Context: an optimization exercise on an open-source flow, tuned for a short achievable clock period and few clock cycles. The choices shown serve that exercise and are no tape-out recipe.
Function was checked by simulation only, so behaviour that the tests miss may differ from the original.
The series may have gaps, and a smaller design here may also do less where the tests do not look.

==> design/flow/config.mk <==
export PLATFORM = sky130hd
export DESIGN_NAME = bfcpu_core
export DESIGN_NICKNAME = bfcpu_core
export VERILOG_FILES = /design/flow/design.v
export SDC_FILE = /design/flow/constraint.sdc
export NUM_CORES = 4
export LEC_CHECK = 0
export CAP_MARGIN = 20
export CORE_MARGIN = 2
export CORE_UTILIZATION = 40
export SLEW_MARGIN = 20
==> design/flow/constraint.sdc <==
create_clock -name core_clock -period 10.0 [get_ports {CLK}]
set_input_delay 2.0000 -clock core_clock [delete_from_list [all_inputs] [get_ports {CLK}]]
set_output_delay 2.0000 -clock core_clock [all_outputs]
set_load 0.01 [all_outputs]
==> design/flow/design.v <==
module CPU
(
    input  logic CLK,
    input  logic RES,
    output logic        IF_REQ,
    output logic [15:0] IF_ADDR,
    input  logic [ 3:0] IF_CODE,
    input  logic        IF_RDY,
    output logic        DM_REQ,
    output logic        DM_WRITE,
    output logic [14:0] DM_ADDR,
    output logic [ 7:0] DM_WDATA,
    input  logic [ 7:0] DM_RDATA,
    input  logic        DM_RDY,
    output logic        IO_REQ,
    output logic        IO_WRITE,
    output logic [ 1:0] IO_ADDR,
    output logic [ 7:0] IO_WDATA,
    input  logic [ 7:0] IO_RDATA,
    input  logic        IO_RDY
);
logic slot;
assign slot = IF_RDY & DM_RDY & IO_RDY;
logic        if_do;
logic        if_do_dphase;
logic [15:0] if_addr;  
logic [ 3:0] if_code;
logic [ 3:0] if_code_keep;
assign IF_REQ  = if_do & slot;
assign IF_ADDR = if_addr;
always_ff @(posedge CLK, posedge RES)
begin
    if (RES)
        if_do_dphase <= 1'b0;
    else if (IF_REQ & IF_RDY)
        if_do_dphase <= 1'b1;
    else if (IF_RDY)
        if_do_dphase <= 1'b0;
end
always_ff @(posedge CLK, posedge RES)
begin
    if (RES)
        if_code_keep <= 4'hf;
    else if (if_do_dphase & IF_RDY)
        if_code_keep <= IF_CODE;    
end
assign if_code = (if_do_dphase & IF_RDY)? IF_CODE : if_code_keep;
logic        dr_do;
logic        dr_do_dphase;
logic        dw_do;
logic [14:0] dm_addr;
logic [ 7:0] dw_data;
logic [ 7:0] dr_data;
logic [ 7:0] dr_data_keep;
assign DM_REQ   = (dr_do | dw_do) & slot;
assign DM_WRITE = dw_do;
assign DM_ADDR  = dm_addr;
assign DM_WDATA = dw_data;
always_ff @(posedge CLK, posedge RES)
begin
    if (RES)
        dr_do_dphase <= 1'b0;
    else if (DM_REQ & ~DM_WRITE & DM_RDY)
        dr_do_dphase <= 1'b1;
    else if (DM_RDY)
        dr_do_dphase <= 1'b0;
end
always_ff @(posedge CLK, posedge RES)
begin
    if (RES)
        dr_data_keep <= 8'h00;
    else if (dr_do_dphase & DM_RDY)
        dr_data_keep <= DM_RDATA;    
end
assign dr_data = (dr_do_dphase & DM_RDY)? DM_RDATA : dr_data_keep;
logic       ir_do;
logic       iw_do;
logic       ir_do_dphase;
logic [7:0] iw_data;
logic [7:0] ir_data;
logic [7:0] ir_data_keep;
logic [1:0] io_addr;
always_ff @(posedge CLK, posedge RES)
begin
    if (RES)
        ir_do_dphase <= 1'b0;
    else if (IO_REQ & ~IO_WRITE & IO_RDY)
        ir_do_dphase <= 1'b1;
    else if (slot)
        ir_do_dphase <= 1'b0;
end
assign IO_REQ   = (ir_do | iw_do) & slot;
assign IO_WRITE = iw_do;
assign IO_ADDR  = io_addr;
assign IO_WDATA = iw_data;
always_ff @(posedge CLK, posedge RES)
begin
    if (RES)
        ir_data_keep <= 8'h00;
    else if (ir_do_dphase & IO_RDY)
        ir_data_keep <= IO_RDATA;    
end
assign ir_data = (ir_do_dphase & IO_RDY)? IO_RDATA : ir_data_keep;
logic [15:0] pc;   
logic        pc_clr;
logic        pc_inc;
logic        pc_dec;
logic        pc_inc2;
logic        pc_dec2;
always_ff @(posedge CLK, posedge RES)
begin
    if (RES)
        pc <= 16'h0000;
    else if (pc_clr & slot)
        pc <= 16'h0000;
    else if (pc_inc & slot)
        pc <= pc + 16'h0001;
    else if (pc_dec & slot)
        pc <= pc - 16'h0001;
    else if (pc_inc2 & slot)
        pc <= pc + 16'h0002;
    else if (pc_dec2 & slot)
        pc <= pc - 16'h0002;
end
assign if_addr = pc;
logic [14:0] ptr;  
logic        ptr_clr;
logic        ptr_inc;
logic        ptr_dec;
logic        ptr_end;
always_ff @(posedge CLK, posedge RES)
begin
    if (RES)
        ptr <= 15'h0000;
    else if (ptr_clr & slot)
        ptr <= 15'h0000;
    else if (ptr_inc & slot)
        ptr <= ptr + 15'h0001;
    else if (ptr_dec & slot)
        ptr <= ptr - 15'h0001;
end
assign dm_addr = ptr;
assign ptr_end      = (ptr == 15'h001d);
logic [15:0] indent;
logic        indent_clr;
logic        indent_inc;
logic        indent_dec;
logic        indent_zero;
logic        indent_plus;
always_ff @(posedge CLK, posedge RES)
begin
    if (RES)
        indent <= 16'h0000;
    else if (indent_clr & slot)
        indent <= 16'h0000;
    else if (indent_inc & slot)
        indent <= indent + 16'h0001;
    else if (indent_dec & slot)
        indent <= indent - 16'h0001;
end
assign indent_zero = (indent == 16'h0000);
assign indent_plus = ~indent[15] & (|indent[14:0]);
logic [3:0] alufunc;
logic [7:0] aluinx;
logic [7:0] aluout;
logic       aluzero;
logic       aluinx_dr;
logic       aluinx_ir;
assign aluinx = (aluinx_dr)? dr_data
              : (aluinx_ir)? ir_data
              : 8'h00;
always_comb
begin
    case (alufunc)
        4'h0 : aluout = 8'h00;
        4'h1 : aluout = aluinx;
        4'h2  : aluout = aluinx + 8'h01;
        4'h3  : aluout = aluinx - 8'h01;
        default       : aluout = 8'h00;
    endcase
end
assign aluzero = (aluout == 8'h00);
assign dw_data = aluout;
assign iw_data = aluout;
logic [4:0] state;
logic [4:0] state_next;
logic [3:0] seq;
logic       seq_clr;
logic       seq_inc;
always_ff @(posedge CLK, posedge RES)
begin
    if (RES)
        state <= 5'h00;
    else if (slot)
        state <= state_next;
end
always_ff @(posedge CLK, posedge RES)
begin
    if (RES)
        seq <= 4'h0;
    else if (seq_clr & slot)
        seq <= 4'h0;
    else if (seq_inc & slot)
        seq <= seq + 4'h1;
end
always @*
begin
    state_next = 5'h00;
    seq_clr    = 1'b0;
    seq_inc    = 1'b0;
    if_do   = 1'b0;
    pc_clr  = 1'b0;
    pc_inc  = 1'b0;
    pc_dec  = 1'b0;
    pc_inc2 = 1'b0;
    pc_dec2 = 1'b0;
    ptr_clr = 1'b0;
    ptr_inc = 1'b0;
    ptr_dec = 1'b0;
    dr_do = 1'b0;
    dw_do = 1'b0;
    ir_do = 1'b0;
    iw_do = 1'b0;
    io_addr = 2'b00;
    indent_clr = 1'b0;
    indent_inc = 1'b0;
    indent_dec = 1'b0;
    alufunc   = 4'h0;
    aluinx_dr = 1'b0;
    aluinx_ir = 1'b0;
    casez ({state, seq})
        {5'h00, 4'h0} :
        begin
            pc_clr     = 1'b1;
            ptr_clr    = 1'b1;
            indent_clr = 1'b1;
            seq_inc    = 1'b1;
            state_next = 5'h00;
        end
        {5'h00, 4'h1} :
        begin
            if (ptr_end)
            begin
                dw_do   = 1'b1;
                alufunc = 4'h0;
                ptr_inc = 1'b1;
                seq_inc = 1'b1;
                state_next = 5'h00;
            end
            else
            begin
                dw_do   = 1'b1;
                alufunc = 4'h0;
                ptr_inc = 1'b1;
                state_next = 5'h00;
            end
        end
        {5'h00, 4'h2} :
        begin
            dr_do = 1'b1;
            seq_inc = 1'b1;
            state_next = 5'h00;
        end
        {5'h00, 4'h3} :
        begin
            aluinx_dr = 1'b1;
            alufunc   = 4'h1;
            iw_do = 1'b1;
            io_addr = 2'b10;
            ptr_inc = 1'b1;
            seq_inc = 1'b1;
            state_next = 5'h00;
        end
        {5'h00, 4'h4} :
        begin
            dr_do = 1'b1;
            seq_inc = 1'b1;
            state_next = 5'h00;
        end
        {5'h00, 4'h5} :
        begin
            aluinx_dr = 1'b1;
            alufunc   = 4'h1;
            iw_do = 1'b1;
            io_addr = 2'b11;
            ptr_clr = 1'b1;
            if_do  = 1'b1;
            pc_inc = 1'b1;
            seq_clr    = 1'b1;
            state_next = 5'h01;
        end
        {5'h01, 4'h0} :
        begin
            case (if_code)
                4'h0, 4'h1 :  
                begin
                    ptr_inc = ~if_code[0];
                    ptr_dec =  if_code[0];
                    if_do  = 1'b1;
                    pc_inc = 1'b1;
                    seq_clr    = 1'b1;
                    state_next = 5'h01;
                end
                4'h2, 4'h3 :
                begin
                    dr_do = 1'b1;
                    seq_inc    = 1'b1;
                    state_next = {1'b1, if_code};                
                end
                4'h4 :
                begin
                    dr_do = 1'b1;
                    seq_inc = 1'b1;
                    state_next = 5'h14;
                end
                4'h5 :
                begin
                    ir_do = 1'b1;
                    seq_inc = 1'b1;
                    state_next = 5'h15;
                end
                4'h6, 4'h7 :
                begin
                    dr_do = 1'b1;
                    seq_inc = 1'b1;
                    state_next = {1'b1, if_code};
                end
                4'h8 :
                begin
                    seq_clr = 1'b1;
                    state_next = 5'h00;
                end
                4'hf :
                begin
                    if_do  = 1'b1;
                    pc_inc = 1'b1;
                    seq_clr    = 1'b1;
                    state_next = 5'h01;
                end
                default :  
                begin
                    if_do  = 1'b1;
                    pc_inc = 1'b1;
                    seq_clr    = 1'b1;
                    state_next = 5'h01;
                end
            endcase        
        end        
        {5'h12, 4'h1}, {5'h13, 4'h1} :
        begin
            aluinx_dr = 1'b1;
            alufunc   = state[3:0];
            dw_do = 1'b1;
            if_do  = 1'b1;
            pc_inc = 1'b1;
            seq_clr    = 1'b1;
            state_next = 5'h01;
        end
        {5'h14, 4'h1} :
        begin
            aluinx_dr = 1'b1;
            alufunc   = 4'h1;
            iw_do = 1'b1;
            if_do  = 1'b1;
            pc_inc = 1'b1;
            seq_clr    = 1'b1;
            state_next = 5'h01;
        end
        {5'h15, 4'h1} :
        begin
            dr_do = 1'b1;
            seq_inc = 1'b1;
            state_next = 5'h15;
        end
        {5'h15, 4'h2} :
        begin
            aluinx_ir = 1'b1;
            alufunc   = 4'h1;
            dw_do = 1'b1;
            if_do  = 1'b1;
            pc_inc = 1'b1;
            seq_clr    = 1'b1;
            state_next = 5'h01;
        end
        {5'h16, 4'h1} :
        begin
            aluinx_dr = 1'b1;
            alufunc = 4'h1;
            if (~aluzero)
            begin
                if_do  = 1'b1;
                pc_inc = 1'b1;
                seq_clr    = 1'b1;
                state_next = 5'h01;
            end
            else
            begin
                if_do  = 1'b1;
                pc_inc = 1'b1;
                indent_clr = 1'b1;
                seq_inc = 1'b1;
                state_next = 5'h16;
            end
        end
        {5'h16, 4'h2} :
        begin
            if (indent_zero && (if_code == 4'h7))
            begin
                if_do  = 1'b1;
                pc_inc = 1'b1;
                seq_clr    = 1'b1;
                state_next = 5'h01;
            end
            else if (indent_plus && (if_code == 4'h7))
            begin
                indent_dec = 1'b1;
                if_do  = 1'b1;
                pc_inc = 1'b1;
                state_next = 5'h16;
            end
            else if (if_code == 4'h6)
            begin
                indent_inc = 1'b1;
                if_do  = 1'b1;
                pc_inc = 1'b1;
                state_next = 5'h16;
            end
            else
            begin
                if_do  = 1'b1;
                pc_inc = 1'b1;
                state_next = 5'h16;
            end                    
        end        
        {5'h17, 4'h1} :
        begin
            aluinx_dr = 1'b1;
            alufunc = 4'h1;
            if (aluzero)
            begin
                if_do  = 1'b1;
                pc_inc = 1'b1;
                seq_clr    = 1'b1;
                state_next = 5'h01;
            end
            else
            begin
                pc_dec2 = 1'b1;
                indent_clr = 1'b1;
                seq_inc = 1'b1;
                state_next = 5'h17;
            end
        end
        {5'h17, 4'h2} :
        begin
            if_do  = 1'b1;
            pc_dec = 1'b1;
            seq_inc = 1'b1;
            state_next = 5'h17;
        end
        {5'h17, 4'h3} :
        begin
            if (indent_zero && (if_code == 4'h6))
            begin
                pc_inc2 = 1'b1;
                seq_inc = 1'b1;
                state_next = 5'h17;
            end
            else if (indent_plus && (if_code == 4'h6))
            begin
                indent_dec = 1'b1;
                if_do  = 1'b1;
                pc_dec = 1'b1;
                state_next = 5'h17;
            end
            else if (if_code == 4'h7)
            begin
                indent_inc = 1'b1;
                if_do  = 1'b1;
                pc_dec = 1'b1;
                state_next = 5'h17;
            end
            else
            begin
                if_do  = 1'b1;
                pc_dec = 1'b1;
                state_next = 5'h17;
            end                    
        end        
        {5'h17, 4'h4} :
        begin
            if_do  = 1'b1;
            pc_inc = 1'b1;
            seq_clr    = 1'b1;
            state_next = 5'h01;
        end
        default :  
        begin
            seq_clr    = 1'b1;
            state_next = 5'h00;
        end
    endcase
end
endmodule
module CACHE
(
    input  logic CLK,
    input  logic RES,
    input  logic        IF_REQ,
    input  logic [15:0] IF_ADDR,
    output logic [ 3:0] IF_CODE,
    output logic        IF_RDY,
    input  logic        DM_REQ,
    input  logic        DM_WRITE,
    input  logic [14:0] DM_ADDR,
    input  logic [ 7:0] DM_WDATA,
    output logic [ 7:0] DM_RDATA,
    output logic        DM_RDY,
    output logic        BUS_REQ,
    output logic        BUS_WRITE,
    output logic [15:0] BUS_ADDR,
    output logic [ 7:0] BUS_WDATA,
    input  logic [ 7:0] BUS_RDATA,
    input  logic        BUS_RDY
);
logic if_slot;  
logic [10:0] ic_a0;  
logic [10:0] ic_a1;  
logic [10:0] ic_a2;  
logic [10:0] ic_a3;  
logic [31:0] ic_d0;  
logic [31:0] ic_d1;  
logic [31:0] ic_d2;  
logic [31:0] ic_d3;  
logic        ic_v0;  
logic        ic_v1;  
logic        ic_v2;  
logic        ic_v3;  
logic        if_hit;
logic        if_hit_dphase;
logic [ 4:0] if_hit_dphase_addr;  
assign if_hit = IF_REQ & ic_v0 & (IF_ADDR[4:3] == 2'b00) & (ic_a0 == IF_ADDR[15:5])
              | IF_REQ & ic_v1 & (IF_ADDR[4:3] == 2'b01) & (ic_a1 == IF_ADDR[15:5])
              | IF_REQ & ic_v2 & (IF_ADDR[4:3] == 2'b10) & (ic_a2 == IF_ADDR[15:5])
              | IF_REQ & ic_v3 & (IF_ADDR[4:3] == 2'b11) & (ic_a3 == IF_ADDR[15:5]);
always_ff @(posedge CLK, posedge RES)
begin
    if (RES)
    begin
        if_hit_dphase      <= 1'b0;
        if_hit_dphase_addr <= 5'b00_000;
    end
    else if (if_hit & if_slot)
    begin
        if_hit_dphase      <= 1'b1;
        if_hit_dphase_addr <= IF_ADDR[4:0];
    end
    else if (if_slot)
    begin
        if_hit_dphase      <= 1'b0;
        if_hit_dphase_addr <= 5'b00_000;
    end
end    
logic        if_mis_req;
logic [15:0] if_mis_req_addr;  
logic        if_mis_dphase;
logic [15:0] if_mis_dphase_addr;
logic [31:0] if_mis_dphase_rdata;
assign if_mis_req = IF_REQ & ~if_hit;
assign if_mis_req_addr = {1'b0, IF_ADDR[15:1]};
always_ff @(posedge CLK, posedge RES)
begin
    if (RES)
    begin
        if_mis_dphase      <= 1'b0;
        if_mis_dphase_addr <= 16'h0000;
    end
    else if (if_mis_req & if_slot)
    begin
        if_mis_dphase      <= 1'b1;
        if_mis_dphase_addr <= IF_ADDR[15:0];        
    end
    else if (if_slot)
    begin
        if_mis_dphase      <= 1'b0;
        if_mis_dphase_addr <= 16'h0000;
    end
end
always_ff @(posedge CLK, posedge RES)
begin
    if (RES)
    begin
        ic_v0 <= 1'b0;
        ic_v1 <= 1'b0;
        ic_v2 <= 1'b0;
        ic_v3 <= 1'b0;
    end
    else if (if_mis_req & if_slot & (IF_ADDR[4:3] == 2'b00))
        ic_v0 <= 1'b1;
    else if (if_mis_req & if_slot & (IF_ADDR[4:3] == 2'b01))
        ic_v1 <= 1'b1;
    else if (if_mis_req & if_slot & (IF_ADDR[4:3] == 2'b10))
        ic_v2 <= 1'b1;
    else if (if_mis_req & if_slot & (IF_ADDR[4:3] == 2'b11))
        ic_v3 <= 1'b1;
end
always_ff @(posedge CLK, posedge RES)
begin
    if (RES)
    begin
        ic_a0 <= 11'h000;
        ic_a1 <= 11'h000;
        ic_a2 <= 11'h000;
        ic_a3 <= 11'h000;
    end
    else if (if_mis_req & if_slot & (IF_ADDR[4:3] == 2'b00))
        ic_a0 <= IF_ADDR[15:5];
    else if (if_mis_req & if_slot & (IF_ADDR[4:3] == 2'b01))
        ic_a1 <= IF_ADDR[15:5];
    else if (if_mis_req & if_slot & (IF_ADDR[4:3] == 2'b10))
        ic_a2 <= IF_ADDR[15:5];
    else if (if_mis_req & if_slot & (IF_ADDR[4:3] == 2'b11))
        ic_a3 <= IF_ADDR[15:5];
end
always_ff @(posedge CLK, posedge RES)
begin
    if (RES)
    begin
        ic_d0 <= 32'h00000000;
        ic_d1 <= 32'h00000000;
        ic_d2 <= 32'h00000000;
        ic_d3 <= 32'h00000000;
    end
    else if (if_mis_dphase & if_slot & (if_mis_dphase_addr[4:3] == 2'b00))
        ic_d0 <= if_mis_dphase_rdata;
    else if (if_mis_dphase & if_slot & (if_mis_dphase_addr[4:3] == 2'b01))
        ic_d1 <= if_mis_dphase_rdata;
    else if (if_mis_dphase & if_slot & (if_mis_dphase_addr[4:3] == 2'b10))
        ic_d2 <= if_mis_dphase_rdata;
    else if (if_mis_dphase & if_slot & (if_mis_dphase_addr[4:3] == 2'b11))
        ic_d3 <= if_mis_dphase_rdata;
end
logic [3:0] ic_d0_out;
logic [3:0] ic_d1_out;
logic [3:0] ic_d2_out;
logic [3:0] ic_d3_out;
always @*
begin
    case (if_hit_dphase_addr[2:0])
        3'b000  : ic_d0_out = ic_d0[ 3: 0];
        3'b001  : ic_d0_out = ic_d0[ 7: 4];
        3'b010  : ic_d0_out = ic_d0[11: 8];
        3'b011  : ic_d0_out = ic_d0[15:12];
        3'b100  : ic_d0_out = ic_d0[19:16];
        3'b101  : ic_d0_out = ic_d0[23:20];
        3'b110  : ic_d0_out = ic_d0[27:24];
        3'b111  : ic_d0_out = ic_d0[31:28];
        default : ic_d0_out = 4'b1111;  
    endcase
end
always @*
begin
    case (if_hit_dphase_addr[2:0])
        3'b000  : ic_d1_out = ic_d1[ 3: 0];
        3'b001  : ic_d1_out = ic_d1[ 7: 4];
        3'b010  : ic_d1_out = ic_d1[11: 8];
        3'b011  : ic_d1_out = ic_d1[15:12];
        3'b100  : ic_d1_out = ic_d1[19:16];
        3'b101  : ic_d1_out = ic_d1[23:20];
        3'b110  : ic_d1_out = ic_d1[27:24];
        3'b111  : ic_d1_out = ic_d1[31:28];
        default : ic_d1_out = 4'b1111;  
    endcase
end
always @*
begin
    case (if_hit_dphase_addr[2:0])
        3'b000  : ic_d2_out = ic_d2[ 3: 0];
        3'b001  : ic_d2_out = ic_d2[ 7: 4];
        3'b010  : ic_d2_out = ic_d2[11: 8];
        3'b011  : ic_d2_out = ic_d2[15:12];
        3'b100  : ic_d2_out = ic_d2[19:16];
        3'b101  : ic_d2_out = ic_d2[23:20];
        3'b110  : ic_d2_out = ic_d2[27:24];
        3'b111  : ic_d2_out = ic_d2[31:28];
        default : ic_d2_out = 4'b1111;  
    endcase
end
always @*
begin
    case (if_hit_dphase_addr[2:0])
        3'b000  : ic_d3_out = ic_d3[ 3: 0];
        3'b001  : ic_d3_out = ic_d3[ 7: 4];
        3'b010  : ic_d3_out = ic_d3[11: 8];
        3'b011  : ic_d3_out = ic_d3[15:12];
        3'b100  : ic_d3_out = ic_d3[19:16];
        3'b101  : ic_d3_out = ic_d3[23:20];
        3'b110  : ic_d3_out = ic_d3[27:24];
        3'b111  : ic_d3_out = ic_d3[31:28];
        default : ic_d3_out = 4'b1111;  
    endcase
end
always @*
begin
    if (if_hit_dphase & if_slot)
    begin   
        IF_CODE = (if_hit_dphase_addr[4:3] == 2'b00)? ic_d0_out
                : (if_hit_dphase_addr[4:3] == 2'b01)? ic_d1_out
                : (if_hit_dphase_addr[4:3] == 2'b10)? ic_d2_out
                : (if_hit_dphase_addr[4:3] == 2'b11)? ic_d3_out
                : 4'hf;  
    end
    else if (if_mis_dphase & if_slot)
        IF_CODE = (if_mis_dphase_addr[2:0] == 3'b000)? if_mis_dphase_rdata[ 3: 0]
                : (if_mis_dphase_addr[2:0] == 3'b001)? if_mis_dphase_rdata[ 7: 4]
                : (if_mis_dphase_addr[2:0] == 3'b010)? if_mis_dphase_rdata[11: 8]
                : (if_mis_dphase_addr[2:0] == 3'b011)? if_mis_dphase_rdata[15:12]
                : (if_mis_dphase_addr[2:0] == 3'b100)? if_mis_dphase_rdata[19:16]
                : (if_mis_dphase_addr[2:0] == 3'b101)? if_mis_dphase_rdata[23:20]
                : (if_mis_dphase_addr[2:0] == 3'b110)? if_mis_dphase_rdata[27:24]
                : (if_mis_dphase_addr[2:0] == 3'b111)? if_mis_dphase_rdata[31:28]
                : 4'hf;  
    else
        IF_CODE = 4'hf;  
end
assign IF_RDY = if_slot;
logic dm_slot;  
logic [11:0] dc_a0;  
logic [11:0] dc_a1;  
logic [31:0] dc_d0;  
logic [31:0] dc_d1;  
logic        dc_v0;  
logic        dc_v1;  
logic        dm_hit;
logic        dm_hit_dphase;
logic        dm_hit_dphase_write;
logic [ 2:0] dm_hit_dphase_addr;  
logic [ 7:0] dm_hit_dphase_wdata;
logic [31:0] dm_hit_dphase_update_data0;
logic [31:0] dm_hit_dphase_update_data1;
assign dm_hit = DM_REQ & dc_v0 & ~DM_ADDR[2] & (dc_a0 == DM_ADDR[14:3])
              | DM_REQ & dc_v1 &  DM_ADDR[2] & (dc_a1 == DM_ADDR[14:3]);
always_ff @(posedge CLK, posedge RES)
begin
    if (RES)
    begin
        dm_hit_dphase       <= 1'b0;
        dm_hit_dphase_write <= 1'b0;
        dm_hit_dphase_addr  <= 3'b0_00;
        dm_hit_dphase_wdata <= 8'h00;
    end
    else if (dm_hit & dm_slot)
    begin
        dm_hit_dphase       <= 1'b1;
        dm_hit_dphase_write <= DM_WRITE;
        dm_hit_dphase_addr  <= DM_ADDR[2:0];
        dm_hit_dphase_wdata <= DM_WDATA;
    end
    else if (dm_slot)
    begin
        dm_hit_dphase       <= 1'b0;
        dm_hit_dphase_write <= 1'b0;
        dm_hit_dphase_addr  <= 3'b0_00;
        dm_hit_dphase_wdata <= 8'h00;
    end
end
logic        dm_mis_req;
logic        dm_mis_req_write;
logic [15:0] dm_mis_req_addr;
logic        dm_mis_replace;
logic [15:0] dm_mis_replace_addr;
logic        dm_mis_dphase;
logic [14:0] dm_mis_dphase_addr;
logic        dm_mis_dphase_write;
logic [ 7:0] dm_mis_dphase_wdata;
logic [31:0] dm_mis_dphase_rdata;
logic [31:0] dm_mis_dphase_update_data;
logic [31:0] dm_mis_dphase_writeback_data;
assign dm_mis_req       = DM_REQ & ~dm_hit;
assign dm_mis_req_write = DM_WRITE;
assign dm_mis_req_addr  = {1'b1, DM_ADDR};
assign dm_mis_replace   = dm_mis_req & dc_v0 & ~DM_ADDR[2]
                        | dm_mis_req & dc_v1 &  DM_ADDR[2];    
assign dm_mis_replace_addr = (~DM_ADDR[2])? {1'b1, dc_a0, 1'b0, 2'b00}
                           :                {1'b1, dc_a1, 1'b1, 2'b00};   
always_ff @(posedge CLK, posedge RES)
begin
    if (RES)
    begin
        dm_mis_dphase       <= 1'b0;
        dm_mis_dphase_write <= 1'b0;
        dm_mis_dphase_addr  <= 15'h0000;
        dm_mis_dphase_wdata <= 8'h00;
    end
    else if (dm_mis_req & dm_slot)
    begin
        dm_mis_dphase       <= 1'b1;
        dm_mis_dphase_write <= dm_mis_req_write;
        dm_mis_dphase_addr  <= DM_ADDR;
        dm_mis_dphase_wdata <= DM_WDATA;
    end
    else if (dm_slot)
    begin
        dm_mis_dphase       <= 1'b0;
        dm_mis_dphase_write <= 1'b0;
        dm_mis_dphase_addr  <= 15'h0000;
        dm_mis_dphase_wdata <= 8'h00;
    end
end
always_ff @(posedge CLK, posedge RES)
begin
    if (RES)
    begin
        dc_v0 <= 1'b0;
        dc_v1 <= 1'b0;
    end
    else if (dm_mis_req & dm_slot & ~DM_ADDR[2])
        dc_v0 <= 1'b1;
    else if (dm_mis_req & dm_slot &  DM_ADDR[2])
        dc_v1 <= 1'b1;
end
always_ff @(posedge CLK, posedge RES)
begin
    if (RES)
    begin
        dc_a0 <= 12'h000;
        dc_a1 <= 12'h000;
    end
    else if (dm_mis_req & dm_slot & ~DM_ADDR[2])
        dc_a0 <= DM_ADDR[14:3];
    else if (dm_mis_req & dm_slot &  DM_ADDR[2])
        dc_a1 <= DM_ADDR[14:3];
end
always_ff @(posedge CLK, posedge RES)
begin
    if (RES)
    begin
        dc_d0 <= 32'h00000000;
        dc_d1 <= 32'h00000000;
    end
    else if (dm_hit_dphase & dm_hit_dphase_write & dm_slot & ~dm_hit_dphase_addr[2])
        dc_d0 <= dm_hit_dphase_update_data0;
    else if (dm_hit_dphase & dm_hit_dphase_write & dm_slot &  dm_hit_dphase_addr[2])
        dc_d1 <= dm_hit_dphase_update_data1;
    else if (dm_mis_dphase & dm_mis_dphase_write & dm_slot & ~dm_mis_dphase_addr[2])
        dc_d0 <= dm_mis_dphase_update_data;
    else if (dm_mis_dphase & dm_mis_dphase_write & dm_slot &  dm_mis_dphase_addr[2])
        dc_d1 <= dm_mis_dphase_update_data;
    else if (dm_mis_dphase & dm_slot & ~dm_mis_dphase_addr[2])
        dc_d0 <= dm_mis_dphase_rdata;
    else if (dm_mis_dphase & dm_slot &  dm_mis_dphase_addr[2])
        dc_d1 <= dm_mis_dphase_rdata;
end
always @*
begin
    dm_hit_dphase_update_data0 = dc_d0;  
    if (dm_hit_dphase_addr[1:0] == 2'b00) dm_hit_dphase_update_data0[ 7: 0] = dm_hit_dphase_wdata;
    if (dm_hit_dphase_addr[1:0] == 2'b01) dm_hit_dphase_update_data0[15: 8] = dm_hit_dphase_wdata;
    if (dm_hit_dphase_addr[1:0] == 2'b10) dm_hit_dphase_update_data0[23:16] = dm_hit_dphase_wdata;
    if (dm_hit_dphase_addr[1:0] == 2'b11) dm_hit_dphase_update_data0[31:24] = dm_hit_dphase_wdata;
end
always @*
begin
    dm_hit_dphase_update_data1 = dc_d1;  
    if (dm_hit_dphase_addr[1:0] == 2'b00) dm_hit_dphase_update_data1[ 7: 0] = dm_hit_dphase_wdata;
    if (dm_hit_dphase_addr[1:0] == 2'b01) dm_hit_dphase_update_data1[15: 8] = dm_hit_dphase_wdata;
    if (dm_hit_dphase_addr[1:0] == 2'b10) dm_hit_dphase_update_data1[23:16] = dm_hit_dphase_wdata;
    if (dm_hit_dphase_addr[1:0] == 2'b11) dm_hit_dphase_update_data1[31:24] = dm_hit_dphase_wdata;
end
always @*
begin
    dm_mis_dphase_update_data = dm_mis_dphase_rdata;
    if (dm_mis_dphase_addr[1:0] == 2'b00) dm_mis_dphase_update_data[ 7: 0] = dm_mis_dphase_wdata;
    if (dm_mis_dphase_addr[1:0] == 2'b01) dm_mis_dphase_update_data[15: 8] = dm_mis_dphase_wdata;
    if (dm_mis_dphase_addr[1:0] == 2'b10) dm_mis_dphase_update_data[23:16] = dm_mis_dphase_wdata;
    if (dm_mis_dphase_addr[1:0] == 2'b11) dm_mis_dphase_update_data[31:24] = dm_mis_dphase_wdata;
end
always @*
begin
    if (dm_hit_dphase & ~dm_hit_dphase_write & dm_slot)
        DM_RDATA = (dm_hit_dphase_addr[2:0] == 3'b0_00)? dc_d0[ 7: 0]
                 : (dm_hit_dphase_addr[2:0] == 3'b0_01)? dc_d0[15: 8]
                 : (dm_hit_dphase_addr[2:0] == 3'b0_10)? dc_d0[23:16]
                 : (dm_hit_dphase_addr[2:0] == 3'b0_11)? dc_d0[31:24]
                 : (dm_hit_dphase_addr[2:0] == 3'b1_00)? dc_d1[ 7: 0]
                 : (dm_hit_dphase_addr[2:0] == 3'b1_01)? dc_d1[15: 8]
                 : (dm_hit_dphase_addr[2:0] == 3'b1_10)? dc_d1[23:16]
                 : (dm_hit_dphase_addr[2:0] == 3'b1_11)? dc_d1[31:24]
                 : 8'h00;
    else if (dm_mis_dphase & ~dm_mis_dphase_write & dm_slot)
        DM_RDATA = (dm_mis_dphase_addr[1:0] == 2'b00)? dm_mis_dphase_rdata[ 7: 0]
                 : (dm_mis_dphase_addr[1:0] == 2'b01)? dm_mis_dphase_rdata[15: 8]
                 : (dm_mis_dphase_addr[1:0] == 2'b10)? dm_mis_dphase_rdata[23:16]
                 : (dm_mis_dphase_addr[1:0] == 2'b11)? dm_mis_dphase_rdata[31:24]
                 : 8'h00;
    else
        DM_RDATA = 8'h00;
end
assign dm_mis_dphase_writeback_data
    = (dm_mis_req & dm_hit_dphase & ~dm_mis_req_addr[2] & ~dm_hit_dphase_addr[2])? dm_hit_dphase_update_data0
    : (dm_mis_req & dm_hit_dphase &  dm_mis_req_addr[2] &  dm_hit_dphase_addr[2])? dm_hit_dphase_update_data1
    : (dm_mis_req & ~dm_mis_req_addr[2])? dc_d0
    : (dm_mis_req &  dm_mis_req_addr[2])? dc_d1
    : (dm_mis_dphase                   )? dm_mis_dphase_update_data  
    : 32'h00000000;
assign DM_RDY = dm_slot;
logic        bus_req_inst;
logic        bus_req_data;
logic        bus_req_read;
logic        bus_req_wrte;
logic [15:0] bus_req_addr;
logic        bus_req_repl;
logic [15:0] bus_req_repl_addr;
logic [31:0] bus_req_wdata;
logic        bus_rdy;
logic [31:0] bus_rdy_rdata;
logic        if_mis_req_pend;
logic [15:0] if_mis_req_addr_pend;
assign bus_req_inst = (if_mis_req | if_mis_req_pend) & ~dm_mis_req;  
assign bus_req_data = dm_mis_req;
assign bus_req_read = dm_mis_req & ~dm_mis_req_write;
assign bus_req_wrte = dm_mis_req &  dm_mis_req_write;
assign bus_req_repl = dm_mis_replace;
assign bus_req_addr = (dm_mis_req     )? dm_mis_req_addr
                    : (if_mis_req_pend)? if_mis_req_addr_pend
                    : (if_mis_req     )? if_mis_req_addr
                    : 16'h0000;
assign bus_req_repl_addr = dm_mis_replace_addr;
assign bus_req_wdata = dm_mis_dphase_writeback_data;
assign if_mis_dphase_rdata = bus_rdy_rdata;
assign dm_mis_dphase_rdata = bus_rdy_rdata;
logic        bus_inst;
logic        bus_read;
logic        bus_wrte;
logic        bus_repl;
logic [15:0] bus_repl_addr;
logic [15:0] bus_pend_addr;
logic [31:0] bus_pend_wdata;
logic [31:0] bus_pend_rdata;
logic [ 2:0] bus_count;
logic        bus_count_end;
logic        bus_count_0123;
always_ff @(posedge CLK, posedge RES)
begin
    if (RES)
        bus_count <= 3'b000;
    else if (bus_req_inst & BUS_RDY)
        bus_count <= 3'b101;
    else if ((bus_req_read | bus_req_wrte) &  bus_req_repl & BUS_RDY)
        bus_count <= 3'b001;
    else if ((bus_req_read | bus_req_wrte) & ~bus_req_repl & BUS_RDY)
        bus_count <= 3'b101;
    else if (bus_count_end & BUS_RDY)
        bus_count <= bus_count;
    else if ((|bus_count) & BUS_RDY)
        bus_count <= bus_count + 3'b001;
end
assign bus_count_end  = (bus_count == 3'b000);
assign bus_count_0123 = ~bus_count[2];
always_ff @(posedge CLK, posedge RES)
begin
    if (RES)
        bus_inst <= 1'b0; 
    else if (bus_req_inst & BUS_RDY)
        bus_inst <= 1'b1; 
    else if (bus_count_end & BUS_RDY)
        bus_inst <= 1'b0; 
end
always_ff @(posedge CLK, posedge RES)
begin
    if (RES)
        bus_read <= 1'b0; 
    else if (bus_req_read & BUS_RDY)
        bus_read <= 1'b1; 
    else if (bus_count_end & BUS_RDY)
        bus_read <= 1'b0; 
end
always_ff @(posedge CLK, posedge RES)
begin
    if (RES)
        bus_wrte <= 1'b0; 
    else if (bus_req_wrte & BUS_RDY)
        bus_wrte <= 1'b1; 
    else if (bus_count_end & BUS_RDY)
        bus_wrte <= 1'b0; 
end
always_ff @(posedge CLK, posedge RES)
begin
    if (RES)
    begin
        bus_repl      <= 1'b0; 
        bus_repl_addr <= 16'h0000;
    end
    else if ((bus_req_read | bus_req_wrte) & BUS_RDY)
    begin
        bus_repl      <= bus_req_repl; 
        bus_repl_addr <= bus_req_repl_addr;
    end
    else if (bus_count_end & BUS_RDY)
    begin
        bus_repl      <= 1'b0; 
        bus_repl_addr <= 16'h0000;
    end
end
always_ff @(posedge CLK, posedge RES)
begin
    if (RES)
        bus_pend_addr <= 16'h0000;
    else if ((bus_req_inst | bus_req_read | bus_req_wrte) & BUS_RDY)
        bus_pend_addr <= bus_req_addr;
end
always_ff @(posedge CLK, posedge RES)
begin
    if (RES)
        bus_pend_wdata <= 32'h00000000;
    else if ((bus_req_read | bus_req_wrte) & BUS_RDY)
        bus_pend_wdata <= bus_req_wdata;
end
assign BUS_REQ = bus_req_inst | bus_req_read | bus_req_wrte
               | ((bus_inst | bus_read | bus_wrte) & ~bus_count_end);
assign BUS_WRITE = ((bus_req_read | bus_req_wrte) & bus_req_repl)? 1'b1
                 : (bus_req_inst  | bus_inst                    )? 1'b0
                 : ((bus_read | bus_wrte) & bus_count_0123)? 1'b1
                 : 1'b0;
assign BUS_ADDR
    = ((bus_req_read | bus_req_wrte) & ~bus_req_repl)? {bus_req_addr [15:2]    , 2'b00}
    : ((bus_req_read | bus_req_wrte) &  bus_req_repl)? {bus_req_repl_addr[15:2], 2'b00}
    : (bus_req_inst                                 )? {bus_req_addr[15:2]     , 2'b00}
    : ((bus_read | bus_wrte) & bus_count_0123)? {bus_repl_addr[15:2], bus_count[1:0]}
    : ((bus_read | bus_wrte)                 )? {bus_pend_addr[15:2], bus_count[1:0]}
    : (bus_inst                              )? {bus_pend_addr[15:2], bus_count[1:0]}
    : 16'h0000;
always @*
begin
    if (bus_req_read | bus_req_wrte)
    begin
        BUS_WDATA = bus_req_wdata[7:0];
    end
    else if (bus_read | bus_wrte)
    begin
        BUS_WDATA = (bus_count == 3'b001)? bus_pend_wdata[15: 8]
                  : (bus_count == 3'b010)? bus_pend_wdata[23:16]
                  : (bus_count == 3'b011)? bus_pend_wdata[31:24]
                  : 8'h00;
    end
    else
    begin
        BUS_WDATA = 8'h00;
    end
end
always_ff @(posedge CLK, posedge RES)
begin
    if (RES)
        bus_pend_rdata <= 32'h00000000;
    else if (bus_inst & BUS_RDY)
    begin
        if (bus_count == 3'b101)
            bus_pend_rdata[ 7: 0] <= BUS_RDATA;
        else if (bus_count == 3'b110)
            bus_pend_rdata[15: 8] <= BUS_RDATA;
        else if (bus_count == 3'b111)
            bus_pend_rdata[23:16] <= BUS_RDATA;
        else if (bus_count == 3'b000)
            bus_pend_rdata[31:24] <= BUS_RDATA;
    end
    else if ((bus_read | bus_wrte) & BUS_RDY)
    begin
        if (bus_count == 3'b101)
            bus_pend_rdata[ 7: 0] <= BUS_RDATA;
        else if (bus_count == 3'b110)
            bus_pend_rdata[15: 8] <= BUS_RDATA;
        else if (bus_count == 3'b111)
            bus_pend_rdata[23:16] <= BUS_RDATA;
        else if (bus_count == 3'b000)
            bus_pend_rdata[31:24] <= BUS_RDATA;
    end
end
assign bus_rdy = bus_count_end & BUS_RDY;
assign bus_rdy_rdata = {BUS_RDATA, bus_pend_rdata[23:0]};
always_ff @(posedge CLK, posedge RES)
begin
    if (RES)
    begin
        if_mis_req_pend      <= 1'b0;
        if_mis_req_addr_pend <= 16'h0000;
    end
    else if (if_mis_req & dm_mis_req & bus_rdy)
    begin
        if_mis_req_pend      <= if_mis_req;
        if_mis_req_addr_pend <= if_mis_req_addr;
    end
    else if (if_mis_req_pend & ~dm_mis_req & bus_rdy)
    begin
        if_mis_req_pend      <= 1'b0;
        if_mis_req_addr_pend <= 16'h0000;
    end
end
assign if_slot = bus_rdy & ~if_mis_req_pend;
assign dm_slot = bus_rdy | dm_hit_dphase;
endmodule
module bfcpu_core
(
    input  logic CLK,
    input  logic RES_N,
    output logic        BUS_REQ,
    output logic        BUS_WRITE,
    output logic [15:0] BUS_ADDR,
    output logic [ 7:0] BUS_WDATA,
    input  logic [ 7:0] BUS_RDATA,
    input  logic        BUS_RDY,
    output logic        IO_REQ,
    output logic        IO_WRITE,
    output logic [ 1:0] IO_ADDR,
    output logic [ 7:0] IO_WDATA,
    input  logic [ 7:0] IO_RDATA,
    input  logic        IO_RDY
);
logic        if_req;
logic [15:0] if_addr;
logic [ 3:0] if_code;
logic        if_rdy;
logic        dm_req;
logic        dm_write;
logic [14:0] dm_addr;
logic [ 7:0] dm_wdata;
logic [ 7:0] dm_rdata;
logic        dm_rdy;
CPU U_CPU
(
    .CLK (CLK),
    .RES (~RES_N),
    .IF_REQ  (if_req),
    .IF_ADDR (if_addr),
    .IF_CODE (if_code),
    .IF_RDY  (if_rdy),
    .DM_REQ   (dm_req),
    .DM_WRITE (dm_write),
    .DM_ADDR  (dm_addr),
    .DM_WDATA (dm_wdata),
    .DM_RDATA (dm_rdata),
    .DM_RDY   (dm_rdy),
    .IO_REQ   (IO_REQ),
    .IO_WRITE (IO_WRITE),
    .IO_ADDR  (IO_ADDR),
    .IO_WDATA (IO_WDATA),
    .IO_RDATA (IO_RDATA),
    .IO_RDY   (IO_RDY)
);
CACHE U_CACHE
(
    .CLK (CLK),
    .RES (~RES_N),
    .IF_REQ  (if_req),
    .IF_ADDR (if_addr),
    .IF_CODE (if_code),
    .IF_RDY  (if_rdy),
    .DM_REQ   (dm_req),
    .DM_WRITE (dm_write),
    .DM_ADDR  (dm_addr),
    .DM_WDATA (dm_wdata),
    .DM_RDATA (dm_rdata),
    .DM_RDY   (dm_rdy),
    .BUS_REQ   (BUS_REQ),
    .BUS_WRITE (BUS_WRITE),
    .BUS_ADDR  (BUS_ADDR),
    .BUS_WDATA (BUS_WDATA),
    .BUS_RDATA (BUS_RDATA),
    .BUS_RDY   (BUS_RDY)
);
endmodule
==> design/flow/run.sh <==
#!/bin/bash
# synth_recipe.tcl (not shown) runs the flow's synth.tcl, then flattens the netlist and writes it again
# the make line also repeats each setting of config.mk as NAME=value (left out here)
make -C /OpenROAD-flow-scripts/flow DESIGN_CONFIG=/design/flow/config.mk WORK_HOME=/design/flow/orfs CLKGATE_MAP_FILE= SYNTH_SCRIPT=/design/flow/synth_recipe.tcl finish
**Run 1: local utilization**

Drawn at 1.5 px/µm. The die is cut into 28 by 28 equal tiles; white is low, dark blue is high, 0 to 100% covered.
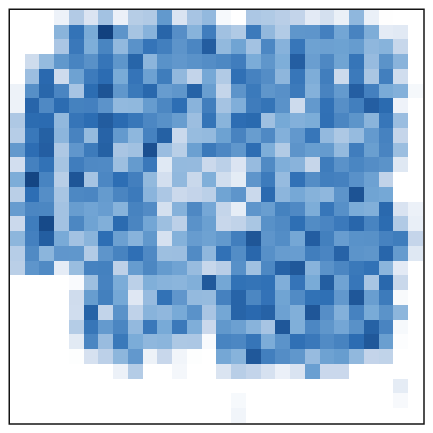
fullest tile: 93%
nearly empty tiles: 20%
emptiest ninth of the die: bottom left

**Run 1: routed clock nets over the placement**

Drawn at 1.5 px/µm.
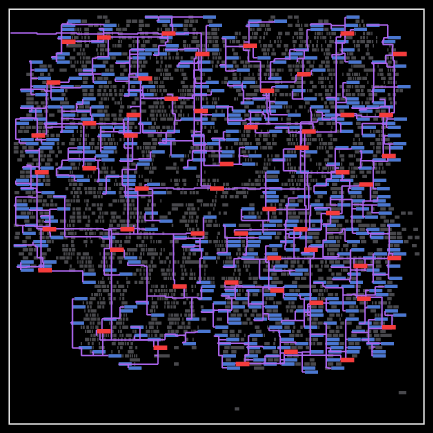
legend:
  purple:
    item: clock wires
    length: 7,210 µm
  red:
    item: clock drivers
    count: 54
  blue:
    item: flip-flops
    count: 479
flops lie: widely spread

==> impl_results.md, run 1 <==
* Status: no timing/DRC/antenna violations
* H-tree depth at 2
* TritonCTS clock tree: yes
* GRT Total Usage at between 20% and 30%
* Clock root cell: clkbuf_16
* Cell chain of the critical path: clkdlybuf4s50_1, and3b_1, o2111a_1, a221oi_1, a21oi_1, ha_1, a21oi_1, o21bai_1, a211oi_1, o21ai_0, mux2i_1, o22ai_1, nand4b_2, o21ai_4, o21a_4, nor3_2, buf_6, a221o_1, clkdlybuf4s50_1
* Cell taking the most area after synthesis: dfrtp_1
* Post-synth top flop: dfrtp_1
* Worst-case clock skew at 0.04079 ns
* Clock Sinks at between 400 and 500
* Routed Antenna Nets at 0
* Met2 WL at about 45,000 µm
* Initial Util at 40.39%
* Port bufs at 57
* Largest net degree at the start of global routing at roughly 170
* Hold crit path type: flip-flop to flip-flop
* Crit Path Max Fanout at 8
* Inverters at 97
* Reg-to-Reg End: U_CPU.pc[15]
* Initial drt markers at 2,671
* Path depth of the worst reg2reg path at 21
* Final hold slack at 0.4703 ns
* Mux cell area share after synthesis at a little under a fifth
* Vias per std cell at 6.255
* Syn Nets at 2,993
* Syn Std Cell Area at about 0.03 mm²
* Worst Setup Slack, final at 0.4123 ns
* Largest family of logic cells by synthesized area: multiplexers
* Mapped Cells at between 2,000 and 3,000
* Met1 Use GR at between 30% and 40%
* Final setup violation count at 0
* Gr ovfl total at 0
* Cts-stage hold buffer count at 0
* DP Wirelength at approximately 68,000 µm
* Hold Fails Final Rpt at 0
* Setup TNS at 0 ns
* Pre-CTS setup slack at about 0.20 ns
* CP max-delay cell: clkdlybuf4s50_1
* GR Util met3 at 4.263%
* Critical Path Stages at 19
* Met3 WL at a little under 7000 µm
* Critical path endpoint category: output port
* Met1 wire length at a little over 40,000 µm
* # diodes at 0
* Num rows at 99
* Final Slew Violations at 0
* DRC at 0
* Synth top cells by count: dfrtp_1 (475), nand2_1 (242), mux2_2 (230), nor2_1 (219), mux2i_1 (200)
* Most frequent cells in the layout: dfrtp_1 (472), nand2_1 (242), mux2_2 (230), nor2_1 (218), mux2i_1 (200)
* GR peak layer: met2
* Final instance area at around 0.033 mm²
* Post-Synth XOR/XNOR Area at ~3.5%
* Most frequent cell after synthesis: dfrtp_1
* First-pass GRT wire length at ~150,000 µm
* Period minus WS final at 9.588 ns
* RSZ-0062 raised after global routing: false
* Area after DPL at 0.03080 mm²
* Netlist cell types at ~120
* Antenna violations before repair at 4
* Simple-Gate Fraction of Synth Area at ~13%
* Vias in the first global route at 23,954
* Clk slew on worst S/H paths at roughly 0.060 ns
* DIE HEIGHT at ~280 µm
* P&R area growth vs syn at 10.72%
* Critical path type: input pin to output port
* Max layer used: met5
* Clock buf/inv share at about 5.5%
* Part of the cycle the worst path needs at between 90% and 100%
* Die W at approximately 280 µm
Testbench counts for the RTL of run 1, summed over its fixed seeds: cycles 1,212,392.
**Run 1: sequential cells colored by instance or generate block**

Drawn at 2 px/µm. Other cells in gray.
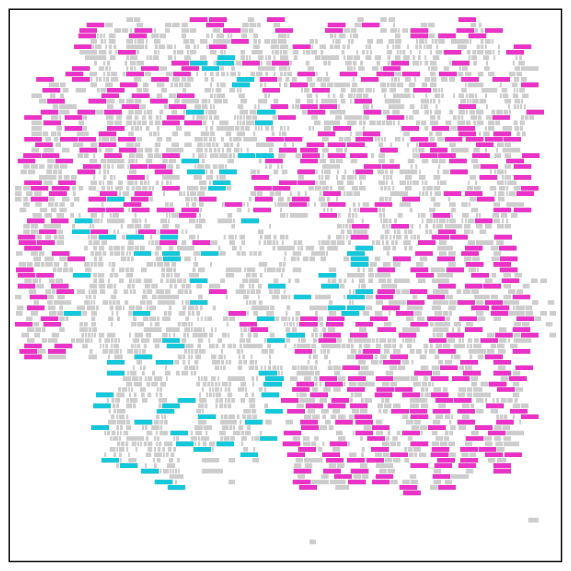
legend:
  cyan:
    scope: U_CPU
    placed_flops: 79
  magenta:
    scope: U_CACHE
    placed_flops: 400
    where: widely spread
final std cells w/o fill: 3,872
fin util: 44.72%
die area: 0.07586 mm²

==> run 2: a larger rewrite; changed files in full <==
==> design/flow/design.v <==
module bfcpu_core
(
    input  logic CLK,
    input  logic RES_N,
    output logic        BUS_REQ,
    output logic        BUS_WRITE,
    output logic [15:0] BUS_ADDR,
    output logic [ 7:0] BUS_WDATA,
    input  logic [ 7:0] BUS_RDATA,
    input  logic        BUS_RDY,
    output logic        IO_REQ,
    output logic        IO_WRITE,
    output logic [ 1:0] IO_ADDR,
    output logic [ 7:0] IO_WDATA,
    input  logic [ 7:0] IO_RDATA,
    input  logic        IO_RDY
);
localparam int W     = 8;    
localparam int QD    = 16;   
localparam int AHEAD = 24;   
localparam logic [2:0] OP_GRP  = 3'd0;   
localparam logic [2:0] OP_MV   = 3'd1;   
localparam logic [2:0] OP_ADD  = 3'd2;   
localparam logic [2:0] OP_OUT  = 3'd3;
localparam logic [2:0] OP_IN   = 3'd4;
localparam logic [2:0] OP_BEG  = 3'd5;
localparam logic [2:0] OP_END  = 3'd6;
localparam logic [2:0] OP_RST  = 3'd7;
localparam logic [3:0] ES_RUN  = 4'd0;
localparam logic [3:0] ES_INW  = 4'd1;
localparam logic [3:0] ES_SCAN = 4'd2;
localparam logic [3:0] ES_BCLR = 4'd3;
localparam logic [3:0] ES_BR0  = 4'd4;
localparam logic [3:0] ES_BR1  = 4'd5;
localparam logic [3:0] ES_JF1  = 4'd6;   
localparam logic [3:0] ES_JF2  = 4'd7;
localparam logic [3:0] ES_JF0  = 4'd8;   
localparam logic [1:0] BK_I  = 2'd0;
localparam logic [1:0] BK_D  = 2'd1;
localparam logic [1:0] BK_WB = 2'd2;
function automatic logic [2:0] opclass(input logic [3:0] c);
    case (c)
        4'h0, 4'h1 : opclass = OP_MV;
        4'h2, 4'h3 : opclass = OP_ADD;
        4'h4       : opclass = OP_OUT;
        4'h5       : opclass = OP_IN;
        4'h6       : opclass = OP_BEG;
        4'h7       : opclass = OP_END;
        4'h8       : opclass = OP_RST;
        default    : opclass = OP_GRP;
    endcase
endfunction
function automatic logic [3:0] pop8(input logic [7:0] v);
    logic [1:0] p0, p1, p2, p3;
    logic [2:0] s0, s1;
    p0 = {1'b0, v[0]} + {1'b0, v[1]};
    p1 = {1'b0, v[2]} + {1'b0, v[3]};
    p2 = {1'b0, v[4]} + {1'b0, v[5]};
    p3 = {1'b0, v[6]} + {1'b0, v[7]};
    s0 = {1'b0, p0} + {1'b0, p1};
    s1 = {1'b0, p2} + {1'b0, p3};
    pop8 = {1'b0, s0} + {1'b0, s1};
endfunction
function automatic logic [4:0] sum8(input logic [7:0] p, input logic [7:0] m);
    logic [1:0] t [0:7];
    logic [2:0] u [0:3];
    logic [3:0] v0, v1;
    for (int i = 0; i < 8; i++)
        t[i] = (p[i]) ? 2'b01 : (m[i]) ? 2'b11 : 2'b00;
    for (int i = 0; i < 4; i++)
        u[i] = {t[2*i][1], t[2*i]} + {t[2*i+1][1], t[2*i+1]};
    v0 = {u[0][2], u[0]} + {u[1][2], u[1]};
    v1 = {u[2][2], u[2]} + {u[3][2], u[3]};
    sum8 = {v0[3], v0} + {v1[3], v1};
endfunction
function automatic logic [15:0] therm(input logic [3:0] n);
    for (int i = 0; i < 16; i++)
        therm[i] = (n > i);
endfunction
function automatic logic [7:0] por8(input logic [7:0] v);
    logic [7:0] r;
    r = v;
    for (int i = 0; i < 8; i++) if (i % 2 == 1)        r[i] = r[i] | r[i - 1];
    for (int i = 0; i < 8; i++) if ((i / 2) % 2 == 1)  r[i] = r[i] | r[(i / 4) * 4 + 1];
    for (int i = 0; i < 8; i++) if (i >= 4)            r[i] = r[i] | r[3];
    por8 = r;
endfunction
function automatic logic [39:0] psum8(input logic [7:0] p, input logic [7:0] m);
    logic [4:0] r [0:7];
    for (int i = 0; i < 8; i++)
        r[i] = (p[i]) ? 5'd1 : (m[i]) ? 5'h1f : 5'd0;
    for (int i = 0; i < 8; i++) if (i % 2 == 1)        r[i] = r[i] + r[i - 1];
    for (int i = 0; i < 8; i++) if ((i / 2) % 2 == 1)  r[i] = r[i] + r[(i / 4) * 4 + 1];
    for (int i = 0; i < 8; i++) if (i >= 4)            r[i] = r[i] + r[3];
    for (int i = 0; i < 8; i++)
        psum8[5*i +: 5] = r[i];
endfunction
function automatic logic [7:0] sx8(input logic [4:0] v);
    sx8 = {{3{v[4]}}, v};
endfunction
logic [63:0]  ic_data [0:63];
logic [5:0]   ic_tag  [0:63];
logic [63:0]  ic_lv;             
logic [511:0] ic_bv;             
logic [7:0]   dmem    [0:127];
logic [127:0] dz;                
logic [7:0]   dc_tag  [0:15];
logic [15:0]  dc_lv;
logic [127:0] dc_bv;
logic [15:0]  dc_dirty;
logic [63:0]  jt_v;
logic [9:0]   jt_tag [0:63];
logic [15:0]  jt_tgt [0:63];
logic [31:0]  jt_pay [0:63];    
logic [12:0] fp;                 
logic [4*QD-1:0] q;              
logic [QD-1:0] qv;               
logic [4:0]  qn;                 
always_comb
begin
    qn = 5'd0;
    for (int i = 0; i < QD; i++)
        if (qv[i])
            qn = i[4:0] + 5'd1;
end
logic [2:0]  qoff;               
logic [15:0] pc_d;               
logic        e_v;
logic [2:0]  e_op;
logic [7:0]  e_aamt;             
logic [7:0]  e_naamt;            
logic [3:0]  e_mp, e_mm;         
logic        e_hasa;
logic        e_hasm;
logic [15:0] e_pc;
logic        e_jh;
logic [15:0] e_jt;
logic [31:0] e_pay;              
logic [15:0] e_jnx;              
logic [31:0] e_fq;               
logic [3:0]  e_fqn;
logic [15:0] e_fnx;              
logic [3:0]  es;
logic [14:0] ptr;
logic [7:0]  acc;
logic        acc_z;              
logic        acc_v;
logic        acc_d;
logic        in_got;
logic [7:0]  in_data;
logic        sc_fwd;
logic [15:0] sc_ind;
logic [15:0] sc_bpc;
logic        sc_chv;             
logic        sr_v;               
logic [31:0] sr_ch;
logic [12:0] sr_fp;
logic [31:0] sc_ch;
logic [12:0] sc_chfp;
logic [2:0]  sc_j;               
logic        sc_first;           
logic [7:0]  sc_isc;             
logic [44:0] sc_pre;             
logic [15:0] sc_t;               
logic [31:0] jf_a;
logic        io_req_q;
logic        io_wr_q;
logic [1:0]  io_addr_q;
logic [7:0]  io_wdata_q;
logic        io_rpend;
logic        pf_en;
logic [11:0] pf_line;
logic        b_busy;
logic [1:0]  b_kind;
logic [5:0]  b_idx;
logic [3:0]  b_cnt;
logic [3:0]  b_rcnt;
logic        bus_req_q;
logic        bus_wr_q;
logic [15:0] bus_addr_q;
logic [7:0]  bus_wdata_q;
logic        rp_v;
logic        rp_d;
logic [5:0]  rp_idx;
logic [2:0]  rp_off;
logic        rv_q;
logic        rv_d;
logic [5:0]  rv_idx;
logic [2:0]  rv_off;
logic [7:0]  rv_data;
assign BUS_REQ   = bus_req_q;
assign BUS_WRITE = bus_wr_q;
assign BUS_ADDR  = bus_addr_q;
assign BUS_WDATA = bus_wdata_q;
assign IO_REQ    = io_req_q;
assign IO_WRITE  = io_wr_q;
assign IO_ADDR   = io_addr_q;
assign IO_WDATA  = io_wdata_q;
logic [11:0] f_line;
logic [5:0]  f_idx;
logic        f_lhit;
logic        f_hit;
logic [31:0] f_chunk;
assign f_line  = fp[12:1];
assign f_idx   = f_line[5:0];
assign f_lhit  = ic_lv[f_idx] & (ic_tag[f_idx] == f_line[11:6]);
assign f_hit   = f_lhit & (&ic_bv[{f_idx, fp[0], 2'b00} +: 4]);
assign f_chunk = (fp[0]) ? ic_data[f_idx][63:32] : ic_data[f_idx][31:0];
logic [2:0]  d_op;
logic [3:0]  d_ap, d_am, d_mp, d_mm;
logic [7:0]  d_aamt;
logic        d_hasa;
logic        d_hasm;
logic [3:0]  d_len;
logic        d_valid;
logic [W-1:0] d_th;        
logic [W:1]   d_l1h;       
always_comb
begin
    logic [3:0]   n;
    logic [W-1:0] isn, ism, isa, sg, okk, cont, mvb, t;
    logic [W-1:0] oaa, om;
    logic         haa, hm;
    logic         grp;
    for (int i = 0; i < W; i++)
    begin
        n      = q[4*i +: 4];
        isn[i] = (n[3] & (n[2:0] != 3'b000));
        ism[i] = (n[3:1] == 3'b000);
        isa[i] = (n[3:1] == 3'b001);
        sg[i]  = n[0];
    end
    t    = por8(ism);
    mvb  = {t[W-2:0], 1'b0};
    okk  = qv[W-1:0] & (isn | ism | (isa & ~mvb));
    cont = ~por8(~okk);
    grp  = isn[0] | ism[0] | isa[0];
    d_th = (grp) ? cont : {{(W-1){1'b0}}, 1'b1};
    for (int k = 1; k <= W; k++)
        d_l1h[k] = d_th[k-1] & ((k == W) ? 1'b1 : ~d_th[k]);
    d_len = 4'd0;
    for (int k = 1; k <= W; k++)
        if (d_l1h[k])
            d_len = d_len | k[3:0];
    d_ap = pop8(d_th & isa & ~sg);
    d_am = pop8(d_th & isa &  sg);
    d_mp = pop8(d_th & ism & ~sg);
    d_mm = pop8(d_th & ism &  sg);
    d_aamt = {4'h0, d_ap} - {4'h0, d_am};
    oaa = por8(isa);
    om  = por8(ism);
    haa = 1'b0; hm = 1'b0;
    for (int k = 1; k <= W; k++)
    begin
        haa = haa | (d_l1h[k] & oaa[k-1]);
        hm  = hm  | (d_l1h[k] & om[k-1]);
    end
    d_hasm  = hm;
    d_hasa  = haa;
    d_op    = (grp) ? OP_GRP : opclass(q[3:0]);
    d_valid = qv[0];
end
logic [15:0] d_pcn;
logic [15:0] d_fnx;
always_comb
begin
    d_pcn = 16'h0000;
    for (int k = 1; k <= W; k++)
        d_pcn = d_pcn | ((d_l1h[k]) ? pc_d + k[15:0] : 16'h0000);
    d_fnx = (qv[8]) ? pc_d + 16'd9 : 16'h0000;
    for (int k = 1; k <= 8; k++)
        d_fnx = d_fnx | ((qv[k-1] & ~qv[k]) ? pc_d + k[15:0] : 16'h0000);
end
logic        d_jh;
logic [15:0] d_jt;
assign d_jh = jt_v[pc_d[5:0]] & (jt_tag[pc_d[5:0]] == pc_d[15:6]);
assign d_jt = jt_tgt[pc_d[5:0]];
logic [31:0] d_jpay;
logic [3:0]  d_fqn;
assign d_jpay = jt_pay[pc_d[5:0]];
assign d_fqn  = (qv[8]) ? 4'd8 : qn[3:0] - 4'd1;
logic [3:0]  pidx;
logic        dhit;
logic        dline;
logic [7:0]  dval;
logic [7:0]  cur;
logic        cur_ok;
logic        cur_z;
logic [7:0]  am_val;
assign pidx   = ptr[6:3];
assign dline  = dc_lv[pidx] & (dc_tag[pidx] == ptr[14:7]);
assign dhit   = dline & dc_bv[ptr[6:0]];
assign dval   = dmem[ptr[6:0]];
assign cur    = (acc_v) ? acc : dval;
assign cur_ok = acc_v | dhit;
assign cur_z  = (acc_v) ? acc_z : dz[ptr[6:0]];
assign am_val = cur + e_aamt;
logic am_z;
assign am_z = (cur == e_naamt);
logic        grp_p1;       
assign grp_p1 = ~e_hasa | cur_ok;
logic        sc_fast;
logic        sc_found;
logic        sc_last;        
logic [15:0] sc_tgt;         
logic [15:0] sc_ind_nx;
logic [2:0]  sc_j_nx;
logic [7:0]  sl_isc;
logic [44:0] sl_pre;
logic        sc_adv;         
logic        sr_mv;          
assign sc_adv = ~sc_chv | (sc_last & ~sc_found);
assign sr_mv  = ~sr_v | sc_adv;
always_comb
begin
    logic [3:0] c;
    logic [7:0] act, iso;
    logic [7:0] lt;
    for (int k = 0; k < 8; k++)
    begin
        c         = (sc_fwd) ? sr_ch[4*k +: 4] : sr_ch[4*(7-k) +: 4];
        act[k]    = ~sc_first | ((sc_fwd) ? (k[2:0] >= sc_j) : ((3'd7 - k[2:0]) <= sc_j));
        sl_isc[k] = act[k] & (c == ((sc_fwd) ? 4'h7 : 4'h6));
        iso[k]    = act[k] & (c == ((sc_fwd) ? 4'h6 : 4'h7));
    end
    for (int k = 0; k <= 8; k++)
    begin
        lt = (k == 8) ? 8'hff : ((8'd1 << k) - 8'd1);
        sl_pre[5*k +: 5] = {1'b0, pop8(iso & lt)} - {1'b0, pop8(sl_isc & lt)};
    end
end
always_comb
begin
    logic [2:0] fk;
    logic       f8;
    logic [3:0] c1;
    logic       f1;
    logic [4:0] pk;
    f8 = 1'b0;
    fk = 3'd0;
    for (int k = 7; k >= 0; k--)
    begin
        pk = sc_pre[5*k +: 5];
        if (sc_isc[k] & (sc_ind[15:4] == 12'd0) & ({1'b0, sc_ind[3:0]} == 5'd0 - pk))
        begin
            f8 = 1'b1;
            fk = k[2:0];
        end
    end
    sc_fast = (sc_ind < 16'h7ff0);
    c1 = sc_ch[4*sc_j +: 4];
    f1 = (sc_ind == 16'h0000) & (c1 == ((sc_fwd) ? 4'h7 : 4'h6));
    if (sc_fast)
    begin
        sc_found  = f8;
        sc_tgt    = {sc_chfp, ((sc_fwd) ? fk : 3'd7 - fk)};
        sc_ind_nx = sc_ind + {{11{sc_pre[44]}}, sc_pre[44:40]};
        sc_last   = 1'b1;
        sc_j_nx   = (sc_fwd) ? 3'd0 : 3'd7;
    end
    else
    begin
        sc_found  = f1;
        sc_tgt    = {sc_chfp, sc_j};
        sc_ind_nx = sc_ind;
        if (~sc_ind[15] & (|sc_ind[14:0]) & (c1 == ((sc_fwd) ? 4'h7 : 4'h6)))
            sc_ind_nx = sc_ind - 16'd1;
        else if (c1 == ((sc_fwd) ? 4'h6 : 4'h7))
            sc_ind_nx = sc_ind + 16'd1;
        sc_last   = (sc_fwd) ? (sc_j == 3'd7) : (sc_j == 3'd0);
        sc_j_nx   = (sc_fwd) ? sc_j + 3'd1 : sc_j - 3'd1;
    end
end
logic        e_done;       
logic        redir;        
logic [15:0] redir_pc;
logic        squash;       
logic        d_hold;       
logic        need_d;       
logic        io_post;
logic        io_post_rd;
logic [1:0]  io_post_addr;
logic [7:0]  io_post_data;
logic        acc_wb;       
logic        am_wr;        
logic        clr_wr;       
logic        jt_wr;
logic        sc_start;
logic        sc_done;
logic        redir_pay;    
logic [31:0] redir_q;
logic [3:0]  redir_qn;
logic [15:0] redir_nx;     
logic [31:0] jf_pay;
assign jf_pay = {f_chunk, jf_a} >> {sc_t[2:0], 2'b00};
logic [15:0] sc_t1;
assign sc_t1 = sc_t + 16'd1;
logic [15:0] sc_pos;       
assign sc_pos = (e_op == OP_BEG) ? e_pc + 16'd1 : e_pc - 16'd1;
always_comb
begin
    e_done       = 1'b0;
    redir        = 1'b0;
    redir_pc     = 16'h0000;
    squash       = 1'b0;
    need_d       = 1'b0;
    io_post      = 1'b0;
    io_post_rd   = 1'b0;
    io_post_addr = 2'b00;
    io_post_data = cur;
    acc_wb       = 1'b0;
    am_wr        = 1'b0;
    clr_wr       = 1'b0;
    jt_wr        = 1'b0;
    sc_start     = 1'b0;
    sc_done      = 1'b0;
    redir_pay    = 1'b0;
    redir_q      = e_pay;
    redir_qn     = 4'd8;
    redir_nx     = e_jnx;
    d_hold       = (es != ES_RUN) & (es != ES_INW);
    case (es)
        ES_RUN :
        if (e_v)
        begin
            case (e_op)
                OP_GRP : begin
                    e_done = grp_p1;
                    need_d = e_hasa & ~cur_ok;
                    am_wr  = e_hasa & e_hasm & cur_ok;
                    acc_wb = ~e_hasa & e_hasm & acc_v & acc_d;
                end
                OP_OUT : begin
                    need_d  = ~cur_ok;
                    e_done  = cur_ok & ~io_req_q;
                    io_post = e_done;
                end
                OP_IN : begin
                    io_post    = ~io_req_q & ~io_rpend;
                    io_post_rd = 1'b1;
                end
                OP_BEG : begin
                    need_d = ~cur_ok;
                    e_done = cur_ok;
                    if (cur_ok & cur_z)
                    begin
                        squash = 1'b1;
                        if (e_jh)
                        begin
                            redir     = 1'b1;
                            redir_pc  = e_jt;
                            redir_pay = 1'b1;
                        end
                        else
                            sc_start = 1'b1;
                    end
                end
                OP_END : begin
                    need_d = ~cur_ok;
                    e_done = cur_ok;
                    if (cur_ok & ~cur_z & ~e_jh)
                    begin
                        squash   = 1'b1;
                        sc_start = 1'b1;
                    end
                    else if (cur_ok & cur_z & e_jh)
                    begin
                        squash    = 1'b1;
                        redir     = 1'b1;
                        redir_pc  = e_pc + 16'd1;
                        redir_pay = 1'b1;
                        redir_q   = e_fq;
                        redir_qn  = e_fqn;
                        redir_nx  = e_fnx;
                    end
                end
                OP_RST : begin
                    e_done   = 1'b1;
                    squash   = 1'b1;
                    redir    = 1'b1;
                    redir_pc = 16'h0000;
                    acc_wb   = acc_v & acc_d;
                end
                default : e_done = 1'b1;
            endcase
        end
        ES_INW : begin
            need_d = ~cur_ok;
            e_done = in_got & cur_ok;
        end
        ES_SCAN : sc_done = sc_chv & sc_found;
        ES_JF2 : begin
            if (f_hit)
            begin
                jt_wr     = 1'b1;
                redir     = 1'b1;
                redir_pc  = sc_t;
                redir_pay = 1'b1;
                redir_q   = jf_pay;
                redir_nx  = {sc_t[15:3] + 13'd1, sc_t[2:0]};
            end
        end
        ES_BCLR : begin
            need_d = ~dhit;
            clr_wr = dhit;
        end
        ES_BR0, ES_BR1 : begin
            need_d       = ~dhit;
            io_post      = dhit & ~io_req_q;
            io_post_addr = (es == ES_BR0) ? 2'b10 : 2'b11;
            io_post_data = dval;
        end
        default : ;
    endcase
end
logic d_fire;
logic d_jump;
assign d_fire = d_valid & ~d_hold & ~squash & (~e_v | e_done);
assign d_jump = d_fire & (d_op == OP_END) & d_jh;
logic        f_app;
logic [31:0] f_chs;
logic [4*(QD+W)-1:0] q_app;    
logic [4*QD-1:0] q_sh;         
logic [QD+W-1:0] qv_app;
logic [QD-1:0]   qv_sh;
assign f_app  = f_hit & ~qv[8] & (es != ES_SCAN) & (es != ES_JF0) & (es != ES_JF1) & (es != ES_JF2);
assign f_chs  = f_chunk >> {qoff, 2'b00};
logic [4:0]  qn_full;                 
logic [QD-1:0] app_mask;               
logic [8:0]  qoh;                      
assign qn_full = qn + 5'd8 - {2'b00, qoff};
always_comb
begin
    for (int i = 0; i < QD; i++)
        app_mask[i] = ~qv[i] & (i < qn_full);
    qoh[0] = ~qv[0];
    for (int j = 1; j <= 8; j++)
        qoh[j] = qv[j-1] & ~qv[j];
end
always_comb
begin
    q_app = {{(4*W){1'b1}}, q};
    for (int i = 0; i < QD; i++)
        for (int j = 0; j <= 8; j++)
            if (qoh[j] & (i >= j) & (i < j + 8))
                q_app[4*i +: 4] = f_chs[4*(i - j) +: 4];
    qv_app = {{W{1'b0}}, qv};
    for (int i = 0; i < QD; i++)
        if (f_app & app_mask[i])
            qv_app[i] = 1'b1;
    for (int i = 0; i < QD; i++)
    begin
        qv_sh[i] = (d_fire) ? 1'b0 : qv_app[i];
        for (int k = 1; k <= W; k++)
            if (d_fire & d_l1h[k])
                qv_sh[i] = qv_sh[i] | qv_app[i+k];
    end
    for (int i = 0; i < QD; i++)
    begin
        q_sh[4*i +: 4] = (d_fire) ? 4'h0 : q_app[4*i +: 4];
        for (int k = 1; k <= W; k++)
            if (d_fire & d_l1h[k])
                q_sh[4*i +: 4] = q_sh[4*i +: 4] | q_app[4*(i+k) +: 4];
    end
end
always_ff @(posedge CLK, negedge RES_N)
begin
    if (~RES_N)
    begin
        fp    <= 13'h0000;
        q     <= {(4*QD){1'b1}};
        qv    <= {QD{1'b0}};
        qoff  <= 3'd0;
        pc_d  <= 16'h0000;
    end
    else if (redir | sc_start | sc_done)
    begin
        qv    <= {QD{1'b0}};
        if (sc_start)
            fp <= sc_pos[15:3];
        else if (redir_pay)
        begin
            q[31:0] <= redir_q;
            qv      <= therm(redir_qn);
            fp      <= redir_nx[15:3];
            qoff    <= redir_nx[2:0];
            pc_d    <= redir_pc;
        end
        else
        begin
            fp   <= redir_pc[15:3];
            qoff <= redir_pc[2:0];
            pc_d <= redir_pc;
        end
    end
    else if (d_jump)
    begin
        q[31:0] <= d_jpay;
        qv      <= {{(QD-8){1'b0}}, 8'hff};
        fp      <= d_jt[15:3] + 13'd1;
        qoff    <= d_jt[2:0];
        pc_d    <= d_jt;
    end
    else if (es == ES_JF0)
        fp <= sc_t1[15:3];
    else if (es == ES_JF1)
    begin
        if (f_hit)
            fp <= fp + 13'd1;
    end
    else if (es == ES_SCAN)
    begin
        if (f_hit & sr_mv)
            fp <= (sc_fwd) ? fp + 13'd1 : fp - 13'd1;
    end
    else
    begin
        if (d_fire)
        begin
            pc_d  <= d_pcn;
        end
        q  <= q_sh;
        qv <= qv_sh;
        if (f_app)
        begin
            qoff <= 3'd0;
            fp   <= fp + 13'd1;
        end
    end
end
always_ff @(posedge CLK, negedge RES_N)
begin
    if (~RES_N)
    begin
        e_v     <= 1'b0;
        e_op    <= OP_GRP;
        e_aamt  <= 8'h00;
        e_naamt <= 8'h00;
        e_mp    <= 4'h0;
        e_mm    <= 4'h0;
        e_hasa  <= 1'b0;
        e_hasm  <= 1'b0;
        e_pc    <= 16'h0000;
        e_jh    <= 1'b0;
        e_jt    <= 16'h0000;
        e_pay   <= 32'h0;
        e_jnx   <= 16'h0000;
        e_fq    <= 32'h0;
        e_fqn   <= 4'd0;
        e_fnx   <= 16'h0000;
        sc_t    <= 16'h0000;
        jf_a    <= 32'h0;
        es      <= ES_BCLR;
        ptr     <= 15'h0000;
        acc     <= 8'h00;
        acc_z   <= 1'b1;
        acc_v   <= 1'b0;
        acc_d   <= 1'b0;
        in_got  <= 1'b0;
        in_data <= 8'h00;
        sc_fwd  <= 1'b0;
        sc_ind  <= 16'h0000;
        sc_bpc  <= 16'h0000;
        sc_chv  <= 1'b0;
        sr_v    <= 1'b0;
        sr_ch   <= 32'h0;
        sr_fp   <= 13'h0000;
        sc_ch   <= 32'h0;
        sc_chfp <= 13'h0000;
        sc_j    <= 3'd0;
        sc_first <= 1'b0;
        sc_isc  <= 8'h00;
        sc_pre  <= 45'h0;
    end
    else
    begin
        if (d_fire)
        begin
            e_v    <= 1'b1;
            e_op   <= d_op;
            e_aamt <= d_aamt;
            e_naamt <= {4'h0, d_am} - {4'h0, d_ap};
            e_mp   <= d_mp;
            e_mm   <= d_mm;
            e_hasa <= d_hasa;
            e_hasm <= d_hasm;
            e_pc   <= pc_d;
            e_jh   <= d_jh;
            e_jt   <= d_jt;
            e_pay  <= d_jpay;
            e_jnx  <= {d_jt[15:3] + 13'd1, d_jt[2:0]};
            e_fq   <= q[35:4];
            e_fqn  <= d_fqn;
            e_fnx  <= d_fnx;
        end
        else if (e_done | squash)
            e_v <= 1'b0;
        if (io_rpend & IO_RDY)
        begin
            in_got  <= 1'b1;
            in_data <= IO_RDATA;
        end
        case (es)
            ES_RUN : if (e_v)
            begin
                case (e_op)
                    OP_GRP : if (e_hasm)
                    begin
                        if (grp_p1)
                        begin
                            ptr   <= ptr + {11'h000, e_mp} - {11'h000, e_mm};
                            acc_v <= 1'b0;
                            acc_d <= 1'b0;
                        end
                    end
                    else if (e_hasa & cur_ok)
                    begin
                        acc   <= am_val;
                        acc_z <= am_z;
                        acc_v <= 1'b1;
                        acc_d <= 1'b1;
                    end
                    OP_OUT, OP_BEG, OP_END : if (cur_ok)
                    begin
                        acc   <= cur;
                        acc_z <= cur_z;
                        acc_v <= 1'b1;
                    end
                    OP_IN : if (io_post)
                    begin
                        es     <= ES_INW;
                        in_got <= 1'b0;
                    end
                    OP_RST : begin
                        es    <= ES_BCLR;
                        ptr   <= 15'h0000;
                        acc_v <= 1'b0;
                        acc_d <= 1'b0;
                    end
                    default : ;
                endcase
                if (sc_start)
                begin
                    es     <= ES_SCAN;
                    sc_fwd <= (e_op == OP_BEG);
                    sc_ind <= 16'h0000;
                    sc_bpc <= e_pc;
                    sc_chv <= 1'b0;
                    sr_v   <= 1'b0;
                    sc_j   <= sc_pos[2:0];
                    sc_first <= 1'b1;
                end
            end
            ES_INW : if (e_done)
            begin
                es    <= ES_RUN;
                acc   <= in_data;
                acc_z <= (in_data == 8'h00);
                acc_v <= 1'b1;
                acc_d <= 1'b1;
            end
            ES_SCAN : begin
                if (sc_chv)
                begin
                    sc_ind <= sc_ind_nx;
                    sc_j   <= sc_j_nx;
                end
                if (sc_chv & sc_found)
                begin
                    es   <= ES_JF0;
                    sc_t <= sc_tgt;
                end
                else
                begin
                    if (sc_adv)
                    begin
                        sc_chv  <= sr_v;
                        sc_ch   <= sr_ch;
                        sc_chfp <= sr_fp;
                        sc_isc  <= sl_isc;
                        sc_pre  <= sl_pre;
                        if (sr_v)
                            sc_first <= 1'b0;
                    end
                    if (sr_mv)
                    begin
                        sr_v  <= f_hit;
                        sr_ch <= f_chunk;
                        sr_fp <= fp;
                    end
                end
            end
            ES_JF0 : begin
                sc_t <= sc_t1;
                es   <= ES_JF1;
            end
            ES_JF1 : if (f_hit)
            begin
                jf_a <= f_chunk;
                es   <= ES_JF2;
            end
            ES_JF2 : if (f_hit)
                es <= ES_RUN;
            ES_BCLR : if (dhit)
            begin
                if (ptr == 15'h001d)
                    es <= ES_BR0;
                ptr <= ptr + 15'd1;
            end
            ES_BR0 : if (io_post)
            begin
                es  <= ES_BR1;
                ptr <= ptr + 15'd1;
            end
            ES_BR1 : if (io_post)
            begin
                es    <= ES_RUN;
                ptr   <= 15'h0000;
                acc_v <= 1'b0;
                acc_d <= 1'b0;
            end
            default : es <= ES_BCLR;
        endcase
    end
end
logic        jw_v;
logic [15:0] jw_pc;
logic [15:0] jw_tgt;
logic [31:0] jw_pay;
always_ff @(posedge CLK, negedge RES_N)
begin
    if (~RES_N)
    begin
        jt_v   <= 64'h0;
        jw_v   <= 1'b0;
        jw_pc  <= 16'h0000;
        jw_tgt <= 16'h0000;
        jw_pay <= 32'h0;
    end
    else
    begin
        jw_v   <= jt_wr;
        jw_pc  <= sc_bpc;
        jw_tgt <= sc_t;
        jw_pay <= jf_pay;
        if (jw_v)
            jt_v[jw_pc[5:0]] <= 1'b1;
    end
end
always_ff @(posedge CLK)
begin
    if (jw_v)
    begin
        jt_tag[jw_pc[5:0]] <= jw_pc[15:6];
        jt_tgt[jw_pc[5:0]] <= jw_tgt;
        jt_pay[jw_pc[5:0]] <= jw_pay;
    end
end
always_ff @(posedge CLK, negedge RES_N)
begin
    if (~RES_N)
    begin
        io_req_q   <= 1'b0;
        io_wr_q    <= 1'b0;
        io_addr_q  <= 2'b00;
        io_wdata_q <= 8'h00;
        io_rpend   <= 1'b0;
    end
    else
    begin
        if (io_post)
        begin
            io_req_q   <= 1'b1;
            io_wr_q    <= ~io_post_rd;
            io_addr_q  <= io_post_addr;
            io_wdata_q <= io_post_data;
        end
        else if (io_req_q & IO_RDY)
            io_req_q <= 1'b0;
        if (io_req_q & IO_RDY & ~io_wr_q)
            io_rpend <= 1'b1;
        else if (IO_RDY)
            io_rpend <= 1'b0;
    end
end
logic        b_acc;
logic        b_resp;
logic        b_start;
logic [1:0]  b_start_kind;
logic [5:0]  b_start_idx;
logic [15:0] b_start_addr;
logic        ic_alloc;
logic        dc_alloc;
logic        bw_start;
logic [1:0]  bw_kind;
logic [5:0]  bw_idx;
logic [15:0] bw_addr;
logic        bw_ic;
logic        bw_dc;
logic        bq_v;
logic [1:0]  bq_kind;
logic [5:0]  bq_idx;
logic [15:0] bq_addr;
logic        bq_ic;
logic        bq_dc;
assign b_start      = bq_v;
assign b_start_kind = bq_kind;
assign b_start_idx  = bq_idx;
assign b_start_addr = bq_addr;
assign ic_alloc     = bq_v & bq_ic;
assign dc_alloc     = bq_v & bq_dc;
logic [11:0] cur_line;
logic [11:0] pf_dist;
logic        cur_alloc;
logic        pf_alloc;
assign b_acc  = bus_req_q & BUS_RDY;
assign b_resp = rp_v & BUS_RDY;
assign cur_line  = f_line;
assign pf_dist   = pf_line - cur_line;
assign cur_alloc = f_lhit;
assign pf_alloc  = ic_lv[pf_line[5:0]] & (ic_tag[pf_line[5:0]] == pf_line[11:6]);
always_comb
begin
    bw_start      = 1'b0;
    bw_kind = BK_I;
    bw_idx  = {2'b00, pidx};
    bw_addr = 16'h0000;
    bw_ic     = 1'b0;
    bw_dc     = 1'b0;
    if (~b_busy & ~bq_v)
    begin
        if (need_d & ~dline)
        begin
            bw_start = 1'b1;
            if (dc_lv[pidx] & dc_dirty[pidx])
            begin
                bw_kind = BK_WB;
                bw_addr = {1'b1, dc_tag[pidx], pidx, 3'b000};
            end
            else
            begin
                bw_kind = BK_D;
                bw_addr = {1'b1, ptr[14:0]};
                bw_dc     = 1'b1;
            end
        end
        else if (pf_en & ~pf_alloc & (pf_dist < AHEAD) & (cur_alloc | (pf_dist == 12'd0)))
        begin
            bw_start      = 1'b1;
            bw_kind = BK_I;
            bw_idx  = pf_line[5:0];
            bw_addr = {1'b0, pf_line, 3'b000};
            bw_ic     = 1'b1;
        end
    end
end
always_ff @(posedge CLK, negedge RES_N)
begin
    if (~RES_N)
    begin
        pf_en       <= 1'b0;
        pf_line     <= 12'h000;
        b_busy      <= 1'b0;
        bq_v        <= 1'b0;
        bq_kind     <= BK_I;
        bq_idx      <= 6'd0;
        bq_addr     <= 16'h0000;
        bq_ic       <= 1'b0;
        bq_dc       <= 1'b0;
        b_kind      <= BK_I;
        b_idx       <= 6'd0;
        b_cnt       <= 4'd0;
        b_rcnt      <= 4'd0;
        bus_req_q   <= 1'b0;
        bus_wr_q    <= 1'b0;
        bus_addr_q  <= 16'h0000;
        bus_wdata_q <= 8'h00;
        rp_v        <= 1'b0;
        rp_d        <= 1'b0;
        rp_idx      <= 6'd0;
        rp_off      <= 3'd0;
        rv_q        <= 1'b0;
        rv_d        <= 1'b0;
        rv_idx      <= 6'd0;
        rv_off      <= 3'd0;
        rv_data     <= 8'h00;
    end
    else
    begin
        if (io_req_q & IO_RDY & io_wr_q & (io_addr_q == 2'b11))
            pf_en <= 1'b1;
        else if (es == ES_BCLR)
            pf_en <= 1'b0;
        if (bw_start & bw_ic)
            pf_line <= pf_line + 12'd1;
        else if (~cur_alloc | (pf_dist[11:6] != 6'd0))
            pf_line <= cur_line;
        else if ((pf_dist < AHEAD) & pf_alloc)
            pf_line <= pf_line + 12'd1;
        bq_v    <= bw_start;
        bq_kind <= bw_kind;
        bq_idx  <= bw_idx;
        bq_addr <= bw_addr;
        bq_ic   <= bw_ic;
        bq_dc   <= bw_dc;
        if (b_start)
        begin
            b_busy      <= 1'b1;
            b_kind      <= b_start_kind;
            b_idx       <= b_start_idx;
            b_cnt       <= 4'd0;
            b_rcnt      <= 4'd0;
            bus_req_q   <= 1'b1;
            bus_wr_q    <= (b_start_kind == BK_WB);
            bus_addr_q  <= b_start_addr;
            bus_wdata_q <= dmem[{b_start_idx[3:0], 3'b000}];
        end
        else if (b_acc)
        begin
            b_cnt <= b_cnt + 4'd1;
            if (b_cnt[2:0] == 3'd7)
                bus_req_q <= 1'b0;
            bus_addr_q[2:0] <= bus_addr_q[2:0] + 3'd1;
            bus_wdata_q     <= dmem[{b_idx[3:0], b_cnt[2:0] + 3'd1}];
            if (bus_wr_q & (b_cnt[2:0] == 3'd7))
                b_busy <= 1'b0;
        end
        if (b_acc & ~bus_wr_q)
        begin
            rp_v   <= 1'b1;
            rp_d   <= (b_kind == BK_D);
            rp_idx <= b_idx;
            rp_off <= bus_addr_q[2:0];
        end
        else if (BUS_RDY)
            rp_v <= 1'b0;
        rv_q <= b_resp;
        if (b_resp)
        begin
            rv_d    <= rp_d;
            rv_idx  <= rp_idx;
            rv_off  <= rp_off;
            rv_data <= BUS_RDATA;
            b_rcnt  <= b_rcnt + 4'd1;
            if (b_rcnt[2:0] == 3'd7)
                b_busy <= 1'b0;
        end
    end
end
always_ff @(posedge CLK, negedge RES_N)
begin
    if (~RES_N)
    begin
        ic_lv    <= 64'h0;
        ic_bv    <= 512'h0;
        dc_lv    <= 16'h0;
        dc_bv    <= 128'h0;
        dc_dirty <= 16'h0;
    end
    else
    begin
        if (rv_q & ~rv_d)
            ic_bv[{rv_idx, rv_off}] <= 1'b1;
        if (rv_q & rv_d)
            dc_bv[{rv_idx[3:0], rv_off}] <= 1'b1;
        if (ic_alloc)
        begin
            ic_lv[b_start_idx]        <= 1'b1;
            ic_bv[b_start_idx*8 +: 8] <= 8'h00;
        end
        if (dc_alloc)
        begin
            dc_lv[b_start_idx[3:0]]        <= 1'b1;
            dc_bv[b_start_idx[3:0]*8 +: 8] <= 8'h00;
            dc_dirty[b_start_idx[3:0]]     <= 1'b0;
        end
        if (b_start & (b_start_kind == BK_WB))
            dc_dirty[b_start_idx[3:0]] <= 1'b0;
        if (acc_wb | am_wr | clr_wr)
            dc_dirty[pidx] <= 1'b1;
    end
end
always_ff @(posedge CLK)
begin
    if (ic_alloc)
        ic_tag[b_start_idx] <= b_start_addr[14:9];
    if (dc_alloc)
        dc_tag[b_start_idx[3:0]] <= b_start_addr[14:7];
    if (rv_q & ~rv_d)
        ic_data[rv_idx][rv_off*8 +: 8] <= rv_data;
end
always_ff @(posedge CLK)
begin
    if (rv_q & rv_d)
    begin
        dmem[{rv_idx[3:0], rv_off}] <= rv_data;
        dz[{rv_idx[3:0], rv_off}]   <= (rv_data == 8'h00);
    end
    if (acc_wb)
    begin
        dmem[ptr[6:0]] <= acc;
        dz[ptr[6:0]]   <= acc_z;
    end
    else if (am_wr)
    begin
        dmem[ptr[6:0]] <= am_val;
        dz[ptr[6:0]]   <= am_z;
    end
    else if (clr_wr)
    begin
        dmem[ptr[6:0]] <= 8'h00;
        dz[ptr[6:0]]   <= 1'b1;
    end
end
endmodule
==> design/flow/config.mk <==
export PLATFORM = sky130hd
export DESIGN_NAME = bfcpu_core
export DESIGN_NICKNAME = bfcpu_core
export VERILOG_FILES = /design/flow/design.v
export SDC_FILE = /design/flow/constraint.sdc
export NUM_CORES = 4
export LEC_CHECK = 0
export ABC_CLOCK_PERIOD_IN_PS = 4000
export CAP_MARGIN = 20
export CORE_MARGIN = 2
export CORE_UTILIZATION = 40
export MIN_ROUTING_LAYER = met2
export SETUP_SLACK_MARGIN = 4
export SLEW_MARGIN = 20
export TNS_END_PERCENT = 5
==> run 2 against run 1 <==
Against the previous run: the run now fails in 5_1_grt; synthesized cell count grew to 11 times the previous value; area after synthesis grew to 16 times the previous value.
==> impl_results.md, run 2 <==
* Seq cells post-synth at around 11,000
* Routability congestion estimate at just over 1
* Num CTS Buffers at ~1,300
* # IOs at 58
* Pre-CTS setup slack at 1.879 ns
* Inst Count DP at about 46,000
* Post-synth top area share at ~58%
* Syn Std Cell Area at between 0.4 and 0.5 mm²
* Simple-Gate Fraction of Synth Area at 6.117%
* Most frequent cell after synthesis: edfxtp_1
* Die W at roughly 1100 µm
* DP Wirelength at 1,192,000 µm
* Post-synth EDFFs at just over 9,000
* Cts repair resizes at 411
* Initial Util at between 40% and 50%
* GR peak layer: met3
* H-tree depth at 7
* Netlist cell types at between 100 and 150
* Post-synth top flop: edfxtp_1
* Ys async rst share at a little over an eighth
* Clk buf depth at 6
* Synth Area per Inst at ~16 µm²
* Adder-cell area share of the yosys netlist at 0.7457%
* Cell taking the most area after synthesis: edfxtp_1
* Clock Sinks at 10,982
* Largest cells by area after synthesis: edfxtp_1 (58%), mux4_2 (13%), dfrtp_1 (7.5%)
* Largest family of logic cells by synthesized area: multiplexers
* Synth Area in Compound Gates at under 10%
* GR Util met3 at around 59%
* Cts-stage hold buffer count at 0
* Sequential cell area fraction in the yosys report at about two thirds
* Clock root cell: clkbuf_16
* Status: stopped before the end
* Area after DPL at between 0.5 and 0.6 mm²
* Synth top cells by count: edfxtp_1 (9,344), nand2_1 (3,082), mux4_2 (2,725), nor2_1 (2,345), o21ai_0 (1,949)
* Port bufs at 57
* Post-Synth XOR/XNOR Area at less than 1%
* Post-CTS Setup Bufs at ~210
* Gr ovfl total at 1
* Met1 Use GR at 0%
* Num rows at 402
* DIE HEIGHT at about 1100 µm
* Tool error: [ERROR GRT-0232] Routing congestion too high. Check the congestion heatmap in the GUI.
* Largest net degree at the start of global routing at about 140
* Syn Nets at 31,171
* Mux cell area share after synthesis at 15.23%
* Mapped Cells at around 31,000
* GR Layer Usage met2 at a little over half
* Synth Warn # at 73
* Failed at: 5_1_grt
* GRT Total Usage at 48.59%
Testbench counts for the RTL of run 2, summed over its fixed seeds: cycles 95,149.
==> run 3, diff against run 2 <==
--- a/design/flow/config.mk
+++ b/design/flow/config.mk
@@ -8,8 +8,8 @@
 export ABC_CLOCK_PERIOD_IN_PS = 4000
 export CAP_MARGIN = 20
 export CORE_MARGIN = 2
-export CORE_UTILIZATION = 40
-export MIN_ROUTING_LAYER = met2
+export CORE_UTILIZATION = 30
+export PLACE_DENSITY = 0.4
 export SETUP_SLACK_MARGIN = 4
 export SLEW_MARGIN = 20
 export TNS_END_PERCENT = 5
**Run 3: routed clock nets over the placement**

Drawn at 0.5 px/µm.
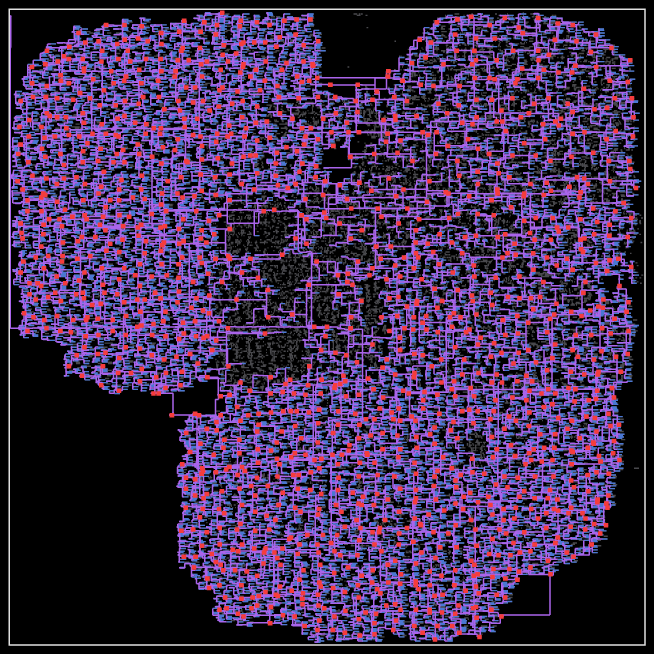
legend:
  blue:
    item: flip-flops
    count: 10,982
  purple:
    item: clock wires
    length: 159 mm
  red:
    item: clock drivers
    count: 1,360
flops lie: widely spread

**Run 3: placement by cell class**

Drawn at 0.5 px/µm.
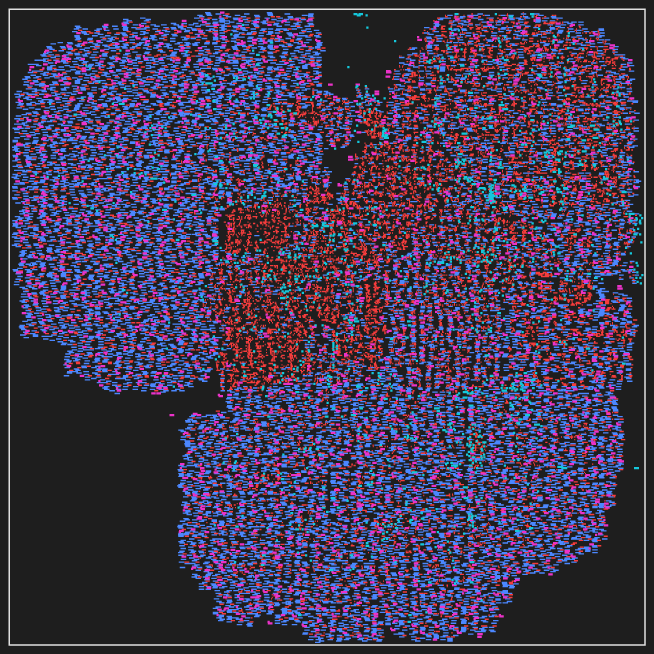
legend:
  red:
    class: combinational and other logic
    cells: 17,656
    share_of_their_area: 29%
  blue:
    class: flops
    cells: 10,982
    share_of_their_area: 61%
  cyan:
    class: other buffers and delay cells
    cells: 1,490
    share_of_their_area: 2.8%
  magenta:
    class: clock drivers and dummy loads
    cells: 2,361
    share_of_their_area: 7.8%

==> run 3 against run 2 <==
Against the previous run: now clean on timing, DRC and antenna; area after synthesis unchanged; synthesized cell count unchanged.
==> impl_results.md, run 3 <==
* Seq cells post-synth at between 10,000 and 15,000
* DIE HEIGHT at approximately 1300 µm
* Post-Synth XOR/XNOR Area at less than 1%
* Largest net degree at the start of global routing at roughly 190
* FF+latch count at approximately 11,000
* Commonest non-fill, non-tap cell in the layout: edfxtp_1
* Fillers at 152,424
* Max reg flops at 4,096
* Repair and plain buffers at approximately 1,500
* Antenna violations before repair at between 200 and 300
* Synth Area in Compound Gates at about 8.1%
* Adder-cell area share of the yosys netlist at 0.7457%
* Period minus WS final at ~6.3 ns
* Cts-stage hold buffer count at 0
* Routability congestion estimate at between 0.9 and 1
* Cell type taking the most area: sequential cells
* Layout cells sized above 1 at 22.56%
* # diodes at ~200
* Clock buf/inv share at roughly 7.4%
* Hold crit path type: flip-flop to flip-flop
* CP max-delay cell: a222oi_1
* Final hold slack at 0.3734 ns
* Fin util at between 30% and 40%
* Num CTS Buffers at between 1,000 and 1,500
* Clk buf depth at 6
* Syn Std Cell Area at 0.4799 mm²
* Die area at about 1.6 mm²
* Crit path from: ptr[0]
* Ys async rst share at between 10% and 20%
* Critical Path Stages at 18
* DP Wirelength at 1,287,000 µm
* GRT Total Usage at between 20 and 25%
* Max layer used: met5
* Cell taking the most area after synthesis: edfxtp_1
* Delay-heaviest family, CP: compound AO/OA/AOI/OAI gates
* # IOs at 58
* Most frequent cells in the layout: edfxtp_1 (9,344), nand2_1 (2,999), mux4_2 (2,725), nor2_1 (2,162), o21ai_0 (1,880)
* Fmax at 157.5 MHz
* Post-synth top flop: edfxtp_1
* Num rows at ~460
* Worst-case clock skew at approximately 0.13 ns
* CP Launch Type: flip-flop
* GR Util met3 at under 10%
* Pre-CTS setup slack at between 2 and 2.5 ns
* Met2 WL at between 900,000 and 1,000,000 µm
* First-pass GRT wire length at about 2,800,000 µm
* Met1 wire length at between 800,000 and 900,000 µm
* Worst skew pair latency at ~1.4 ns
* Initial Util at around 30%
* Post-synth top area share at around 60%
* Most frequent cell after synthesis: edfxtp_1
* DRC at 0
* Clock root cell: clkbuf_16
* Met3 WL at 175,300 µm
* Hold Startpoint: sc_bpc[8]
* Mux cell area share after synthesis at 15.23%
* Critical path endpoint category: flip-flop
* Part of the cycle the worst path needs at 63.49%
* Arr. time, crit path at around 7.5 ns
* Setup TNS at 0 ns
* Path depth of the worst reg2reg path at 18
* TritonCTS clock tree: yes
* Met1 Use GR at about a third
* Simple-Gate Fraction of Synth Area at approximately 6.1%
* Drt wl/cell at approximately 38 µm
* Vias in the first global route at ~300k
* Tap Cells at 21,203
* Synth Area per Inst at 15.53 µm²
* Nets at roughly 32,000
* P&R area growth vs syn at 16.14%
* Clk slew on worst S/H paths at ~0.060 ns
* Mapped Cells at ~30,000
* Synth Warn # at 73
* Vias per std cell at roughly 5.8
* H-tree depth at 7
* Area after DPL at 0.5092 mm²
* FF-to-FF Start: ptr[0]
* Critical path type: flip-flop to flip-flop
* Syn Nets at slightly above 30,000
* Sequential cell area fraction in the yosys report at roughly two thirds
* Final setup violation count at 0
* Multi-input gate share of total cell area at a little over a quarter
* Post-CTS Setup Bufs at 156
* Port bufs at 57
* RSZ-0062 raised after global routing: true
* Clock Sinks at about 11,000
* Cts repair resizes at 397
* Inst Count DP at a little over 50,000
* Initial drt markers at 42,118
* Final Slew Violations at 0
* Status: no timing/DRC/antenna violations
* Final std cells w/o fill at 53,893
* Data buffer area share at under 10%
* Largest cells by area after synthesis: edfxtp_1 (58%), mux4_2 (13%), dfrtp_1 (7.5%)
* Multi-Input Combinational at about 17,000
* Synth top cells by count: edfxtp_1 (9,344), nand2_1 (3,082), mux4_2 (2,725), nor2_1 (2,345), o21ai_0 (1,949)
* Netlist cell types at about 140
* Area used by multi-input combinational logic at 0.1513 mm²
* Largest family of logic cells by synthesized area: multiplexers
* Inverters at roughly 280
* Routed Antenna Nets at 0
* Post-synth EDFFs at ~9,300
* Setup crit end: pc_d[14]
* Worst hold path depth at 0
* Worst min-delay path endpoint: jw_pc[8]
* Critical Path Max Stage Delay at 1.00 ns
* Register area at ~0.32 mm²
* Detailed Routing Iterations Pass 1 at 10
* Buf/Inv on CP at 4
* Sequential cell area share at 57.66%
* Hold Fails Final Rpt at 0
* Worst Setup Slack, final at roughly 3.7 ns
* Gr ovfl total at 0
* GR peak layer: met2
* Crit Path Max Fanout at 38
* Cell chain of the critical path: buf_12, buf_12, and2_1, buf_4, a22oi_1, a221oi_1, a31oi_1, nor4_1, a211oi_4, a21o_1, o31ai_1, o21a_2, or3_4, nor2_4, buf_4, a222oi_1, a21boi_0, o21ai_0
* GR Layer Usage met2 at roughly two fifths
* Die W at about 1300 µm
* Final instance area at around 0.56 mm²
* Total Wirelength at around 2,100,000 µm
* MaxCap Viol Count at 0
* Relative slew slack at a little under 10%
* Reg-to-Reg End: pc_d[14]
**Run 3: routing congestion**

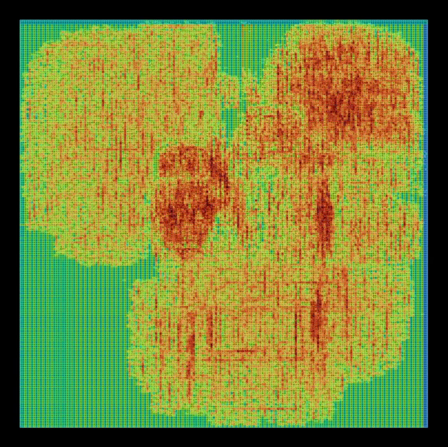

==> run 4, diff against run 3 <==
--- a/design/flow/design.v
+++ b/design/flow/design.v
@@ -108,10 +108,10 @@
 logic [15:0]  dc_lv;
 logic [127:0] dc_bv;
 logic [15:0]  dc_dirty;
-logic [63:0]  jt_v;
-logic [9:0]   jt_tag [0:63];
-logic [15:0]  jt_tgt [0:63];
-logic [31:0]  jt_pay [0:63];    
+logic [31:0]  jt_v;
+logic [10:0]  jt_tag [0:31];
+logic [15:0]  jt_tgt [0:31];
+logic [31:0]  jt_pay [0:31];    
 logic [12:0] fp;                 
 logic [4*QD-1:0] q;              
 logic [QD-1:0] qv;               
@@ -273,11 +273,11 @@
 end
 logic        d_jh;
 logic [15:0] d_jt;
-assign d_jh = jt_v[pc_d[5:0]] & (jt_tag[pc_d[5:0]] == pc_d[15:6]);
-assign d_jt = jt_tgt[pc_d[5:0]];
+assign d_jh = jt_v[pc_d[4:0]] & (jt_tag[pc_d[4:0]] == pc_d[15:5]);
+assign d_jt = jt_tgt[pc_d[4:0]];
 logic [31:0] d_jpay;
 logic [3:0]  d_fqn;
-assign d_jpay = jt_pay[pc_d[5:0]];
+assign d_jpay = jt_pay[pc_d[4:0]];
 assign d_fqn  = (qv[8]) ? 4'd8 : qn[3:0] - 4'd1;
 logic [3:0]  pidx;
 logic        dhit;
@@ -831,7 +831,7 @@
 begin
     if (~RES_N)
     begin
-        jt_v   <= 64'h0;
+        jt_v   <= 32'h0;
         jw_v   <= 1'b0;
         jw_pc  <= 16'h0000;
         jw_tgt <= 16'h0000;
@@ -844,16 +844,16 @@
         jw_tgt <= sc_t;
         jw_pay <= jf_pay;
         if (jw_v)
-            jt_v[jw_pc[5:0]] <= 1'b1;
+            jt_v[jw_pc[4:0]] <= 1'b1;
     end
 end
 always_ff @(posedge CLK)
 begin
     if (jw_v)
     begin
-        jt_tag[jw_pc[5:0]] <= jw_pc[15:6];
-        jt_tgt[jw_pc[5:0]] <= jw_tgt;
-        jt_pay[jw_pc[5:0]] <= jw_pay;
+        jt_tag[jw_pc[4:0]] <= jw_pc[15:5];
+        jt_tgt[jw_pc[4:0]] <= jw_tgt;
+        jt_pay[jw_pc[4:0]] <= jw_pay;
     end
 end
 always_ff @(posedge CLK, negedge RES_N)
**Run 4: routing congestion**

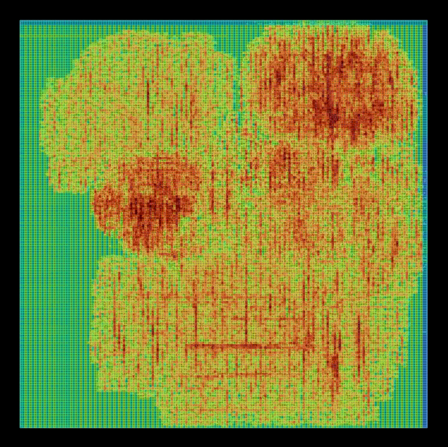
fin util: 35.04%
GR Util met3: 6.099%

**Run 4: routed clock nets over the placement**

Drawn at 0.5 px/µm.
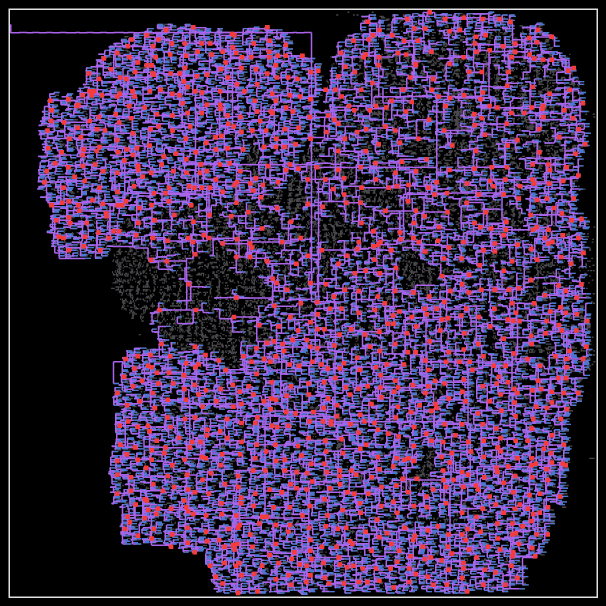
legend:
  red:
    item: clock drivers
    count: 1,147
  purple:
    item: clock wires
    length: 133 mm
  blue:
    item: flip-flops
    count: 9,126
routed clock nets: 1,148
worst-case clock skew: 0.1181 ns
worst skew pair latency: 1.31 ns

==> run 4 against run 3 <==
Against the previous run: sequential share of layout area down 2.1 points; via count down 10%; count of clock-buffer cells in the layout down 304; critical path type unchanged; critical endpoint is now q[31]; largest cell class unchanged; highest routed layer unchanged.
==> impl_results.md, run 4 <==
* Status: no timing/DRC/antenna violations
* Commonest non-fill, non-tap cell in the layout: edfxtp_1
* Nets at a little under 30,000
* Post-Synth XOR/XNOR Area at less than 1%
* GR peak layer: met2
* Clkbuf count at 1,487
* Clock Sinks at just over 9,000
* Sequential cell area share at 55.59%
* Num rows at 429
* Largest cells by area after synthesis: edfxtp_1 (55%), mux4_2 (12%), dfrtp_1 (8.6%)
* Post-synth top flop: edfxtp_1
* Ys async rst share at between 15 and 20%
* Hold Startpoint: sc_bpc[2]
* FF+latch count at about 9,100
* Port bufs at 57
* Inverters at between 200 and 300
* Period minus WS final at roughly 6.6 ns
* Netlist cell types at ~140
* Adder-cell area share of the yosys netlist at less than 1%
* Routability congestion estimate at ~0.94
* Drt wl/cell at 38.73 µm
* Setup crit end: q[31]
* P&R area growth vs syn at 16.58%
* GR Layer Usage met2 at ~39%
* Setup TNS at 0 ns
* Critical path endpoint category: flip-flop
* # diodes at 147
* DIE HEIGHT at between 1000 and 1500 µm
* MaxCap Viol Count at 0
* Synth Area per Inst at 14.61 µm²
* Num CTS Buffers at around 1,100
* DP Wirelength at between 1,000,000 and 1,500,000 µm
* Most frequent cell after synthesis: edfxtp_1
* Part of the cycle the worst path needs at between 60% and 70%
* Repair and plain buffers at around 1,500
* Post-synth EDFFs at ~7,500
* Total Wirelength at roughly 1,800,000 µm
* Detailed Routing Iterations Pass 1 at 10
* Gr ovfl total at 0
* Met3 WL at around 180,000 µm
* Clk buf depth at 6
* Met1 wire length at just under 800,000 µm
* Met2 WL at 817,800 µm
* Fillers at 131,036
* Max reg flops at ~4,000
* DRC at 0
* Initial drt markers at around 39,000
* Mapped Cells at 28,051
* Initial Util at a little under a third
* Area used by multi-input combinational logic at between 0.1 and 0.15 mm²
* Final instance area at ~0.48 mm²
* Cts repair resizes at approximately 600
* Arr. time, crit path at 7.73 ns
* Multi-Input Combinational at 16,559
* Crit path from: fp[6]
* Vias in the first global route at 267,837
* Antenna violations before repair at 214
* Cell taking the most area after synthesis: edfxtp_1
* Cell chain of the critical path: buf_12, nand2_8, buf_4, buf_4, a21oi_1, or4_1, and2_1, a221o_1, o21ai_0, nor2_1, o31ai_1, nand2_2, a22o_1, nor4_4, o22ai_1
* Clk slew on worst S/H paths at ~0.06 ns
* Tap Cells at around 18,000
* Hold crit path type: flip-flop to flip-flop
* Critical path type: flip-flop to flip-flop
* Pre-CTS setup slack at between 1.5 and 2 ns
* Routed Antenna Nets at 0
* Synth Warn # at between 70 and 80
* Delay-heaviest family, CP: simple AND/OR/NAND/NOR gates
* Cell type taking the most area: sequential cells
* FF-to-FF Start: fp[6]
* Worst path most repeated cell: buf_4
* Final hold slack at 0.3700 ns
* Clock root cell: clkbuf_16
* Syn Nets at between 20,000 and 30,000
* Max layer used: met5
* Met1 Use GR at between 30% and 40%
* Final setup violation count at 0
* Crit Path Max Fanout at between 60 and 70
* Post-CTS Setup Bufs at about 200
* Buf/Inv on CP at 3
* Reg-to-Reg End: q[31]
* CP Launch Type: flip-flop
* Largest net degree at the start of global routing at between 100 and 150
* Layout cells sized above 1 at 22.14%
* Worst hold path depth at 0
* Worst min-delay path endpoint: jw_pc[2]
* Final std cells w/o fill at between 40,000 and 50,000
* Area after DPL at between 0.4 and 0.5 mm²
* Cts-stage hold buffer count at 0
* Relative slew slack at between 10% and 20%
* Fmax at ~150 MHz
* Vias per std cell at a little under 6
* Hold Fails Final Rpt at 0
* Inst Count DP at approximately 45,000
* Simple-Gate Fraction of Synth Area at under 10%
* Most frequent cells in the layout: edfxtp_1 (7,520), nand2_1 (2,733), nor2_1 (2,144), mux4_2 (2,117), o21ai_0 (1,889)
* Mux cell area share after synthesis at about 15%
* Die W at 1173 µm
* Data buffer area share at ~3.1%
* Syn Std Cell Area at approximately 0.41 mm²
* TritonCTS clock tree: yes
* Synth Area in Compound Gates at about a tenth
* # IOs at 58
* Multi-input gate share of total cell area at between 20% and 30%
* Seq cells post-synth at ~9,100
* Clock buf/inv share at roughly 7.3%
* H-tree depth at 7
* Worst Setup Slack, final at between 3 and 4 ns
* GRT Total Usage at roughly a quarter
* Post-synth top area share at a little under three fifths
* Synth top cells by count: edfxtp_1 (7,520), nand2_1 (2,793), nor2_1 (2,293), mux4_2 (2,117), o21ai_0 (2,114)
* Register area at around 0.27 mm²
* RSZ-0062 raised after global routing: true
* CP max-delay cell: dfrtp_4
* Critical Path Stages at 15
* Die area at roughly 1.4 mm²
* First-pass GRT wire length at about 2,500,000 µm
* Largest family of logic cells by synthesized area: multiplexers
Testbench counts for the RTL of run 4, summed over its fixed seeds: cycles 96,460.
**Run 4: where the registers sit**

Drawn at 0.5 px/µm. Other sequential cells in the stronger gray, the rest of the logic in the fainter gray.
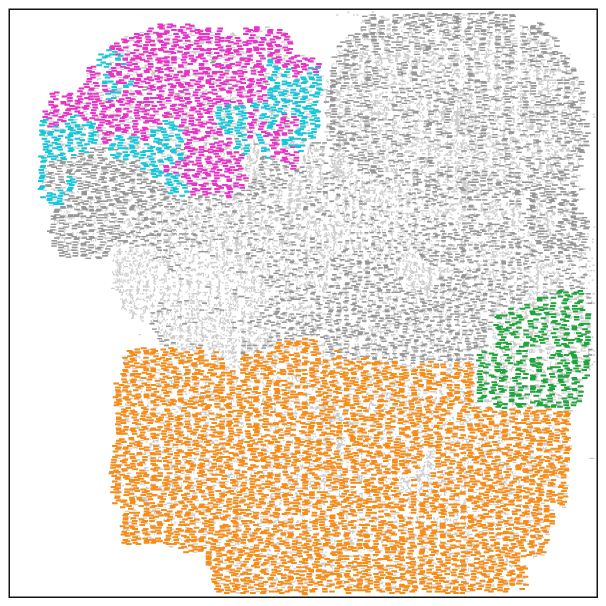

==> run 5, diff against run 4 <==
--- a/design/flow/design.v
+++ b/design/flow/design.v
@@ -17,7 +17,7 @@
 );
 localparam int W     = 8;    
 localparam int QD    = 16;   
-localparam int AHEAD = 24;   
+localparam int AHEAD = 16;   
 localparam logic [2:0] OP_GRP  = 3'd0;   
 localparam logic [2:0] OP_MV   = 3'd1;   
 localparam logic [2:0] OP_ADD  = 3'd2;   
@@ -98,10 +98,10 @@
 function automatic logic [7:0] sx8(input logic [4:0] v);
     sx8 = {{3{v[4]}}, v};
 endfunction
-logic [63:0]  ic_data [0:63];
-logic [5:0]   ic_tag  [0:63];
-logic [63:0]  ic_lv;             
-logic [511:0] ic_bv;             
+logic [63:0]  ic_data [0:31];
+logic [6:0]   ic_tag  [0:31];
+logic [31:0]  ic_lv;             
+logic [255:0] ic_bv;             
 logic [7:0]   dmem    [0:127];
 logic [127:0] dz;                
 logic [7:0]   dc_tag  [0:15];
@@ -197,13 +197,13 @@
 assign IO_ADDR   = io_addr_q;
 assign IO_WDATA  = io_wdata_q;
 logic [11:0] f_line;
-logic [5:0]  f_idx;
+logic [4:0]  f_idx;
 logic        f_lhit;
 logic        f_hit;
 logic [31:0] f_chunk;
 assign f_line  = fp[12:1];
-assign f_idx   = f_line[5:0];
-assign f_lhit  = ic_lv[f_idx] & (ic_tag[f_idx] == f_line[11:6]);
+assign f_idx   = f_line[4:0];
+assign f_lhit  = ic_lv[f_idx] & (ic_tag[f_idx] == f_line[11:5]);
 assign f_hit   = f_lhit & (&ic_bv[{f_idx, fp[0], 2'b00} +: 4]);
 assign f_chunk = (fp[0]) ? ic_data[f_idx][63:32] : ic_data[f_idx][31:0];
 logic [2:0]  d_op;
@@ -918,7 +918,7 @@
 assign cur_line  = f_line;
 assign pf_dist   = pf_line - cur_line;
 assign cur_alloc = f_lhit;
-assign pf_alloc  = ic_lv[pf_line[5:0]] & (ic_tag[pf_line[5:0]] == pf_line[11:6]);
+assign pf_alloc  = ic_lv[pf_line[4:0]] & (ic_tag[pf_line[4:0]] == pf_line[11:5]);
 always_comb
 begin
     bw_start      = 1'b0;
@@ -948,7 +948,7 @@
         begin
             bw_start      = 1'b1;
             bw_kind = BK_I;
-            bw_idx  = pf_line[5:0];
+            bw_idx  = {1'b0, pf_line[4:0]};
             bw_addr = {1'b0, pf_line, 3'b000};
             bw_ic     = 1'b1;
         end
@@ -993,7 +993,7 @@
             pf_en <= 1'b0;
         if (bw_start & bw_ic)
             pf_line <= pf_line + 12'd1;
-        else if (~cur_alloc | (pf_dist[11:6] != 6'd0))
+        else if (~cur_alloc | (pf_dist[11:5] != 7'd0))
             pf_line <= cur_line;
         else if ((pf_dist < AHEAD) & pf_alloc)
             pf_line <= pf_line + 12'd1;
@@ -1051,8 +1051,8 @@
 begin
     if (~RES_N)
     begin
-        ic_lv    <= 64'h0;
-        ic_bv    <= 512'h0;
+        ic_lv    <= 32'h0;
+        ic_bv    <= 256'h0;
         dc_lv    <= 16'h0;
         dc_bv    <= 128'h0;
         dc_dirty <= 16'h0;
@@ -1060,13 +1060,13 @@
     else
     begin
         if (rv_q & ~rv_d)
-            ic_bv[{rv_idx, rv_off}] <= 1'b1;
+            ic_bv[{rv_idx[4:0], rv_off}] <= 1'b1;
         if (rv_q & rv_d)
             dc_bv[{rv_idx[3:0], rv_off}] <= 1'b1;
         if (ic_alloc)
         begin
-            ic_lv[b_start_idx]        <= 1'b1;
-            ic_bv[b_start_idx*8 +: 8] <= 8'h00;
+            ic_lv[b_start_idx[4:0]]        <= 1'b1;
+            ic_bv[b_start_idx[4:0]*8 +: 8] <= 8'h00;
         end
         if (dc_alloc)
         begin
@@ -1083,11 +1083,11 @@
 always_ff @(posedge CLK)
 begin
     if (ic_alloc)
-        ic_tag[b_start_idx] <= b_start_addr[14:9];
+        ic_tag[b_start_idx[4:0]] <= b_start_addr[14:8];
     if (dc_alloc)
         dc_tag[b_start_idx[3:0]] <= b_start_addr[14:7];
     if (rv_q & ~rv_d)
-        ic_data[rv_idx][rv_off*8 +: 8] <= rv_data;
+        ic_data[rv_idx[4:0]][rv_off*8 +: 8] <= rv_data;
 end
 always_ff @(posedge CLK)
 begin
**Run 5: where the registers sit**

Other sequential cells in the stronger gray, the rest of the logic in the fainter gray.
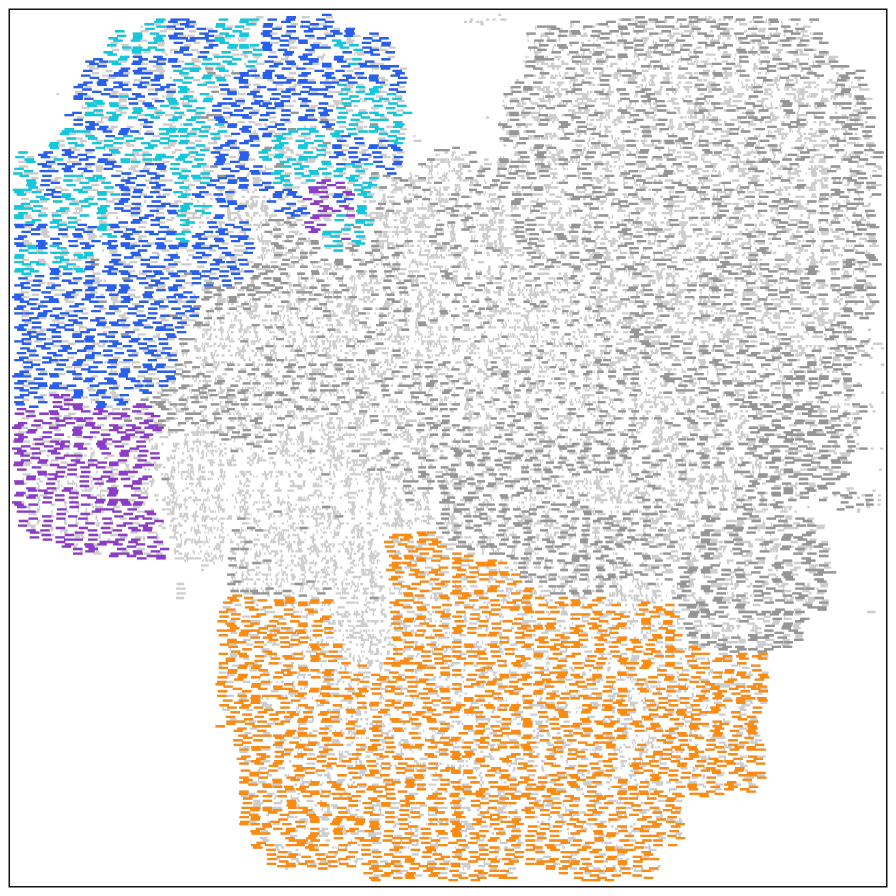
legend:
  purple:
    netlist_name: jt_tag
    placed_flops: 352
    where: left middle
  orange:
    netlist_name: ic_data
    placed_flops: 2,048
  cyan:
    netlist_name: jt_tgt
    placed_flops: 512
    where: top left
  blue:
    netlist_name: jt_pay
    placed_flops: 1,024
    where: top left
not colored: 2,690

**Run 5: routing congestion**

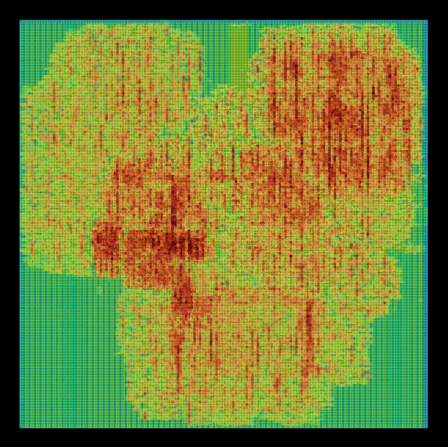
GR peak layer: met2
met1 Use GR: 34.74%
GR Util met3: 4.746%
GR Layer Usage met2: 39.73%
fin util: 34.80%

==> run 5 against run 4 <==
Against the previous run: count of clock-buffer cells in the layout decreased by 472; final cell count shrank 21%; sequential cell count shrank 2500; utilization decreased by 0.24 points; area after synthesis down 24%; hold slack improved by 0.0066 ns; fmax is 5.1% higher.
==> impl_results.md, run 5 <==
* Cts repair resizes at between 300 and 400
* Seq cells post-synth at about 6,600
* Reg-to-Reg End: dz[29]
* Part of the cycle the worst path needs at a little over three fifths
* Synth top cells by count: edfxtp_1 (5,312), nand2_1 (2,839), o21ai_0 (1,963), nor2_1 (1,574), mux4_2 (1,547)
* Largest net degree at the start of global routing at approximately 190
* Clock buf/inv share at roughly 6.9%
* Met3 WL at between 100,000 and 150,000 µm
* Sequential cell area fraction in the yosys report at between 60% and 70%
* Cts-stage hold buffer count at 0
* Simple-Gate Fraction of Synth Area at approximately 8%
* Inverters at roughly 280
* Worst Setup Slack, final at roughly 3.7 ns
* Vias in the first global route at about 210k
* Hold Fails Final Rpt at 0
* Detailed Routing Iterations Pass 1 at 9
* Period minus WS final at around 6.3 ns
* Repair and plain buffers at approximately 1,200
* MaxCap Viol Count at 0
* # diodes at around 110
* Inst Count DP at 35,690
* Multi-input gate share of total cell area at around 31%
* Antenna violations before repair at ~140
* Post-Synth XOR/XNOR Area at 0.6766%
* Initial Util at between 30% and 40%
* Register area at 0.1920 mm²
* TritonCTS clock tree: yes
* Total Wirelength at 1,376,000 µm
* Buf/Inv on CP at 2
* Adder-cell area share of the yosys netlist at under 10%
* Clk slew on worst S/H paths at approximately 0.06 ns
* Fmax at 159.7 MHz
* Initial drt markers at ~28,000
* Hold Startpoint: sc_bpc[0]
* Clock root cell: clkbuf_16
* Setup crit end: dz[29]
* Post-synth top flop: edfxtp_1
* Met1 wire length at between 500,000 and 600,000 µm
* Worst min-delay path endpoint: jw_pc[0]
* Commonest non-fill, non-tap cell in the layout: edfxtp_1
* Final instance area at 0.3591 mm²
* Die W at 1022 µm
* Vias per std cell at 5.802
* RSZ-0062 raised after global routing: true
* Drt wl/cell at 36.80 µm
* Relative slew slack at about 11%
* Delay-heaviest family, CP: compound AO/OA/AOI/OAI gates
* Status: no timing/DRC/antenna violations
* Worst hold path depth at 0
* DP Wirelength at about 900,000 µm
* Most frequent cell after synthesis: edfxtp_1
* Cell chain of the critical path: buf_12, buf_4, mux2_2, a221oi_1, o21ai_0, a2bb2oi_1, o21bai_1, mux4_2, a21oi_1, or3_1, o31a_1, or2_4, o31ai_1, nand2_1, o22ai_1
* FF+latch count at 6,626
* Critical Path Max Stage Delay at roughly 0.64 ns
* H-tree depth at 6
* Layout cells sized above 1 at between 20% and 30%
* DRC at 0
* Data buffer area share at slightly above 3%
Testbench counts for the RTL of run 5, summed over its fixed seeds: cycles 98,331.

==> layout pictures side by side <==
Placement by cell class.
(a)
Drawn at 2 px/µm.
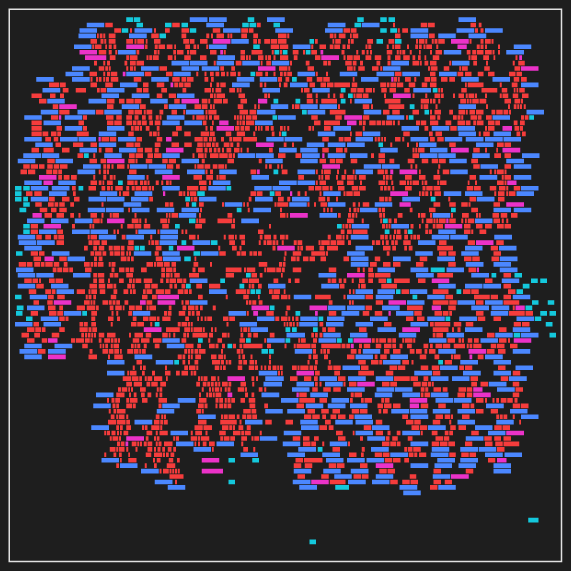
(b)
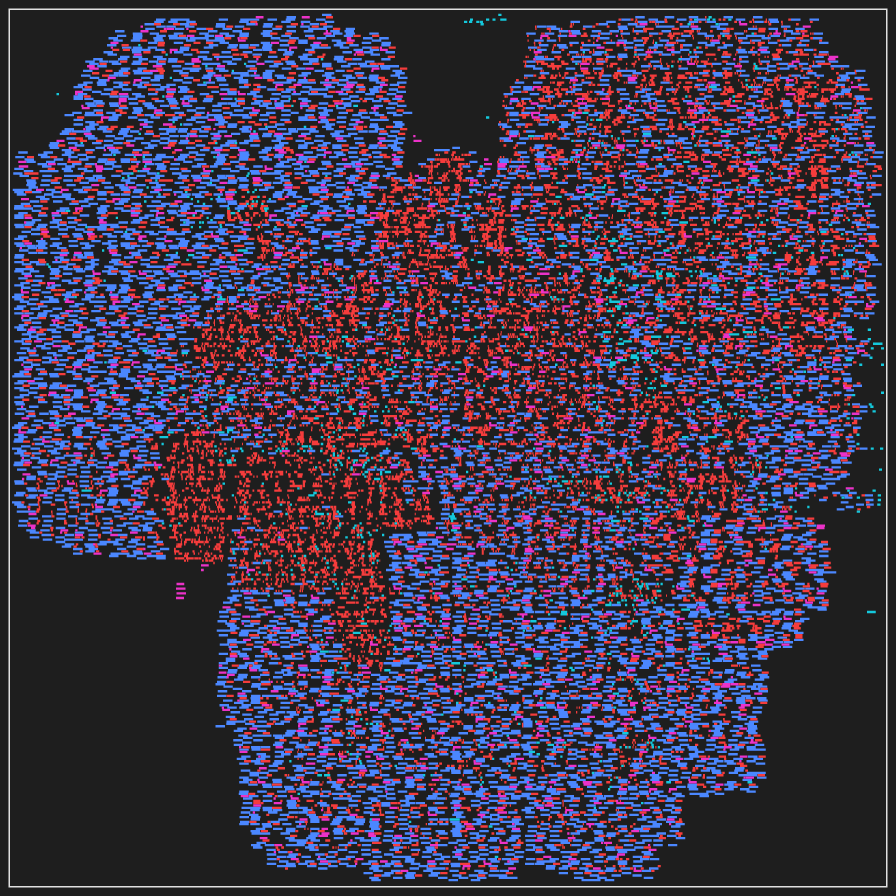
(c)
Drawn at 0.5 px/µm.
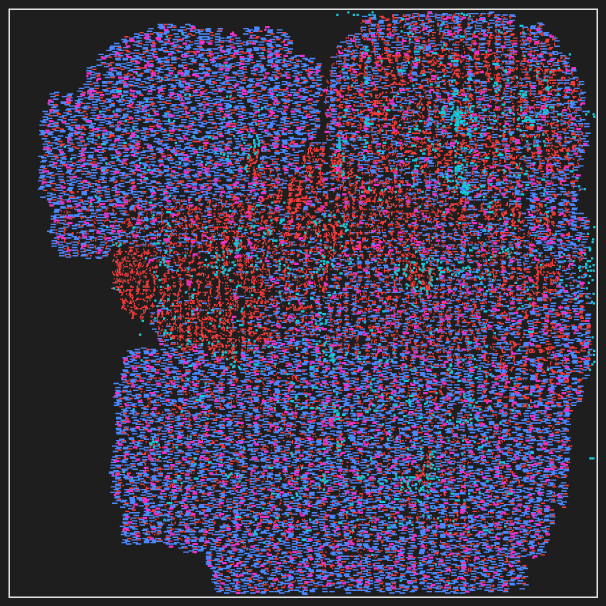
For run 1, see (a).
For run 5, see (b).
For run 4, see (c).

-- separate check: timing with driven ports --
No port has a modelled driver above. Below, the same layouts with a new extraction and two added sets of constraints. Step 1 (the two cells are an assumption about what drives the block):
set clk [get_ports {CLK}]
set_driving_cell -lib_cell sky130_fd_sc_hd__clkbuf_16 $clk
set_driving_cell -lib_cell sky130_fd_sc_hd__buf_2 [delete_from_list [all_inputs] $clk]
Step 2, shift: input delay + t, output delay - t, t = (earliest + latest rising clock arrival at the registers) / 2. This alone moves slack from input paths to output paths. Slacks: no drivers / after step 1 / after step 2; pairs: no drivers / after step 1.
| run | t (ns) | setup WS [ns] | hold WS [ns] | worst register clock-pin slew, ns |
|---|---|---|---|---|
| run 1 | 0.688 | 0.412 / 0.389 / 0.389 | 0.470 / 0.470 / 0.470 | 0.07 / 0.07 |
| run 3 | 1.470 | 3.651 / 3.651 / 3.651 | 0.373 / 0.373 / 0.373 | 0.07 / 0.07 |
| run 4 | 1.442 | 3.417 / 3.417 / 3.417 | 0.370 / 0.370 / 0.370 | 0.07 / 0.07 |
| run 5 | 1.286 | 3.739 / 3.739 / 3.739 | 0.377 / 0.377 / 0.377 | 0.08 / 0.08 |
After both steps setup and hold are still met in every run listed. The setup slack of run 1, which loses most, moves by -0.023 ns with the drivers and by -0.023 ns with both steps.
